What follows belongs to an exercise in optimizing a design on an open flow for small area; a production flow would make more cautious choices.
For this run, only the layout was checked, not whether the RTL still works.
Power and IR drop assume default switching activity.

==> images/placed.png <==
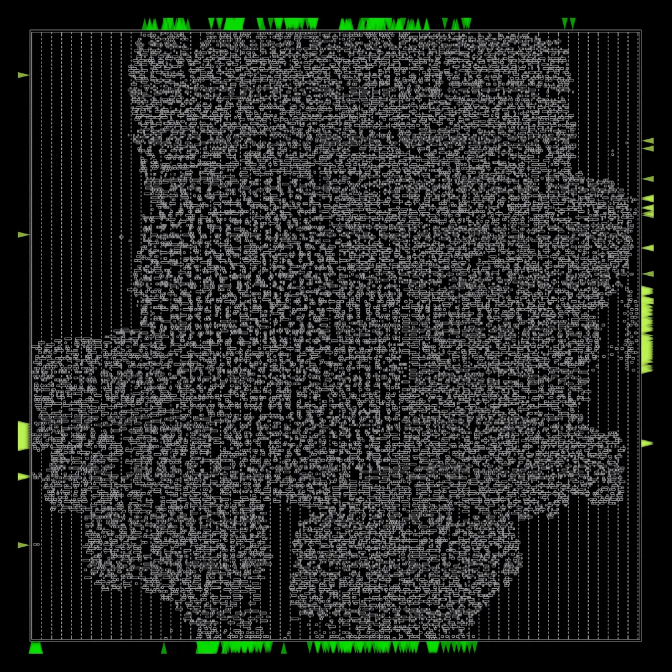
==> images/closeup.png <==
Window x 400 to 450, y 569 to 619 um. Cells in gray, sequential cells in the stronger gray; small squares are vias.
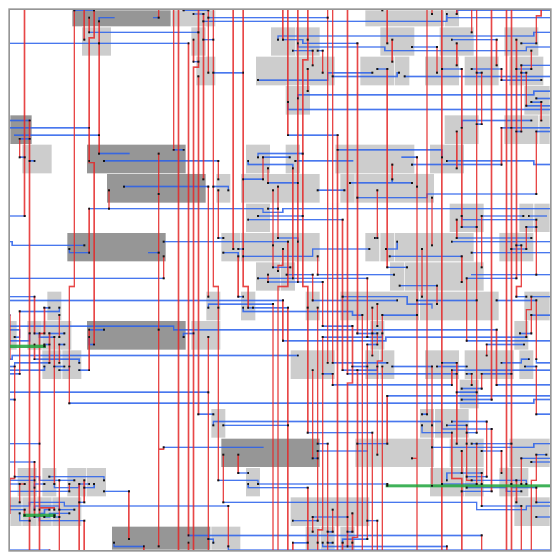
==> images/clock_wires.png <==
Scale bar: 200 um.
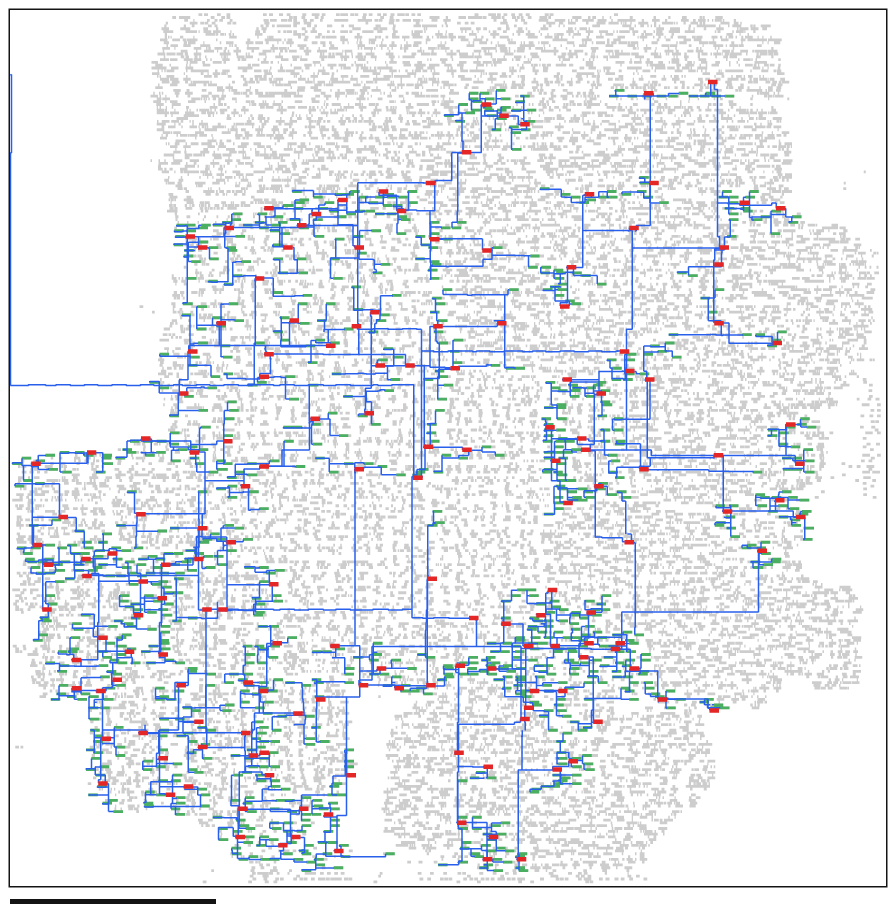
<file path="flow/run.sh">
#!/bin/bash
# synth_recipe.tcl (not shown) runs the flow's synth.tcl, then flattens the netlist and writes it again
# the make line also repeats each setting of config.mk as NAME=value (left out here)
make -C /OpenROAD-flow-scripts/flow DESIGN_CONFIG=/design/flow/config.mk WORK_HOME=/design/flow/orfs CLKGATE_MAP_FILE= SYNTH_SCRIPT=/design/flow/synth_recipe.tcl finish
</file>
<file path="flow/config.mk">
export PLATFORM = sky130hd
export DESIGN_NAME = tpu
export DESIGN_NICKNAME = tpu
export VERILOG_FILES = /design/flow/design.v
export SDC_FILE = /design/flow/constraint.sdc
export NUM_CORES = 4
export LEC_CHECK = 0
export CAP_MARGIN = 20
export CORE_MARGIN = 2
export CORE_UTILIZATION = 25
export PLACE_DENSITY = 0.35
export SLEW_MARGIN = 20
</file>
<file path="flow/constraint.sdc">
create_clock -name core_clock -period 20.0 [get_ports {clk}]
set_input_delay 4.0000 -clock core_clock [delete_from_list [all_inputs] [get_ports {clk}]]
set_output_delay 4.0000 -clock core_clock [all_outputs]
set_load 0.01 [all_outputs]
</file>
<file path="flow/design.v">
`timescale 1ns/1ps
`default_nettype none
module fxp_add #(
    parameter WIIA = 8,
    parameter WIFA = 8,
    parameter WIIB = 8,
    parameter WIFB = 8,
    parameter WOI  = 8,
    parameter WOF  = 8,
    parameter ROUND= 1
)(
    input  wire [WIIA+WIFA-1:0] ina,
    input  wire [WIIB+WIFB-1:0] inb,
    output wire [WOI +WOF -1:0] out,
    output wire                 overflow
);
    wire signed [WOI+WOF:0] result;
    assign result = $signed(ina) + $signed(inb);
    assign overflow = (result[WOI+WOF] != result[WOI+WOF-1]);
    assign out = overflow ?
                 (result[WOI+WOF] ? {1'b1, {(WOI+WOF-1){1'b0}}} : {1'b0, {(WOI+WOF-1){1'b1}}}) :
                 result[WOI+WOF-1:0];
endmodule
module fxp_mul #(
    parameter WIIA = 8,
    parameter WIFA = 8,
    parameter WIIB = 8,
    parameter WIFB = 8,
    parameter WOI  = 8,
    parameter WOF  = 8,
    parameter ROUND= 1
)(
    input  wire [WIIA+WIFA-1:0] ina,
    input  wire [WIIB+WIFB-1:0] inb,
    output wire [WOI +WOF -1:0] out,
    output wire                 overflow
);
    wire signed [(WIIA+WIFA)+(WIIB+WIFB)-1:0] product;
    wire signed [WOI+WOF-1:0] shifted;
    assign product = $signed(ina) * $signed(inb);
    assign shifted = product[(WIFA+WIFB-WOF)+:(WOI+WOF)];
    assign overflow = 1'b0;  
    assign out = shifted;
endmodule
module fxp_addsub #(
    parameter WIIA = 8,
    parameter WIFA = 8,
    parameter WIIB = 8,
    parameter WIFB = 8,
    parameter WOI  = 8,
    parameter WOF  = 8,
    parameter ROUND= 1
)(
    input  wire [WIIA+WIFA-1:0] ina,
    input  wire [WIIB+WIFB-1:0] inb,
    input  wire                 sub,  
    output wire [WOI +WOF -1:0] out,
    output wire                 overflow
);
    wire signed [WOI+WOF:0] result;
    assign result = sub ?
                    ($signed(ina) - $signed(inb)) :
                    ($signed(ina) + $signed(inb));
    assign overflow = (result[WOI+WOF] != result[WOI+WOF-1]);
    assign out = overflow ?
                 (result[WOI+WOF] ? {1'b1, {(WOI+WOF-1){1'b0}}} : {1'b0, {(WOI+WOF-1){1'b1}}}) :
                 result[WOI+WOF-1:0];
endmodule
`timescale 1ns/1ps
`default_nettype none
module loss_child (
    input wire clk,
    input wire rst,
    input wire signed [15:0] H_in,
    input wire signed [15:0] Y_in,
    input wire valid_in,
    input wire signed [15:0] inv_batch_size_times_two_in,   
    output reg signed [15:0] gradient_out,
    output reg valid_out
);
    wire signed [15:0] diff_stage1;
    wire signed [15:0] final_gradient;
    fxp_addsub subtractor (
        .ina(H_in),
        .inb(Y_in),
        .sub(1'b1),  
        .out(diff_stage1),
        .overflow()
    );
    fxp_mul multiplier (
        .ina(diff_stage1),
        .inb(inv_batch_size_times_two_in),
        .out(final_gradient),
        .overflow()
    );
    always @(posedge clk or posedge rst) begin
        if (rst) begin
            gradient_out <= 16'b0;
            valid_out <= 1'b0;
        end else begin
            valid_out <= valid_in;
            gradient_out <= final_gradient;
        end
    end
endmodule
`timescale 1ns/1ps
`default_nettype none
module loss_parent (
    input wire clk,
    input wire rst,
    input wire signed [15:0] H_1_in,
    input wire signed [15:0] Y_1_in,
    input wire signed [15:0] H_2_in,
    input wire signed [15:0] Y_2_in,
    input wire valid_1_in,
    input wire valid_2_in,
    input wire signed [15:0] inv_batch_size_times_two_in,   
    output wire signed [15:0] gradient_1_out,
    output wire signed [15:0] gradient_2_out,
    output wire valid_1_out,
    output wire valid_2_out
);
loss_child first_column (
    .clk(clk),
    .rst(rst),
    .H_in(H_1_in),
    .Y_in(Y_1_in),
    .valid_in(valid_1_in),
    .inv_batch_size_times_two_in(inv_batch_size_times_two_in),
    .gradient_out(gradient_1_out),
    .valid_out(valid_1_out)
);
loss_child second_column (
    .clk(clk),
    .rst(rst),
    .H_in(H_2_in),
    .Y_in(Y_2_in),
    .valid_in(valid_2_in),
    .inv_batch_size_times_two_in(inv_batch_size_times_two_in),
    .gradient_out(gradient_2_out),
    .valid_out(valid_2_out)
);
endmodule
`timescale 1ns/1ps
`default_nettype none
module leaky_relu_derivative_child(
    input wire clk,
    input wire rst,
    input wire lr_d_valid_in,
    input wire signed [15:0] lr_d_data_in,
    input wire signed [15:0] lr_leak_factor_in,
    input wire signed [15:0] lr_d_H_data_in,  
    output reg lr_d_valid_out,
    output reg signed [15:0] lr_d_data_out
);
    wire signed [15:0] mul_out;
    fxp_mul mul_inst(
        .ina(lr_d_data_in),
        .inb(lr_leak_factor_in),
        .out(mul_out)
    );
    always @(posedge clk or posedge rst) begin
        if (rst) begin
            lr_d_data_out <= 16'b0;
            lr_d_valid_out <= 0;
        end else begin
            lr_d_valid_out <= lr_d_valid_in;
            if (lr_d_valid_in) begin
                if (lr_d_H_data_in >= 0) begin       
                    lr_d_data_out <= lr_d_data_in;
                end else begin                   
                    lr_d_data_out <= mul_out;
                end
            end else begin
                lr_d_data_out <= 16'b0;
            end
        end
    end
endmodule
`timescale 1ns/1ps
`default_nettype none
module leaky_relu_derivative_parent (
    input wire clk,
    input wire rst,
    input wire signed [15:0] lr_leak_factor_in,
    input wire lr_d_valid_1_in,
    input wire lr_d_valid_2_in,
    input wire signed [15:0] lr_d_data_1_in,
    input wire signed [15:0] lr_d_data_2_in,
    input wire signed [15:0] lr_d_H_1_in,
    input wire signed [15:0] lr_d_H_2_in,
    output wire signed [15:0] lr_d_data_1_out,
    output wire signed [15:0] lr_d_data_2_out,
    output wire lr_d_valid_1_out,
    output wire lr_d_valid_2_out
);
    leaky_relu_derivative_child lr_d_col_1 (
        .clk(clk),
        .rst(rst),
        .lr_d_valid_in(lr_d_valid_1_in),
        .lr_d_data_in(lr_d_data_1_in),
        .lr_leak_factor_in(lr_leak_factor_in),
        .lr_d_data_out(lr_d_data_1_out),
        .lr_d_valid_out(lr_d_valid_1_out),
        .lr_d_H_data_in(lr_d_H_1_in)  
    );
    leaky_relu_derivative_child lr_d_col_2 (
        .clk(clk),
        .rst(rst),
        .lr_d_valid_in(lr_d_valid_2_in),
        .lr_d_data_in(lr_d_data_2_in),
        .lr_leak_factor_in(lr_leak_factor_in),
        .lr_d_data_out(lr_d_data_2_out),
        .lr_d_valid_out(lr_d_valid_2_out),
        .lr_d_H_data_in(lr_d_H_2_in)  
    );
endmodule
`timescale 1ns/1ps
`default_nettype none
module leaky_relu_child (
    input wire clk,
    input wire rst,
    input wire lr_valid_in,
    input wire signed [15:0] lr_data_in,
    input wire signed [15:0] lr_leak_factor_in,
    output reg signed [15:0] lr_data_out,
    output reg lr_valid_out
);
    wire signed [15:0] mul_out;
    fxp_mul mul_inst(
        .ina(lr_data_in),
        .inb(lr_leak_factor_in),
        .out(mul_out)
    );
    always @(posedge clk or posedge rst) begin
        if (rst) begin
            lr_data_out <= 16'b0;
            lr_valid_out <= 0;
        end else begin
            if (lr_valid_in) begin
                if (lr_data_in >= 0) begin  
                    lr_data_out <= lr_data_in;
                end
                else begin   
                    lr_data_out <= mul_out;
                end
                lr_valid_out <= 1;
            end else begin
                lr_valid_out <= 0;
                lr_data_out <= 16'b0;
            end
        end
    end
endmodule
`timescale 1ns/1ps
`default_nettype none
module leaky_relu_parent (
    input wire clk,
    input wire rst,
    input wire signed [15:0] lr_leak_factor_in,
    input wire lr_valid_1_in,
    input wire lr_valid_2_in,
    input wire signed [15:0] lr_data_1_in,
    input wire signed [15:0] lr_data_2_in,
    output wire signed [15:0] lr_data_1_out,
    output wire signed [15:0] lr_data_2_out,
    output wire lr_valid_1_out,
    output wire lr_valid_2_out
);
    leaky_relu_child leaky_relu_col_1 (
        .clk(clk),
        .rst(rst),
        .lr_valid_in(lr_valid_1_in),
        .lr_data_in(lr_data_1_in),
        .lr_leak_factor_in(lr_leak_factor_in),
        .lr_data_out(lr_data_1_out),
        .lr_valid_out(lr_valid_1_out)
    );
    leaky_relu_child leaky_relu_col_2 (
        .clk(clk),
        .rst(rst),
        .lr_valid_in(lr_valid_2_in),
        .lr_data_in(lr_data_2_in),
        .lr_leak_factor_in(lr_leak_factor_in),
        .lr_data_out(lr_data_2_out),
        .lr_valid_out(lr_valid_2_out)
    );
endmodule
`timescale 1ns/1ps
`default_nettype none
module bias_child (
    input wire clk,
    input wire rst,
    input wire signed [15:0] bias_scalar_in,  
    output reg bias_Z_valid_out,
    input wire signed [15:0] bias_sys_data_in,  
    input wire bias_sys_valid_in,  
    output reg signed [15:0] bias_z_data_out
);
    wire signed [15:0] z_pre_activation;
    fxp_add add_inst(
        .ina(bias_sys_data_in),
        .inb(bias_scalar_in),
        .out(z_pre_activation)
    );
    always @(posedge clk or posedge rst) begin
        if (rst) begin
            bias_Z_valid_out <= 1'b0;  
            bias_z_data_out <= 16'b0;  
        end else begin
            if (bias_sys_valid_in) begin  
                bias_Z_valid_out <= 1'b1;
                bias_z_data_out <= z_pre_activation;  
            end else begin
                bias_Z_valid_out <= 1'b0;  
                bias_z_data_out <= 16'b0;  
            end
        end
    end
endmodule
`timescale 1ns/1ps
`default_nettype none
module bias_parent(
    input wire clk,
    input wire rst,
    input wire signed [15:0] bias_scalar_in_1,
    input wire signed [15:0] bias_scalar_in_2,  
    output wire bias_Z_valid_out_1,
    output wire bias_Z_valid_out_2,
    input wire signed [15:0] bias_sys_data_in_1,
    input wire signed [15:0] bias_sys_data_in_2,
    input wire bias_sys_valid_in_1,
    input wire bias_sys_valid_in_2,
    output wire signed [15:0] bias_z_data_out_1,
    output wire signed [15:0] bias_z_data_out_2
);
    bias_child column_1 (
        .clk(clk),
        .rst(rst),
        .bias_scalar_in(bias_scalar_in_1),
        .bias_Z_valid_out(bias_Z_valid_out_1),
        .bias_sys_data_in(bias_sys_data_in_1),
        .bias_sys_valid_in(bias_sys_valid_in_1),
        .bias_z_data_out(bias_z_data_out_1)
    );
    bias_child column_2 (
        .clk(clk),
        .rst(rst),
        .bias_scalar_in(bias_scalar_in_2),
        .bias_Z_valid_out(bias_Z_valid_out_2),
        .bias_sys_data_in(bias_sys_data_in_2),
        .bias_sys_valid_in(bias_sys_valid_in_2),
        .bias_z_data_out(bias_z_data_out_2)
    );
endmodule
`timescale 1ns/1ps
`default_nettype none
module vpu (
    input wire clk,
    input wire rst,
    input wire [3:0] vpu_data_pathway,  
    input wire signed [15:0] vpu_data_in_1,
    input wire signed [15:0] vpu_data_in_2,
    input wire vpu_valid_in_1,
    input wire vpu_valid_in_2,
    input wire signed [15:0] bias_scalar_in_1,              
    input wire signed [15:0] bias_scalar_in_2,              
    input wire signed [15:0] lr_leak_factor_in,             
    input wire signed [15:0] Y_in_1,                        
    input wire signed [15:0] Y_in_2,                        
    input wire signed [15:0] inv_batch_size_times_two_in,   
    input wire signed [15:0] H_in_1,                        
    input wire signed [15:0] H_in_2,                        
    output reg signed [15:0] vpu_data_out_1,
    output reg signed [15:0] vpu_data_out_2,
    output reg vpu_valid_out_1,
    output reg vpu_valid_out_2
);
    reg [15:0] bias_data_1_in;
    reg bias_valid_1_in;
    reg [15:0] bias_data_2_in;
    reg bias_valid_2_in;
    wire [15:0] bias_z_data_out_1;
    wire bias_valid_1_out;
    wire [15:0] bias_z_data_out_2;
    wire bias_valid_2_out;
    reg [15:0] b_to_lr_data_in_1;
    reg b_to_lr_valid_in_1;
    reg [15:0] b_to_lr_data_in_2;
    reg b_to_lr_valid_in_2;
    reg [15:0] lr_data_1_in;
    reg lr_valid_1_in;
    reg [15:0] lr_data_2_in;
    reg lr_valid_2_in;
    wire [15:0] lr_data_1_out;
    wire lr_valid_1_out;
    wire [15:0] lr_data_2_out;
    wire lr_valid_2_out;
    reg [15:0] lr_to_loss_data_in_1;
    reg lr_to_loss_valid_in_1;
    reg [15:0] lr_to_loss_data_in_2;
    reg lr_to_loss_valid_in_2;
    reg [15:0] loss_data_1_in;
    reg loss_valid_1_in;
    reg [15:0] loss_data_2_in;
    reg loss_valid_2_in;
    wire [15:0] loss_data_1_out;
    wire loss_valid_1_out;
    wire [15:0] loss_data_2_out;
    wire loss_valid_2_out;
    reg [15:0] loss_to_lrd_data_in_1;
    reg loss_to_lrd_valid_in_1;
    reg [15:0] loss_to_lrd_data_in_2;
    reg loss_to_lrd_valid_in_2;
    reg [15:0] lr_d_data_1_in;
    reg lr_d_valid_1_in;
    reg [15:0] lr_d_data_2_in;
    reg lr_d_valid_2_in;
    wire [15:0] lr_d_data_1_out;
    wire lr_d_valid_1_out;
    wire [15:0] lr_d_data_2_out;
    wire lr_d_valid_2_out;
    reg [15:0] lr_d_H_in_1;
    reg [15:0] lr_d_H_in_2;
    reg [15:0] last_H_data_1_in;
    reg [15:0] last_H_data_2_in;
    reg [15:0] last_H_data_1_out;
    reg [15:0] last_H_data_2_out;
    bias_parent bias_parent_inst (
        .clk(clk),
        .rst(rst),
        .bias_sys_data_in_1(bias_data_1_in),     
        .bias_sys_data_in_2(bias_data_2_in),     
        .bias_sys_valid_in_1(bias_valid_1_in),   
        .bias_sys_valid_in_2(bias_valid_2_in),   
        .bias_scalar_in_1(bias_scalar_in_1),     
        .bias_scalar_in_2(bias_scalar_in_2),     
        .bias_Z_valid_out_1(bias_valid_1_out),   
        .bias_Z_valid_out_2(bias_valid_2_out),   
        .bias_z_data_out_1(bias_z_data_out_1),   
        .bias_z_data_out_2(bias_z_data_out_2)    
    );
    leaky_relu_parent leaky_relu_parent_inst (
        .clk(clk),
        .rst(rst),
        .lr_data_1_in(lr_data_1_in),                 
        .lr_data_2_in(lr_data_2_in),                 
        .lr_valid_1_in(lr_valid_1_in),               
        .lr_valid_2_in(lr_valid_2_in),               
        .lr_leak_factor_in(lr_leak_factor_in),       
        .lr_data_1_out(lr_data_1_out),               
        .lr_data_2_out(lr_data_2_out),               
        .lr_valid_1_out(lr_valid_1_out),             
        .lr_valid_2_out(lr_valid_2_out)              
    );
    loss_parent loss_parent_inst (  
        .clk(clk),
        .rst(rst),
        .H_1_in(loss_data_1_in),         
        .H_2_in(loss_data_2_in),         
        .valid_1_in(loss_valid_1_in),    
        .valid_2_in(loss_valid_2_in),    
        .Y_1_in(Y_in_1),                 
        .Y_2_in(Y_in_2),                 
        .inv_batch_size_times_two_in(inv_batch_size_times_two_in),
        .gradient_1_out(loss_data_1_out),  
        .gradient_2_out(loss_data_2_out),  
        .valid_1_out(loss_valid_1_out),
        .valid_2_out(loss_valid_2_out)
    );
    leaky_relu_derivative_parent leaky_relu_derivative_parent_inst (
        .clk(clk),
        .rst(rst),
        .lr_d_data_1_in(lr_d_data_1_in),     
        .lr_d_data_2_in(lr_d_data_2_in),     
        .lr_d_valid_1_in(lr_d_valid_1_in),   
        .lr_d_valid_2_in(lr_d_valid_2_in),   
        .lr_d_H_1_in(lr_d_H_in_1),               
        .lr_d_H_2_in(lr_d_H_in_2),               
        .lr_leak_factor_in(lr_leak_factor_in),
        .lr_d_data_1_out(lr_d_data_1_out),       
        .lr_d_data_2_out(lr_d_data_2_out),       
        .lr_d_valid_1_out(lr_d_valid_1_out),     
        .lr_d_valid_2_out(lr_d_valid_2_out)      
    );
    always @(*) begin
        bias_data_1_in = 16'b0;
        bias_data_2_in = 16'b0;
        bias_valid_1_in = 1'b0;
        bias_valid_2_in = 1'b0;
        b_to_lr_data_in_1 = 16'b0;
        b_to_lr_data_in_2 = 16'b0;
        b_to_lr_valid_in_1 = 1'b0;
        b_to_lr_valid_in_2 = 1'b0;
        lr_data_1_in = 16'b0;
        lr_data_2_in = 16'b0;
        lr_valid_1_in = 1'b0;
        lr_valid_2_in = 1'b0;
        lr_to_loss_data_in_1 = 16'b0;
        lr_to_loss_data_in_2 = 16'b0;
        lr_to_loss_valid_in_1 = 1'b0;
        lr_to_loss_valid_in_2 = 1'b0;
        loss_data_1_in = 16'b0;
        loss_data_2_in = 16'b0;
        loss_valid_1_in = 1'b0;
        loss_valid_2_in = 1'b0;
        loss_to_lrd_data_in_1 = 16'b0;
        loss_to_lrd_data_in_2 = 16'b0;
        loss_to_lrd_valid_in_1 = 1'b0;
        loss_to_lrd_valid_in_2 = 1'b0;
        lr_d_data_1_in = 16'b0;
        lr_d_data_2_in = 16'b0;
        lr_d_valid_1_in = 1'b0;
        lr_d_valid_2_in = 1'b0;
        lr_d_H_in_1 = 16'b0;
        lr_d_H_in_2 = 16'b0;
        last_H_data_1_in = 16'b0;
        last_H_data_2_in = 16'b0;
        vpu_data_out_1 = 16'b0;
        vpu_data_out_2 = 16'b0;
        vpu_valid_out_1 = 1'b0;
        vpu_valid_out_2 = 1'b0;
        if(vpu_data_pathway[3]) begin
            bias_data_1_in = vpu_data_in_1;
            bias_data_2_in = vpu_data_in_2;
            bias_valid_1_in = vpu_valid_in_1;
            bias_valid_2_in = vpu_valid_in_2;
            b_to_lr_data_in_1 = bias_z_data_out_1;
            b_to_lr_data_in_2 = bias_z_data_out_2;
            b_to_lr_valid_in_1 = bias_valid_1_out;
            b_to_lr_valid_in_2 = bias_valid_2_out;
        end else begin
            bias_data_1_in = 16'b0;
            bias_data_2_in = 16'b0;
            bias_valid_1_in = 1'b0;
            bias_valid_2_in = 1'b0;
            b_to_lr_data_in_1 = vpu_data_in_1;
            b_to_lr_data_in_2 = vpu_data_in_2;
            b_to_lr_valid_in_1 = vpu_valid_in_1;
            b_to_lr_valid_in_2 = vpu_valid_in_2;
        end
        if(vpu_data_pathway[2]) begin
            lr_data_1_in = b_to_lr_data_in_1;
            lr_data_2_in = b_to_lr_data_in_2;
            lr_valid_1_in = b_to_lr_valid_in_1;
            lr_valid_2_in = b_to_lr_valid_in_2;
            lr_to_loss_data_in_1 = lr_data_1_out;
            lr_to_loss_data_in_2 = lr_data_2_out;
            lr_to_loss_valid_in_1 = lr_valid_1_out;
            lr_to_loss_valid_in_2 = lr_valid_2_out;
        end else begin
            lr_data_1_in = 16'b0;
            lr_data_2_in = 16'b0;
            lr_valid_1_in = 1'b0;
            lr_valid_2_in = 1'b0;
            lr_to_loss_data_in_1 = b_to_lr_data_in_1;
            lr_to_loss_data_in_2 = b_to_lr_data_in_2;
            lr_to_loss_valid_in_1 = b_to_lr_valid_in_1;
            lr_to_loss_valid_in_2 = b_to_lr_valid_in_2;
        end
        if(vpu_data_pathway[1]) begin
            loss_data_1_in = lr_to_loss_data_in_1;
            loss_data_2_in = lr_to_loss_data_in_2;
            loss_valid_1_in = lr_to_loss_valid_in_1;
            loss_valid_2_in = lr_to_loss_valid_in_2;
            loss_to_lrd_data_in_1 = loss_data_1_out;
            loss_to_lrd_data_in_2 = loss_data_2_out;
            loss_to_lrd_valid_in_1 = loss_valid_1_out;
            loss_to_lrd_valid_in_2 = loss_valid_2_out;
            last_H_data_1_in = lr_data_1_out;
            last_H_data_2_in = lr_data_2_out;
            lr_d_H_in_1 = last_H_data_1_out;
            lr_d_H_in_2 = last_H_data_2_out;
            loss_to_lrd_data_in_1 = loss_data_1_out;
            loss_to_lrd_data_in_2 = loss_data_2_out;
            loss_to_lrd_valid_in_1 = loss_valid_1_out;
            loss_to_lrd_valid_in_2 = loss_valid_2_out;
        end else begin
            loss_data_1_in = 16'b0;
            loss_data_2_in = 16'b0;
            loss_valid_1_in = 1'b0;
            loss_valid_2_in = 1'b0;
            loss_to_lrd_data_in_1 = lr_to_loss_data_in_1;
            loss_to_lrd_data_in_2 = lr_to_loss_data_in_2;
            loss_to_lrd_valid_in_1 = lr_to_loss_valid_in_1;
            loss_to_lrd_valid_in_2 = lr_to_loss_valid_in_2;
            last_H_data_1_in = 16'b0;
            last_H_data_2_in = 16'b0;
            lr_d_H_in_1 = H_in_1;
            lr_d_H_in_2 = H_in_2;
        end
        if(vpu_data_pathway[0]) begin
            lr_d_data_1_in = loss_to_lrd_data_in_1;
            lr_d_data_2_in = loss_to_lrd_data_in_2;
            lr_d_valid_1_in = loss_to_lrd_valid_in_1;
            lr_d_valid_2_in = loss_to_lrd_valid_in_2;
            vpu_data_out_1 = lr_d_data_1_out;
            vpu_data_out_2 = lr_d_data_2_out;
            vpu_valid_out_1 = lr_d_valid_1_out;
            vpu_valid_out_2 = lr_d_valid_2_out;
        end else begin
            lr_d_data_1_in = loss_to_lrd_data_in_1;
            lr_d_data_2_in = loss_to_lrd_data_in_2;
            lr_d_valid_1_in = loss_to_lrd_valid_in_1;
            lr_d_valid_2_in = loss_to_lrd_valid_in_2;
            vpu_data_out_1 = loss_to_lrd_data_in_1;
            vpu_data_out_2 = loss_to_lrd_data_in_2;
            vpu_valid_out_1 = loss_to_lrd_valid_in_1;
            vpu_valid_out_2 = loss_to_lrd_valid_in_2;
        end
    end
    always @(posedge clk or posedge rst) begin
        if (rst) begin
            last_H_data_1_out <= 0;
            last_H_data_2_out <= 0;
        end else begin
            if (vpu_data_pathway[1]) begin
                last_H_data_1_out <= last_H_data_1_in;
                last_H_data_2_out <= last_H_data_2_in;
            end else begin
                last_H_data_1_out <= 0;
                last_H_data_2_out <= 0;
            end
        end
    end
endmodule
`timescale 1ns/1ps
`default_nettype none
module gradient_descent (
    input wire clk,
    input wire rst,
    input wire [15:0] lr_in,
    input wire [15:0] value_old_in,
    input wire [15:0] grad_in,
    input wire grad_descent_valid_in,
    input wire grad_bias_or_weight,
    output reg [15:0] value_updated_out,
    output reg grad_descent_done_out
);
    wire [15:0] sub_value_out;
    reg grad_descent_in_reg;
    reg [15:0] sub_in_a;
    wire [15:0] mul_out;
    fxp_mul mul_inst (
        .ina(grad_in),
        .inb(lr_in),
        .out(mul_out),
        .overflow()
    );
    fxp_addsub sub_inst (
        .ina(sub_in_a),
        .inb(mul_out),
        .sub(1'b1),
        .out(sub_value_out),
        .overflow()
    );
    always @(*) begin
        case(grad_bias_or_weight)
            1'b0: begin
                if(grad_descent_done_out) begin
                    sub_in_a = value_updated_out;
                end else begin
                    sub_in_a = value_old_in;
                end
            end
            1'b1: begin
                sub_in_a = value_old_in;
            end
        endcase
    end
    always @(posedge clk or posedge rst) begin
        if(rst) begin
            value_updated_out <= 16'b0;
            grad_descent_done_out <= 1'b0;
        end else begin
            grad_descent_done_out <= grad_descent_valid_in;
            if(grad_descent_valid_in) begin
                value_updated_out <= sub_value_out;
            end else begin
                value_updated_out <= 16'b0;
            end
        end
    end
endmodule
`timescale 1ns/1ps
`default_nettype none
module unified_buffer #(
    parameter UNIFIED_BUFFER_WIDTH = 8,
    parameter SYSTOLIC_ARRAY_WIDTH = 2
)(
    input wire clk,
    input wire rst,
    input wire [15:0] ub_wr_data_in_0,
    input wire [15:0] ub_wr_data_in_1,
    input wire ub_wr_valid_in_0,
    input wire ub_wr_valid_in_1,
    input wire [15:0] ub_wr_host_data_in_0,
    input wire [15:0] ub_wr_host_data_in_1,
    input wire ub_wr_host_valid_in_0,
    input wire ub_wr_host_valid_in_1,
    input wire ub_rd_start_in,
    input wire ub_rd_transpose,
    input wire [8:0] ub_ptr_select,
    input wire [15:0] ub_rd_addr_in,
    input wire [15:0] ub_rd_row_size,
    input wire [15:0] ub_rd_col_size,
    input wire [15:0] learning_rate_in,
    output reg [15:0] ub_rd_input_data_out_0,
    output reg [15:0] ub_rd_input_data_out_1,
    output reg ub_rd_input_valid_out_0,
    output reg ub_rd_input_valid_out_1,
    output reg [15:0] ub_rd_weight_data_out_0,
    output reg [15:0] ub_rd_weight_data_out_1,
    output reg ub_rd_weight_valid_out_0,
    output reg ub_rd_weight_valid_out_1,
    output reg [15:0] ub_rd_bias_data_out_0,
    output reg [15:0] ub_rd_bias_data_out_1,
    output reg [15:0] ub_rd_Y_data_out_0,
    output reg [15:0] ub_rd_Y_data_out_1,
    output reg [15:0] ub_rd_H_data_out_0,
    output reg [15:0] ub_rd_H_data_out_1,
    output reg [15:0] ub_rd_col_size_out,
    output reg ub_rd_col_size_valid_out
);
    reg [15:0] ub_memory [0:UNIFIED_BUFFER_WIDTH-1];
    localparam UB_ADDR_W = $clog2(UNIFIED_BUFFER_WIDTH);
    function [UB_ADDR_W-1:0] ub_addr;
        input [15:0] a;
        begin
            ub_addr = a[UB_ADDR_W-1:0];
        end
    endfunction
    reg [15:0] wr_ptr;
    reg [15:0] rd_input_ptr;
    reg [15:0] rd_input_row_size;
    reg [15:0] rd_input_col_size;
    reg [15:0] rd_input_time_counter;
    reg rd_input_transpose;
    reg signed [15:0] rd_weight_ptr;
    reg [15:0] rd_weight_row_size;
    reg [15:0] rd_weight_col_size;
    reg [15:0] rd_weight_time_counter;
    reg rd_weight_transpose;
    reg [15:0] rd_weight_skip_size;
    reg [15:0] rd_bias_ptr;
    reg [15:0] rd_bias_row_size;
    reg [15:0] rd_bias_col_size;
    reg [15:0] rd_bias_time_counter;
    reg [15:0] rd_Y_ptr;
    reg [15:0] rd_Y_row_size;
    reg [15:0] rd_Y_col_size;
    reg [15:0] rd_Y_time_counter;
    reg [15:0] rd_H_ptr;
    reg [15:0] rd_H_row_size;
    reg [15:0] rd_H_col_size;
    reg [15:0] rd_H_time_counter;
    reg [15:0] rd_grad_bias_ptr;
    reg [15:0] rd_grad_bias_row_size;
    reg [15:0] rd_grad_bias_col_size;
    reg [15:0] rd_grad_bias_time_counter;
    reg [15:0] rd_grad_weight_ptr;
    reg [15:0] rd_grad_weight_row_size;
    reg [15:0] rd_grad_weight_col_size;
    reg [15:0] rd_grad_weight_time_counter;
    reg [15:0] value_old_in_0;
    reg [15:0] value_old_in_1;
    reg grad_descent_valid_in_0;
    reg grad_descent_valid_in_1;
    wire [15:0] value_updated_out_0;
    wire [15:0] value_updated_out_1;
    wire grad_descent_done_out_0;
    wire grad_descent_done_out_1;
    reg [15:0] grad_descent_ptr;
    reg grad_bias_or_weight;
    gradient_descent gradient_descent_inst_0 (
        .clk(clk),
        .rst(rst),
        .lr_in(learning_rate_in),
        .grad_in(ub_wr_data_in_0),
        .value_old_in(value_old_in_0),
        .grad_descent_valid_in(grad_descent_valid_in_0),
        .grad_bias_or_weight(grad_bias_or_weight),
        .value_updated_out(value_updated_out_0),
        .grad_descent_done_out(grad_descent_done_out_0)
    );
    gradient_descent gradient_descent_inst_1 (
        .clk(clk),
        .rst(rst),
        .lr_in(learning_rate_in),
        .grad_in(ub_wr_data_in_1),
        .value_old_in(value_old_in_1),
        .grad_descent_valid_in(grad_descent_valid_in_1),
        .grad_bias_or_weight(grad_bias_or_weight),
        .value_updated_out(value_updated_out_1),
        .grad_descent_done_out(grad_descent_done_out_1)
    );
    always @(*) begin    
        if (
            rd_grad_bias_time_counter < rd_grad_bias_row_size + rd_grad_bias_col_size ||
            rd_grad_weight_time_counter < rd_grad_weight_row_size + rd_grad_weight_col_size
        ) begin
            grad_descent_valid_in_0 = ub_wr_valid_in_0;
            grad_descent_valid_in_1 = ub_wr_valid_in_1;
        end else begin
            grad_descent_valid_in_0 = 1'b0;
            grad_descent_valid_in_1 = 1'b0;
        end
    end
    integer i;
    always @(posedge clk or posedge rst) begin
        if (rst) begin
            for (i = 0; i < UNIFIED_BUFFER_WIDTH; i = i + 1) begin
                ub_memory[i] = 16'b0;
            end
            ub_rd_input_data_out_0 <= 16'b0;
            ub_rd_input_data_out_1 <= 16'b0;
            ub_rd_input_valid_out_0 <= 1'b0;
            ub_rd_input_valid_out_1 <= 1'b0;
            ub_rd_weight_data_out_0 <= 16'b0;
            ub_rd_weight_data_out_1 <= 16'b0;
            ub_rd_weight_valid_out_0 <= 1'b0;
            ub_rd_weight_valid_out_1 <= 1'b0;
            ub_rd_bias_data_out_0 <= 16'b0;
            ub_rd_bias_data_out_1 <= 16'b0;
            ub_rd_Y_data_out_0 <= 16'b0;
            ub_rd_Y_data_out_1 <= 16'b0;
            ub_rd_H_data_out_0 <= 16'b0;
            ub_rd_H_data_out_1 <= 16'b0;
            wr_ptr <= 16'b0;
            rd_input_ptr <= 16'b0;
            rd_input_row_size <= 16'b0;
            rd_input_col_size <= 16'b0;
            rd_input_time_counter <= 16'b0;
            rd_input_transpose <= 1'b0;
            rd_weight_ptr <= 16'b0;
            rd_weight_row_size <= 16'b0;
            rd_weight_col_size <= 16'b0;
            rd_weight_time_counter <= 16'b0;
            rd_weight_transpose <= 1'b0;
            rd_bias_ptr <= 16'b0;
            rd_bias_row_size <= 16'b0;
            rd_bias_col_size <= 16'b0;
            rd_bias_time_counter <= 16'b0;
            rd_Y_ptr <= 16'b0;
            rd_Y_row_size <= 16'b0;
            rd_Y_col_size <= 16'b0;
            rd_Y_time_counter <= 16'b0;
            rd_H_ptr <= 16'b0;
            rd_H_row_size <= 16'b0;
            rd_H_col_size <= 16'b0;
            rd_H_time_counter <= 16'b0;
            rd_grad_bias_ptr <= 16'b0;
            rd_grad_bias_row_size <= 16'b0;
            rd_grad_bias_col_size <= 16'b0;
            rd_grad_bias_time_counter <= 16'b0;
            rd_grad_weight_ptr <= 16'b0;
            rd_grad_weight_row_size <= 16'b0;
            rd_grad_weight_col_size <= 16'b0;
            rd_grad_weight_time_counter <= 16'b0;
            ub_rd_col_size_out <= 16'b0;
            ub_rd_col_size_valid_out <= 1'b0;
            grad_bias_or_weight <= 1'b0;
            grad_descent_ptr <= 16'b0;
            rd_weight_skip_size <= 16'b0;
            value_old_in_0 <= 16'b0;
            value_old_in_1 <= 16'b0;
        end else begin
            if (ub_rd_start_in) begin
                case (ub_ptr_select)
                    0: begin
                        rd_input_transpose <= ub_rd_transpose;
                        rd_input_ptr <= ub_rd_addr_in;
                        if(ub_rd_transpose) begin
                            rd_input_row_size <= ub_rd_col_size;
                            rd_input_col_size <= ub_rd_row_size;
                        end else begin
                            rd_input_row_size <= ub_rd_row_size;
                            rd_input_col_size <= ub_rd_col_size;
                        end
                        rd_input_time_counter <= 16'b0;
                    end
                    1: begin
                        rd_weight_transpose <= ub_rd_transpose;
                        if(ub_rd_transpose) begin
                            rd_weight_row_size <= ub_rd_col_size;
                            rd_weight_col_size <= ub_rd_row_size;
                            rd_weight_ptr <= ub_rd_addr_in + ub_rd_col_size - 1;
                            ub_rd_col_size_out <= ub_rd_row_size;
                        end else begin
                            rd_weight_row_size <= ub_rd_row_size;
                            rd_weight_col_size <= ub_rd_col_size;
                            rd_weight_ptr <= ub_rd_addr_in + ub_rd_row_size*ub_rd_col_size - ub_rd_col_size;
                            ub_rd_col_size_out <= ub_rd_col_size;
                        end
                        rd_weight_skip_size <= ub_rd_col_size + 1;
                        rd_weight_time_counter <= 16'b0;
                        ub_rd_col_size_valid_out <= 1'b1;
                    end
                    2: begin
                        rd_bias_ptr <= ub_rd_addr_in;
                        rd_bias_row_size <= ub_rd_row_size;
                        rd_bias_col_size <= ub_rd_col_size;
                        rd_bias_time_counter <= 16'b0;
                    end
                    3: begin
                        rd_Y_ptr <= ub_rd_addr_in;
                        rd_Y_row_size <= ub_rd_row_size;
                        rd_Y_col_size <= ub_rd_col_size;
                        rd_Y_time_counter <= 16'b0;
                    end
                    4: begin
                        rd_H_ptr <= ub_rd_addr_in;
                        rd_H_row_size <= ub_rd_row_size;
                        rd_H_col_size <= ub_rd_col_size;
                        rd_H_time_counter <= 16'b0;
                    end
                    5: begin
                        rd_grad_bias_ptr <= ub_rd_addr_in;
                        rd_grad_bias_row_size <= ub_rd_row_size;
                        rd_grad_bias_col_size <= ub_rd_col_size;
                        rd_grad_bias_time_counter <= 16'b0;
                        grad_bias_or_weight <= 1'b0;
                        grad_descent_ptr <= ub_rd_addr_in;
                    end
                    6: begin
                        rd_grad_weight_ptr <= ub_rd_addr_in;
                        rd_grad_weight_row_size <= ub_rd_row_size;
                        rd_grad_weight_col_size <= ub_rd_col_size;
                        rd_grad_weight_time_counter <= 16'b0;
                        grad_bias_or_weight <= 1'b1;
                        grad_descent_ptr <= ub_rd_addr_in;
                    end
                endcase
            end
            if (ub_wr_valid_in_1 || ub_wr_host_valid_in_1) begin
                ub_memory[ub_addr(wr_ptr)] <= ub_wr_valid_in_1 ? ub_wr_data_in_1 : ub_wr_host_data_in_1;
                if (ub_wr_valid_in_0 || ub_wr_host_valid_in_0) begin
                    ub_memory[ub_addr(wr_ptr + 16'd1)] <= ub_wr_valid_in_0 ? ub_wr_data_in_0 : ub_wr_host_data_in_0;
                    wr_ptr <= wr_ptr + 16'd2;
                end else begin
                    wr_ptr <= wr_ptr + 16'd1;
                end
            end else if (ub_wr_valid_in_0 || ub_wr_host_valid_in_0) begin
                ub_memory[ub_addr(wr_ptr)] <= ub_wr_valid_in_0 ? ub_wr_data_in_0 : ub_wr_host_data_in_0;
                wr_ptr <= wr_ptr + 16'd1;
            end
            if (grad_bias_or_weight) begin
                if (grad_descent_done_out_1) begin
                    ub_memory[ub_addr(grad_descent_ptr)] <= value_updated_out_1;
                    if (grad_descent_done_out_0) begin
                        ub_memory[ub_addr(grad_descent_ptr + 16'd1)] <= value_updated_out_0;
                        grad_descent_ptr <= grad_descent_ptr + 16'd2;
                    end else begin
                        grad_descent_ptr <= grad_descent_ptr + 16'd1;
                    end
                end else if (grad_descent_done_out_0) begin
                    ub_memory[ub_addr(grad_descent_ptr)] <= value_updated_out_0;
                    grad_descent_ptr <= grad_descent_ptr + 16'd1;
                end
            end else begin
                if (grad_descent_done_out_1) begin
                    ub_memory[ub_addr(grad_descent_ptr + 1)] <= value_updated_out_1;
                end
                if (grad_descent_done_out_0) begin
                    ub_memory[ub_addr(grad_descent_ptr + 0)] <= value_updated_out_0;
                end
            end
            if (ub_rd_start_in && ub_ptr_select == 9'd0) begin
                ub_rd_input_valid_out_0 <= 1'b0;
                ub_rd_input_data_out_0 <= 16'b0;
                ub_rd_input_valid_out_1 <= 1'b0;
                ub_rd_input_data_out_1 <= 16'b0;
            end else if (rd_input_time_counter + 16'd1 < rd_input_row_size + rd_input_col_size) begin
                if(rd_input_transpose) begin
                    if(rd_input_time_counter < rd_input_row_size && 16'd0 < rd_input_col_size) begin
                        ub_rd_input_valid_out_0 <= 1'b1;
                        ub_rd_input_data_out_0 <= ub_memory[ub_addr(rd_input_ptr)];
                        if(rd_input_time_counter >= 16'd1 && rd_input_time_counter < rd_input_row_size + 16'd1 && 16'd1 < rd_input_col_size) begin
                            ub_rd_input_valid_out_1 <= 1'b1;
                            ub_rd_input_data_out_1 <= ub_memory[ub_addr(rd_input_ptr + 16'd1)];
                            rd_input_ptr <= rd_input_ptr + 16'd2;
                        end else begin
                            ub_rd_input_valid_out_1 <= 1'b0;
                            ub_rd_input_data_out_1 <= 16'b0;
                            rd_input_ptr <= rd_input_ptr + 16'd1;
                        end
                    end else begin
                        ub_rd_input_valid_out_0 <= 1'b0;
                        ub_rd_input_data_out_0 <= 16'b0;
                        if(rd_input_time_counter >= 16'd1 && rd_input_time_counter < rd_input_row_size + 16'd1 && 16'd1 < rd_input_col_size) begin
                            ub_rd_input_valid_out_1 <= 1'b1;
                            ub_rd_input_data_out_1 <= ub_memory[ub_addr(rd_input_ptr)];
                            rd_input_ptr <= rd_input_ptr + 16'd1;
                        end else begin
                            ub_rd_input_valid_out_1 <= 1'b0;
                            ub_rd_input_data_out_1 <= 16'b0;
                        end
                    end
                end else begin
                    if(rd_input_time_counter >= 16'd1 && rd_input_time_counter < rd_input_row_size + 16'd1 && 16'd1 < rd_input_col_size) begin
                        ub_rd_input_valid_out_1 <= 1'b1;
                        ub_rd_input_data_out_1 <= ub_memory[ub_addr(rd_input_ptr)];
                        if(rd_input_time_counter < rd_input_row_size && 16'd0 < rd_input_col_size) begin
                            ub_rd_input_valid_out_0 <= 1'b1;
                            ub_rd_input_data_out_0 <= ub_memory[ub_addr(rd_input_ptr + 16'd1)];
                            rd_input_ptr <= rd_input_ptr + 16'd2;
                        end else begin
                            ub_rd_input_valid_out_0 <= 1'b0;
                            ub_rd_input_data_out_0 <= 16'b0;
                            rd_input_ptr <= rd_input_ptr + 16'd1;
                        end
                    end else begin
                        ub_rd_input_valid_out_1 <= 1'b0;
                        ub_rd_input_data_out_1 <= 16'b0;
                        if(rd_input_time_counter < rd_input_row_size && 16'd0 < rd_input_col_size) begin
                            ub_rd_input_valid_out_0 <= 1'b1;
                            ub_rd_input_data_out_0 <= ub_memory[ub_addr(rd_input_ptr)];
                            rd_input_ptr <= rd_input_ptr + 16'd1;
                        end else begin
                            ub_rd_input_valid_out_0 <= 1'b0;
                            ub_rd_input_data_out_0 <= 16'b0;
                        end
                    end
                end
                rd_input_time_counter <= rd_input_time_counter + 16'd1;
            end else begin
                rd_input_ptr <= 16'd0;
                rd_input_row_size <= 16'd0;
                rd_input_col_size <= 16'd0;
                rd_input_time_counter <= 16'b0;
                ub_rd_input_valid_out_0 <= 1'b0;
                ub_rd_input_data_out_0 <= 16'b0;
                ub_rd_input_valid_out_1 <= 1'b0;
                ub_rd_input_data_out_1 <= 16'b0;
            end
            if (ub_rd_start_in && ub_ptr_select == 9'd1) begin
                ub_rd_weight_valid_out_0 <= 1'b0;
                ub_rd_weight_data_out_0 <= 16'b0;
                ub_rd_weight_valid_out_1 <= 1'b0;
                ub_rd_weight_data_out_1 <= 16'b0;
            end else if (rd_weight_time_counter + 16'd1 < rd_weight_row_size + rd_weight_col_size) begin
                if(rd_weight_transpose) begin
                    if(rd_weight_time_counter < rd_weight_row_size && 16'd0 < rd_weight_col_size) begin
                        ub_rd_weight_valid_out_0 <= 1'b1;
                        ub_rd_weight_data_out_0 <= ub_memory[ub_addr(rd_weight_ptr)];
                        if(rd_weight_time_counter >= 16'd1 && rd_weight_time_counter < rd_weight_row_size + 16'd1 && 16'd1 < rd_weight_col_size) begin
                            ub_rd_weight_valid_out_1 <= 1'b1;
                            ub_rd_weight_data_out_1 <= ub_memory[ub_addr(rd_weight_ptr + rd_weight_skip_size)];
                            rd_weight_ptr <= rd_weight_ptr + rd_weight_skip_size - 16'd1;
                        end else begin
                            ub_rd_weight_valid_out_1 <= 1'b0;
                            ub_rd_weight_data_out_1 <= 16'b0;
                            rd_weight_ptr <= rd_weight_ptr - 16'd1;
                        end
                    end else begin
                        ub_rd_weight_valid_out_0 <= 1'b0;
                        ub_rd_weight_data_out_0 <= 16'b0;
                        if(rd_weight_time_counter >= 16'd1 && rd_weight_time_counter < rd_weight_row_size + 16'd1 && 16'd1 < rd_weight_col_size) begin
                            ub_rd_weight_valid_out_1 <= 1'b1;
                            ub_rd_weight_data_out_1 <= ub_memory[ub_addr(rd_weight_ptr)];
                            rd_weight_ptr <= rd_weight_ptr - 16'd1;
                        end else begin
                            ub_rd_weight_valid_out_1 <= 1'b0;
                            ub_rd_weight_data_out_1 <= 16'b0;
                        end
                    end
                end else begin
                    if(rd_weight_time_counter >= 16'd1 && rd_weight_time_counter < rd_weight_row_size + 16'd1 && 16'd1 < rd_weight_col_size) begin
                        ub_rd_weight_valid_out_1 <= 1'b1;
                        ub_rd_weight_data_out_1 <= ub_memory[ub_addr(rd_weight_ptr)];
                        if(rd_weight_time_counter < rd_weight_row_size && 16'd0 < rd_weight_col_size) begin
                            ub_rd_weight_valid_out_0 <= 1'b1;
                            ub_rd_weight_data_out_0 <= ub_memory[ub_addr(rd_weight_ptr - rd_weight_skip_size)];
                            rd_weight_ptr <= rd_weight_ptr - rd_weight_skip_size + 16'd1;
                        end else begin
                            ub_rd_weight_valid_out_0 <= 1'b0;
                            ub_rd_weight_data_out_0 <= 16'b0;
                            rd_weight_ptr <= rd_weight_ptr + 16'd1;
                        end
                    end else begin
                        ub_rd_weight_valid_out_1 <= 1'b0;
                        ub_rd_weight_data_out_1 <= 16'b0;
                        if(rd_weight_time_counter < rd_weight_row_size && 16'd0 < rd_weight_col_size) begin
                            ub_rd_weight_valid_out_0 <= 1'b1;
                            ub_rd_weight_data_out_0 <= ub_memory[ub_addr(rd_weight_ptr)];
                            rd_weight_ptr <= rd_weight_ptr + 16'd1;
                        end else begin
                            ub_rd_weight_valid_out_0 <= 1'b0;
                            ub_rd_weight_data_out_0 <= 16'b0;
                        end
                    end
                end
                rd_weight_time_counter <= rd_weight_time_counter + 16'd1;
            end else begin
                rd_weight_ptr <= 16'd0;
                rd_weight_row_size <= 16'd0;
                rd_weight_col_size <= 16'd0;
                rd_weight_time_counter <= 16'b0;
                ub_rd_weight_valid_out_0 <= 1'b0;
                ub_rd_weight_data_out_0 <= 16'b0;
                ub_rd_weight_valid_out_1 <= 1'b0;
                ub_rd_weight_data_out_1 <= 16'b0;
            end
            if (ub_rd_start_in && ub_ptr_select == 9'd2) begin
                ub_rd_bias_data_out_0 <= 16'b0;
                ub_rd_bias_data_out_1 <= 16'b0;
            end else if (rd_bias_time_counter + 16'd1 < rd_bias_row_size + rd_bias_col_size) begin
                if(rd_bias_time_counter < rd_bias_row_size && 16'd0 < rd_bias_col_size) begin
                    ub_rd_bias_data_out_0 <= ub_memory[ub_addr(rd_bias_ptr + 0)];
                end else begin
                    ub_rd_bias_data_out_0 <= 16'b0;
                end
                if(rd_bias_time_counter >= 16'd1 && rd_bias_time_counter < rd_bias_row_size + 16'd1 && 16'd1 < rd_bias_col_size) begin
                    ub_rd_bias_data_out_1 <= ub_memory[ub_addr(rd_bias_ptr + 1)];
                end else begin
                    ub_rd_bias_data_out_1 <= 16'b0;
                end
                rd_bias_time_counter <= rd_bias_time_counter + 16'd1;
            end else begin
                rd_bias_ptr <= 16'd0;
                rd_bias_row_size <= 16'd0;
                rd_bias_col_size <= 16'd0;
                rd_bias_time_counter <= 16'b0;
                ub_rd_bias_data_out_0 <= 16'b0;
                ub_rd_bias_data_out_1 <= 16'b0;
            end
            if (ub_rd_start_in && ub_ptr_select == 9'd3) begin
                ub_rd_Y_data_out_0 <= 16'b0;
                ub_rd_Y_data_out_1 <= 16'b0;
            end else if (rd_Y_time_counter + 16'd1 < rd_Y_row_size + rd_Y_col_size) begin
                if(rd_Y_time_counter >= 16'd1 && rd_Y_time_counter < rd_Y_row_size + 16'd1 && 16'd1 < rd_Y_col_size) begin
                    ub_rd_Y_data_out_1 <= ub_memory[ub_addr(rd_Y_ptr)];
                    if(rd_Y_time_counter < rd_Y_row_size && 16'd0 < rd_Y_col_size) begin
                        ub_rd_Y_data_out_0 <= ub_memory[ub_addr(rd_Y_ptr + 16'd1)];
                        rd_Y_ptr <= rd_Y_ptr + 16'd2;
                    end else begin
                        ub_rd_Y_data_out_0 <= 16'b0;
                        rd_Y_ptr <= rd_Y_ptr + 16'd1;
                    end
                end else begin
                    ub_rd_Y_data_out_1 <= 16'b0;
                    if(rd_Y_time_counter < rd_Y_row_size && 16'd0 < rd_Y_col_size) begin
                        ub_rd_Y_data_out_0 <= ub_memory[ub_addr(rd_Y_ptr)];
                        rd_Y_ptr <= rd_Y_ptr + 16'd1;
                    end else begin
                        ub_rd_Y_data_out_0 <= 16'b0;
                    end
                end
                rd_Y_time_counter <= rd_Y_time_counter + 16'd1;
            end else begin
                rd_Y_ptr <= 16'd0;
                rd_Y_row_size <= 16'd0;
                rd_Y_col_size <= 16'd0;
                rd_Y_time_counter <= 16'b0;
                ub_rd_Y_data_out_0 <= 16'b0;
                ub_rd_Y_data_out_1 <= 16'b0;
            end
            if (ub_rd_start_in && ub_ptr_select == 9'd4) begin
                ub_rd_H_data_out_0 <= 16'b0;
                ub_rd_H_data_out_1 <= 16'b0;
            end else if (rd_H_time_counter + 16'd1 < rd_H_row_size + rd_H_col_size) begin
                if(rd_H_time_counter >= 16'd1 && rd_H_time_counter < rd_H_row_size + 16'd1 && 16'd1 < rd_H_col_size) begin
                    ub_rd_H_data_out_1 <= ub_memory[ub_addr(rd_H_ptr)];
                    if(rd_H_time_counter < rd_H_row_size && 16'd0 < rd_H_col_size) begin
                        ub_rd_H_data_out_0 <= ub_memory[ub_addr(rd_H_ptr + 16'd1)];
                        rd_H_ptr <= rd_H_ptr + 16'd2;
                    end else begin
                        ub_rd_H_data_out_0 <= 16'b0;
                        rd_H_ptr <= rd_H_ptr + 16'd1;
                    end
                end else begin
                    ub_rd_H_data_out_1 <= 16'b0;
                    if(rd_H_time_counter < rd_H_row_size && 16'd0 < rd_H_col_size) begin
                        ub_rd_H_data_out_0 <= ub_memory[ub_addr(rd_H_ptr)];
                        rd_H_ptr <= rd_H_ptr + 16'd1;
                    end else begin
                        ub_rd_H_data_out_0 <= 16'b0;
                    end
                end
                rd_H_time_counter <= rd_H_time_counter + 16'd1;
            end else begin
                rd_H_ptr <= 16'd0;
                rd_H_row_size <= 16'd0;
                rd_H_col_size <= 16'd0;
                rd_H_time_counter <= 16'b0;
                ub_rd_H_data_out_0 <= 16'b0;
                ub_rd_H_data_out_1 <= 16'b0;
            end
            if (ub_rd_start_in && ub_ptr_select == 9'd5) begin
                value_old_in_0 <= 16'b0;
                value_old_in_1 <= 16'b0;
            end else if (rd_grad_bias_time_counter + 16'd1 < rd_grad_bias_row_size + rd_grad_bias_col_size) begin
                if(rd_grad_bias_time_counter < rd_grad_bias_row_size && 16'd0 < rd_grad_bias_col_size) begin
                    value_old_in_0 <= ub_memory[ub_addr(rd_grad_bias_ptr + 0)];
                end else begin
                    value_old_in_0 <= 16'b0;
                end
                if(rd_grad_bias_time_counter >= 16'd1 && rd_grad_bias_time_counter < rd_grad_bias_row_size + 16'd1 && 16'd1 < rd_grad_bias_col_size) begin
                    value_old_in_1 <= ub_memory[ub_addr(rd_grad_bias_ptr + 1)];
                end else begin
                    value_old_in_1 <= 16'b0;
                end
                rd_grad_bias_time_counter <= rd_grad_bias_time_counter + 16'd1;
            end else if (ub_rd_start_in && ub_ptr_select == 9'd6) begin
                value_old_in_0 <= 16'b0;
                value_old_in_1 <= 16'b0;
            end else if (rd_grad_weight_time_counter + 16'd1 < rd_grad_weight_row_size + rd_grad_weight_col_size) begin
                if(rd_grad_weight_time_counter >= 16'd1 && rd_grad_weight_time_counter < rd_grad_weight_row_size + 16'd1 && 16'd1 < rd_grad_weight_col_size) begin
                    value_old_in_1 <= ub_memory[ub_addr(rd_grad_weight_ptr)];
                    if(rd_grad_weight_time_counter < rd_grad_weight_row_size && 16'd0 < rd_grad_weight_col_size) begin
                        value_old_in_0 <= ub_memory[ub_addr(rd_grad_weight_ptr + 16'd1)];
                        rd_grad_weight_ptr <= rd_grad_weight_ptr + 16'd2;
                    end else begin
                        value_old_in_0 <= 16'b0;
                        rd_grad_weight_ptr <= rd_grad_weight_ptr + 16'd1;
                    end
                end else begin
                    value_old_in_1 <= 16'b0;
                    if(rd_grad_weight_time_counter < rd_grad_weight_row_size && 16'd0 < rd_grad_weight_col_size) begin
                        value_old_in_0 <= ub_memory[ub_addr(rd_grad_weight_ptr)];
                        rd_grad_weight_ptr <= rd_grad_weight_ptr + 16'd1;
                    end else begin
                        value_old_in_0 <= 16'b0;
                    end
                end
                rd_grad_weight_time_counter <= rd_grad_weight_time_counter + 16'd1;
            end else begin
                rd_grad_bias_ptr <= 16'd0;
                rd_grad_bias_row_size <= 16'd0;
                rd_grad_bias_col_size <= 16'd0;
                rd_grad_bias_time_counter <= 16'b0;
                rd_grad_weight_ptr <= 16'd0;
                rd_grad_weight_row_size <= 16'd0;
                rd_grad_weight_col_size <= 16'd0;
                rd_grad_weight_time_counter <= 16'b0;
            end
        end
    end
endmodule
`timescale 1ns/1ps
`default_nettype none
module pe #(
    parameter DATA_WIDTH = 16  
) (
    input wire clk,
    input wire rst,
    input wire signed [15:0] pe_psum_in,
    input wire signed [15:0] pe_weight_in,
    input wire pe_accept_w_in,
    input wire signed [15:0] pe_input_in,
    input wire pe_valid_in,
    input wire pe_switch_in,
    input wire pe_enabled,
    output reg signed [15:0] pe_psum_out,
    output reg signed [15:0] pe_weight_out,
    output reg signed [15:0] pe_input_out,
    output reg pe_valid_out,
    output reg pe_switch_out
);
    wire signed [15:0] mult_out;
    wire signed [15:0] mac_out;  
    reg signed [15:0] weight_reg_active;  
    reg signed[15:0] weight_reg_inactive;  
    fxp_mul mult (
        .ina(pe_input_in),
        .inb(weight_reg_active),
        .out(mult_out),
        .overflow()
    );
    fxp_add adder (
        .ina(mult_out),
        .inb(pe_psum_in),
        .out(mac_out),
        .overflow()
    );
    always @(*) begin
        if (pe_switch_in) begin
            weight_reg_active = weight_reg_inactive;
        end else begin
            weight_reg_active = weight_reg_inactive;  
        end
    end
    always @(posedge clk or posedge rst) begin
        if (rst) begin
            pe_input_out <= 16'b0;
            weight_reg_inactive <= 16'b0;
            pe_valid_out <= 0;
            pe_weight_out <= 16'b0;
            pe_switch_out <= 0;
            pe_psum_out <= 16'b0;
        end else if (!pe_enabled) begin
            pe_input_out <= 16'b0;
            weight_reg_inactive <= 16'b0;
            pe_valid_out <= 0;
            pe_weight_out <= 16'b0;
            pe_switch_out <= 0;
        end else begin
            pe_switch_out <= pe_switch_in;
            if (pe_accept_w_in) begin
                weight_reg_inactive <= pe_weight_in;
                pe_weight_out <= pe_weight_in;
            end else begin
                pe_weight_out <= 0;
            end
            if (pe_valid_in) begin
                pe_input_out <= pe_input_in;
                pe_psum_out <= mac_out;
                pe_valid_out <= 1'b1;
            end else begin
                pe_input_out <= 16'b0;
                pe_psum_out <= 16'b0;
                pe_valid_out <= 0;
            end
        end
    end
endmodule
`timescale 1ns/1ps
`default_nettype none
module systolic #(
    parameter SYSTOLIC_ARRAY_WIDTH = 2
)(
    input wire clk,
    input wire rst,
    input wire [15:0] sys_data_in_11,
    input wire [15:0] sys_data_in_21,
    input wire sys_start,     
    output wire [15:0] sys_data_out_21,
    output wire [15:0] sys_data_out_22,
    output wire sys_valid_out_21,
    output wire sys_valid_out_22,
    input wire [15:0] sys_weight_in_11,
    input wire [15:0] sys_weight_in_12,
    input wire sys_accept_w_1,              
    input wire sys_accept_w_2,              
    input wire sys_switch_in,                
    input wire [15:0] ub_rd_col_size_in,
    input wire ub_rd_col_size_valid_in
);
    wire [15:0] pe_input_out_11;
    wire [15:0] pe_input_out_21;
    wire [15:0] pe_psum_out_11;
    wire [15:0] pe_psum_out_12;
    wire [15:0] pe_weight_out_11;
    wire [15:0] pe_weight_out_12;
    wire pe_switch_out_11;
    wire pe_switch_out_12;
    wire pe_valid_out_11;    
    wire pe_valid_out_12;    
    reg [1:0] pe_enabled;
    pe pe11 (
        .clk(clk),
        .rst(rst),
        .pe_enabled(pe_enabled[0]),
        .pe_valid_in(sys_start),
        .pe_valid_out(pe_valid_out_11),  
        .pe_accept_w_in(sys_accept_w_1),
        .pe_switch_in(sys_switch_in),
        .pe_switch_out(pe_switch_out_11),
        .pe_input_in(sys_data_in_11),
        .pe_psum_in(16'b0),
        .pe_weight_in(sys_weight_in_11),
        .pe_input_out(pe_input_out_11),
        .pe_psum_out(pe_psum_out_11),
        .pe_weight_out(pe_weight_out_11)
    );
    pe pe12 (
        .clk(clk),
        .rst(rst),
        .pe_enabled(pe_enabled[1]),
        .pe_valid_in(pe_valid_out_11),
        .pe_valid_out(pe_valid_out_12),
        .pe_accept_w_in(sys_accept_w_2),
        .pe_switch_in(pe_switch_out_11),
        .pe_switch_out(pe_switch_out_12),
        .pe_input_in(pe_input_out_11),
        .pe_psum_in(16'b0),
        .pe_weight_in(sys_weight_in_12),
        .pe_input_out(),
        .pe_psum_out(pe_psum_out_12),
        .pe_weight_out(pe_weight_out_12)
    );
    pe pe21 (
        .clk(clk),
        .rst(rst),
        .pe_enabled(pe_enabled[0]),
        .pe_valid_in(pe_valid_out_11),
        .pe_valid_out(sys_valid_out_21),
        .pe_accept_w_in(sys_accept_w_1),
        .pe_switch_in(pe_switch_out_11),
        .pe_switch_out(),
        .pe_input_in(sys_data_in_21),
        .pe_psum_in(pe_psum_out_11),
        .pe_weight_in(pe_weight_out_11),
        .pe_input_out(pe_input_out_21),
        .pe_psum_out(sys_data_out_21),
        .pe_weight_out()
    );
    pe pe22 (  
        .clk(clk),
        .rst(rst),
        .pe_enabled(pe_enabled[1]),
        .pe_valid_in(pe_valid_out_12),
        .pe_valid_out(sys_valid_out_22),
        .pe_accept_w_in(sys_accept_w_2),
        .pe_switch_in(pe_switch_out_12),
        .pe_switch_out(),
        .pe_input_in(pe_input_out_21),
        .pe_psum_in(pe_psum_out_12),
        .pe_weight_in(pe_weight_out_12),
        .pe_input_out(),
        .pe_psum_out(sys_data_out_22),
        .pe_weight_out()
    );
    always@(posedge clk or posedge rst) begin
        if(rst) begin
            pe_enabled <= 2'b0;
        end else begin
            if(ub_rd_col_size_valid_in) begin
                pe_enabled <= (1 << ub_rd_col_size_in) - 1;
            end
        end
    end
endmodule
`timescale 1ns/1ps
`default_nettype none
module tpu #(
    parameter SYSTOLIC_ARRAY_WIDTH = 2
)(
    input wire clk,
    input wire rst,
    input wire [15:0] ub_wr_host_data_in_0,
    input wire [15:0] ub_wr_host_data_in_1,
    input wire ub_wr_host_valid_in_0,
    input wire ub_wr_host_valid_in_1,
    input wire ub_rd_start_in,
    input wire ub_rd_transpose,
    input wire [8:0] ub_ptr_select,
    input wire [15:0] ub_rd_addr_in,
    input wire [15:0] ub_rd_row_size,
    input wire [15:0] ub_rd_col_size,
    input wire [15:0] learning_rate_in,
    input wire [3:0] vpu_data_pathway,
    input wire sys_switch_in,
    input wire [15:0] vpu_leak_factor_in,
    input wire [15:0] inv_batch_size_times_two_in,
    output wire [15:0] sys_data_out_21,
    output wire [15:0] sys_data_out_22,
    output wire sys_valid_out_21,
    output wire sys_valid_out_22,
    output wire [15:0] vpu_data_out_1,
    output wire [15:0] vpu_data_out_2,
    output wire vpu_valid_out_1,
    output wire vpu_valid_out_2,
    output wire [15:0] ub_rd_input_data_out_0,
    output wire [15:0] ub_rd_input_data_out_1,
    output wire ub_rd_input_valid_out_0,
    output wire ub_rd_input_valid_out_1,
    output wire [15:0] ub_rd_weight_data_out_0,
    output wire [15:0] ub_rd_weight_data_out_1,
    output wire ub_rd_weight_valid_out_0,
    output wire ub_rd_weight_valid_out_1,
    output wire [15:0] ub_rd_bias_data_out_0,
    output wire [15:0] ub_rd_bias_data_out_1,
    output wire [15:0] ub_rd_Y_data_out_0,
    output wire [15:0] ub_rd_Y_data_out_1,
    output wire [15:0] ub_rd_H_data_out_0,
    output wire [15:0] ub_rd_H_data_out_1,
    output wire [15:0] ub_rd_col_size_out,
    output wire ub_rd_col_size_valid_out
);
    wire [15:0] ub_wr_data_in_0;
    wire [15:0] ub_wr_data_in_1;
    wire ub_wr_valid_in_0;
    wire ub_wr_valid_in_1;
    assign ub_wr_data_in_0 = vpu_data_out_1;
    assign ub_wr_data_in_1 = vpu_data_out_2;
    assign ub_wr_valid_in_0 = vpu_valid_out_1;
    assign ub_wr_valid_in_1 = vpu_valid_out_2;
    unified_buffer #(
        .SYSTOLIC_ARRAY_WIDTH(SYSTOLIC_ARRAY_WIDTH)
    ) ub_inst(
        .clk(clk),
        .rst(rst),
        .ub_wr_data_in_0(ub_wr_data_in_0),
        .ub_wr_data_in_1(ub_wr_data_in_1),
        .ub_wr_valid_in_0(ub_wr_valid_in_0),
        .ub_wr_valid_in_1(ub_wr_valid_in_1),
        .ub_wr_host_data_in_0(ub_wr_host_data_in_0),
        .ub_wr_host_data_in_1(ub_wr_host_data_in_1),
        .ub_wr_host_valid_in_0(ub_wr_host_valid_in_0),
        .ub_wr_host_valid_in_1(ub_wr_host_valid_in_1),
        .ub_rd_start_in(ub_rd_start_in),
        .ub_rd_transpose(ub_rd_transpose),
        .ub_ptr_select(ub_ptr_select),
        .ub_rd_addr_in(ub_rd_addr_in),
        .ub_rd_row_size(ub_rd_row_size),
        .ub_rd_col_size(ub_rd_col_size),
        .learning_rate_in(learning_rate_in),
        .ub_rd_input_data_out_0(ub_rd_input_data_out_0),
        .ub_rd_input_data_out_1(ub_rd_input_data_out_1),
        .ub_rd_input_valid_out_0(ub_rd_input_valid_out_0),
        .ub_rd_input_valid_out_1(ub_rd_input_valid_out_1),
        .ub_rd_weight_data_out_0(ub_rd_weight_data_out_0),
        .ub_rd_weight_data_out_1(ub_rd_weight_data_out_1),
        .ub_rd_weight_valid_out_0(ub_rd_weight_valid_out_0),
        .ub_rd_weight_valid_out_1(ub_rd_weight_valid_out_1),
        .ub_rd_bias_data_out_0(ub_rd_bias_data_out_0),
        .ub_rd_bias_data_out_1(ub_rd_bias_data_out_1),
        .ub_rd_Y_data_out_0(ub_rd_Y_data_out_0),
        .ub_rd_Y_data_out_1(ub_rd_Y_data_out_1),
        .ub_rd_H_data_out_0(ub_rd_H_data_out_0),
        .ub_rd_H_data_out_1(ub_rd_H_data_out_1),
        .ub_rd_col_size_out(ub_rd_col_size_out),
        .ub_rd_col_size_valid_out(ub_rd_col_size_valid_out)
    );
    systolic systolic_inst (
        .clk(clk),
        .rst(rst),
        .sys_data_in_11(ub_rd_input_data_out_0),
        .sys_data_in_21(ub_rd_input_data_out_1),
        .sys_start(ub_rd_input_valid_out_0),     
        .sys_data_out_21(sys_data_out_21),
        .sys_data_out_22(sys_data_out_22),
        .sys_valid_out_21(sys_valid_out_21),
        .sys_valid_out_22(sys_valid_out_22),
        .sys_weight_in_11(ub_rd_weight_data_out_0),
        .sys_weight_in_12(ub_rd_weight_data_out_1),
        .sys_accept_w_1(ub_rd_weight_valid_out_0),        
        .sys_accept_w_2(ub_rd_weight_valid_out_1),        
        .sys_switch_in(sys_switch_in),           
        .ub_rd_col_size_in(ub_rd_col_size_out),
        .ub_rd_col_size_valid_in(ub_rd_col_size_valid_out)
    );
    vpu vpu_inst (
        .clk(clk),
        .rst(rst),
        .vpu_data_pathway(vpu_data_pathway),  
        .vpu_data_in_1(sys_data_out_21),
        .vpu_data_in_2(sys_data_out_22),
        .vpu_valid_in_1(sys_valid_out_21),
        .vpu_valid_in_2(sys_valid_out_22),
        .bias_scalar_in_1(ub_rd_bias_data_out_0),                
        .bias_scalar_in_2(ub_rd_bias_data_out_1),                
        .lr_leak_factor_in(vpu_leak_factor_in),                  
        .Y_in_1(ub_rd_Y_data_out_0),                                   
        .Y_in_2(ub_rd_Y_data_out_1),                                   
        .inv_batch_size_times_two_in(inv_batch_size_times_two_in),              
        .H_in_1(ub_rd_H_data_out_0),                                   
        .H_in_2(ub_rd_H_data_out_1),                                   
        .vpu_data_out_1(vpu_data_out_1),
        .vpu_data_out_2(vpu_data_out_2),
        .vpu_valid_out_1(vpu_valid_out_1),
        .vpu_valid_out_2(vpu_valid_out_2)
    );
endmodule
</file>
==> results.yml <==
status:
  status: "timing/DRC/antenna clean"
finish:
  buf_share_pct: 4.07
  antenna_cells: 49
  fin_nets: 24600
  top_register: "ub_inst.ub_memory"
  fin_cells: 30400
  drive_gt1_share_pct: 6.82
  n_all_inverters: 3058
  mostFrequentLayoutCell: "inv_1"
  layout_common_cells: "3,042 x inv_1, 2,605 x nand2_1, 2,250 x fa_1"
  buffers: 962
  n_clock_buffer: 223
  multi_input_area_share_pct: 67.6
  largest_register_ffs: 128
  seq_cells: 1080
  clkCellAreaFrac_pct: 2.97
  multiInputGateArea_um2: 135000
  syn2layout_area_growth_pct: 11.6
sta:
  finalHoldViolations: 0
  fmax_mhz: 68.3
  min_period_ns: 14.64
  timing.hold.ws_ns: 0.481
  setup_viol: 0
  setup_ws_ns: 5.36
  rsz0062_at_grt: "no"
  drv_slew: 0
  fin_crit_sh_pct: 73.2
  tns_ns: 0
power_and_ir_drop:
  top_power_group: "combinational cells"
  ir_worst_vdd_mv: 0.659
  seqPwrFrac_pct: 8.4
  power.total_mw: 33.7
  p_int_mw: 15.3
  pg_seq_mw: 2.82
  p_per_area_nw_per_um2: 169
  p_sw_mw: 18.4
  switching_share_pct: 54.5
  p_leak_nw: 90.0
  pwr-share-comb_pct: 81.9
logic_synthesis:
  synthDistinctLibCells: 108
  ys_seq_area_share_pct: 15.1
  yosysMostFrequentCell: "inv_1"
  muxShareOfSynthArea_pct: 3.46
  synth-seq-cells: 1080
  synth_common_cells: "3,044 x inv_1, 2,611 x nand2_1, 2,250 x fa_1, 1,531 x ha_1, 1,403 x clkbuf_1"
  synthArstFlopShare_pct: 100
  synth_top_family_by_area: "adder cells"
  yosys_warnings: 10
  synth_simple_gate_area_share_pct: 16.4
  synth_fa_ha_area_share_pct: 36.1
  synthXorXnorAreaFrac_pct: 4.10
  synth_edf_count: 0
  yosys.area.top_type: "fa_1"
  ys_top_cells_by_area: "fa_1 25%, dfrtp_1 15%, ha_1 11%, inv_1 6.4%, nand2_1 5.5%"
  synth_top_area_share_pct: 25.2
  avgSynthCellArea_um2: 8.45
  syn_nets: 25100
placement:
  globalplace.congestion: 0.855
  dpl_cell_area_um2: 193000
  dp_cells: 30100
  io_buffers: 382
  dpl_worst_slack_ns: 4.60
  dp.final_hpwl_mm: 586
flow_run:
  cap_violations: 0
setup_path:
  endpoint_kind: "flop"
  crit_fanout: 41
  cp.depth: 33
  crit_family: "adder cells"
  startpoint_type: "input pin"
  critical_path.slowest_cell: "o21ai_2"
  path_buf_inv: 6
  worstPathArrival_ns: 15.42
  critical_path_class: "input pin to flop"
  startpoint: "vpu_data_pathway[3]"
  critPathMostFrequentCell: "fa_1"
  required_ns: 20.78
  r2r_cells: 38
  rrSetupSlack_ns: 8.76
  timing.rr.start: "systolic_inst.pe21.pe_psum_out[10]$_DFFE_PP0P_"
routing:
  highest_layer: "met5"
  drt_iter0_drc: 13100
  first_pass_iters: 12
  num_vias: 151000
  postRouteAntennaNets: 0
  drc: 0
clock_tree:
  cts.sinks: 1080
  postCtsSetupBuffers: 0
  cts_tree: "done"
  cts_root_buffer: "clkbuf_16"
  numCtsBuffers: 165
  postCtsResizedCells: 0
  clkTransAtPathRegs_ns: 0.06
  hold_buffers: 0
  cts-htree-levels: 4
worst_hold_path:
  whs_endpoint: "systolic_inst.pe21.weight_reg_inactive[7]$_DFFE_PP0P_"
  worst_hold_startpoint: "systolic_inst.pe11.pe_weight_out[7]$_DFF_PP0_"
  hold_depth: 2
floorplan:
  num_tap_cells: 9516
  core-area_um2: 712000
  die_width_um: 849
  fp-row-count: 310
  start_util_pct: 25.1
  ioPinCount: 397
  die_area_um2: 721000
  die_y_um: 849
global_route:
  grt_max_degree: 143
  grt-ovfl-total: 0
  met2_usage_pct: 36.4
  grt_pass1_wl_mm: 1150
  antenna_found_initial: 83
  busiest_layer: "met2"
  met1_usage_pct: 28.8
Back to the opening pictures, placed.png:
share of the core filled with cells: 28.0%
Layout fillers: 76,800
Seq/total area: 13.6%

Back to the opening pictures, closeup.png:
M2: in red. M3: in green. M1: in blue.
94 logic cells have their middle in the window. Sequential cells in the window: 7. Most frequent: xnor2_1 (14), fa_1 (12), nand2_1 (11). Netlist names of flops here include `vpu_inst.leaky_relu_derivative_parent_inst.lr_d_col_1.lr_d_data_out` (4), `ub_inst.ub_memory` (3).

Back to the opening pictures, clock_wires.png:
flip-flops: in green, count 1,080. clock wires: in blue, length 25.4 mm. clock-net drivers: in red, count 165.
There are 166 routed clock nets.
Final Skew: 0.111 ns
worst skew pair latency: 0.97 ns
clock network power share: 9.8%

what the ideal ports hide:
The flow's constraints put no driver on any port. The routed layout listed below was extracted and timed again, unchanged, in two steps. Step 1, drivers: a clkbuf_16 drives clk and a buf_2 each remaining input, both assumed. Step 2 adds t to the input delays and takes it off the output delays; t is the mean of the earliest and latest rising clock arrival at the registers after step 1. Input paths then give back, and output paths get back, about the clock's delay inside the block. Three values: ideal, step 1, step 2; two values: the first two.
shift t [ns]: 1.045
slack for setup (ns): 5.359 / 5.220 / 4.175
cell pins on the clock port's net: 1
After both steps setup and hold are still met in this run. For this run, drivers alone change the setup slack by -0.139 ns; drivers and shift together by -1.184 ns.
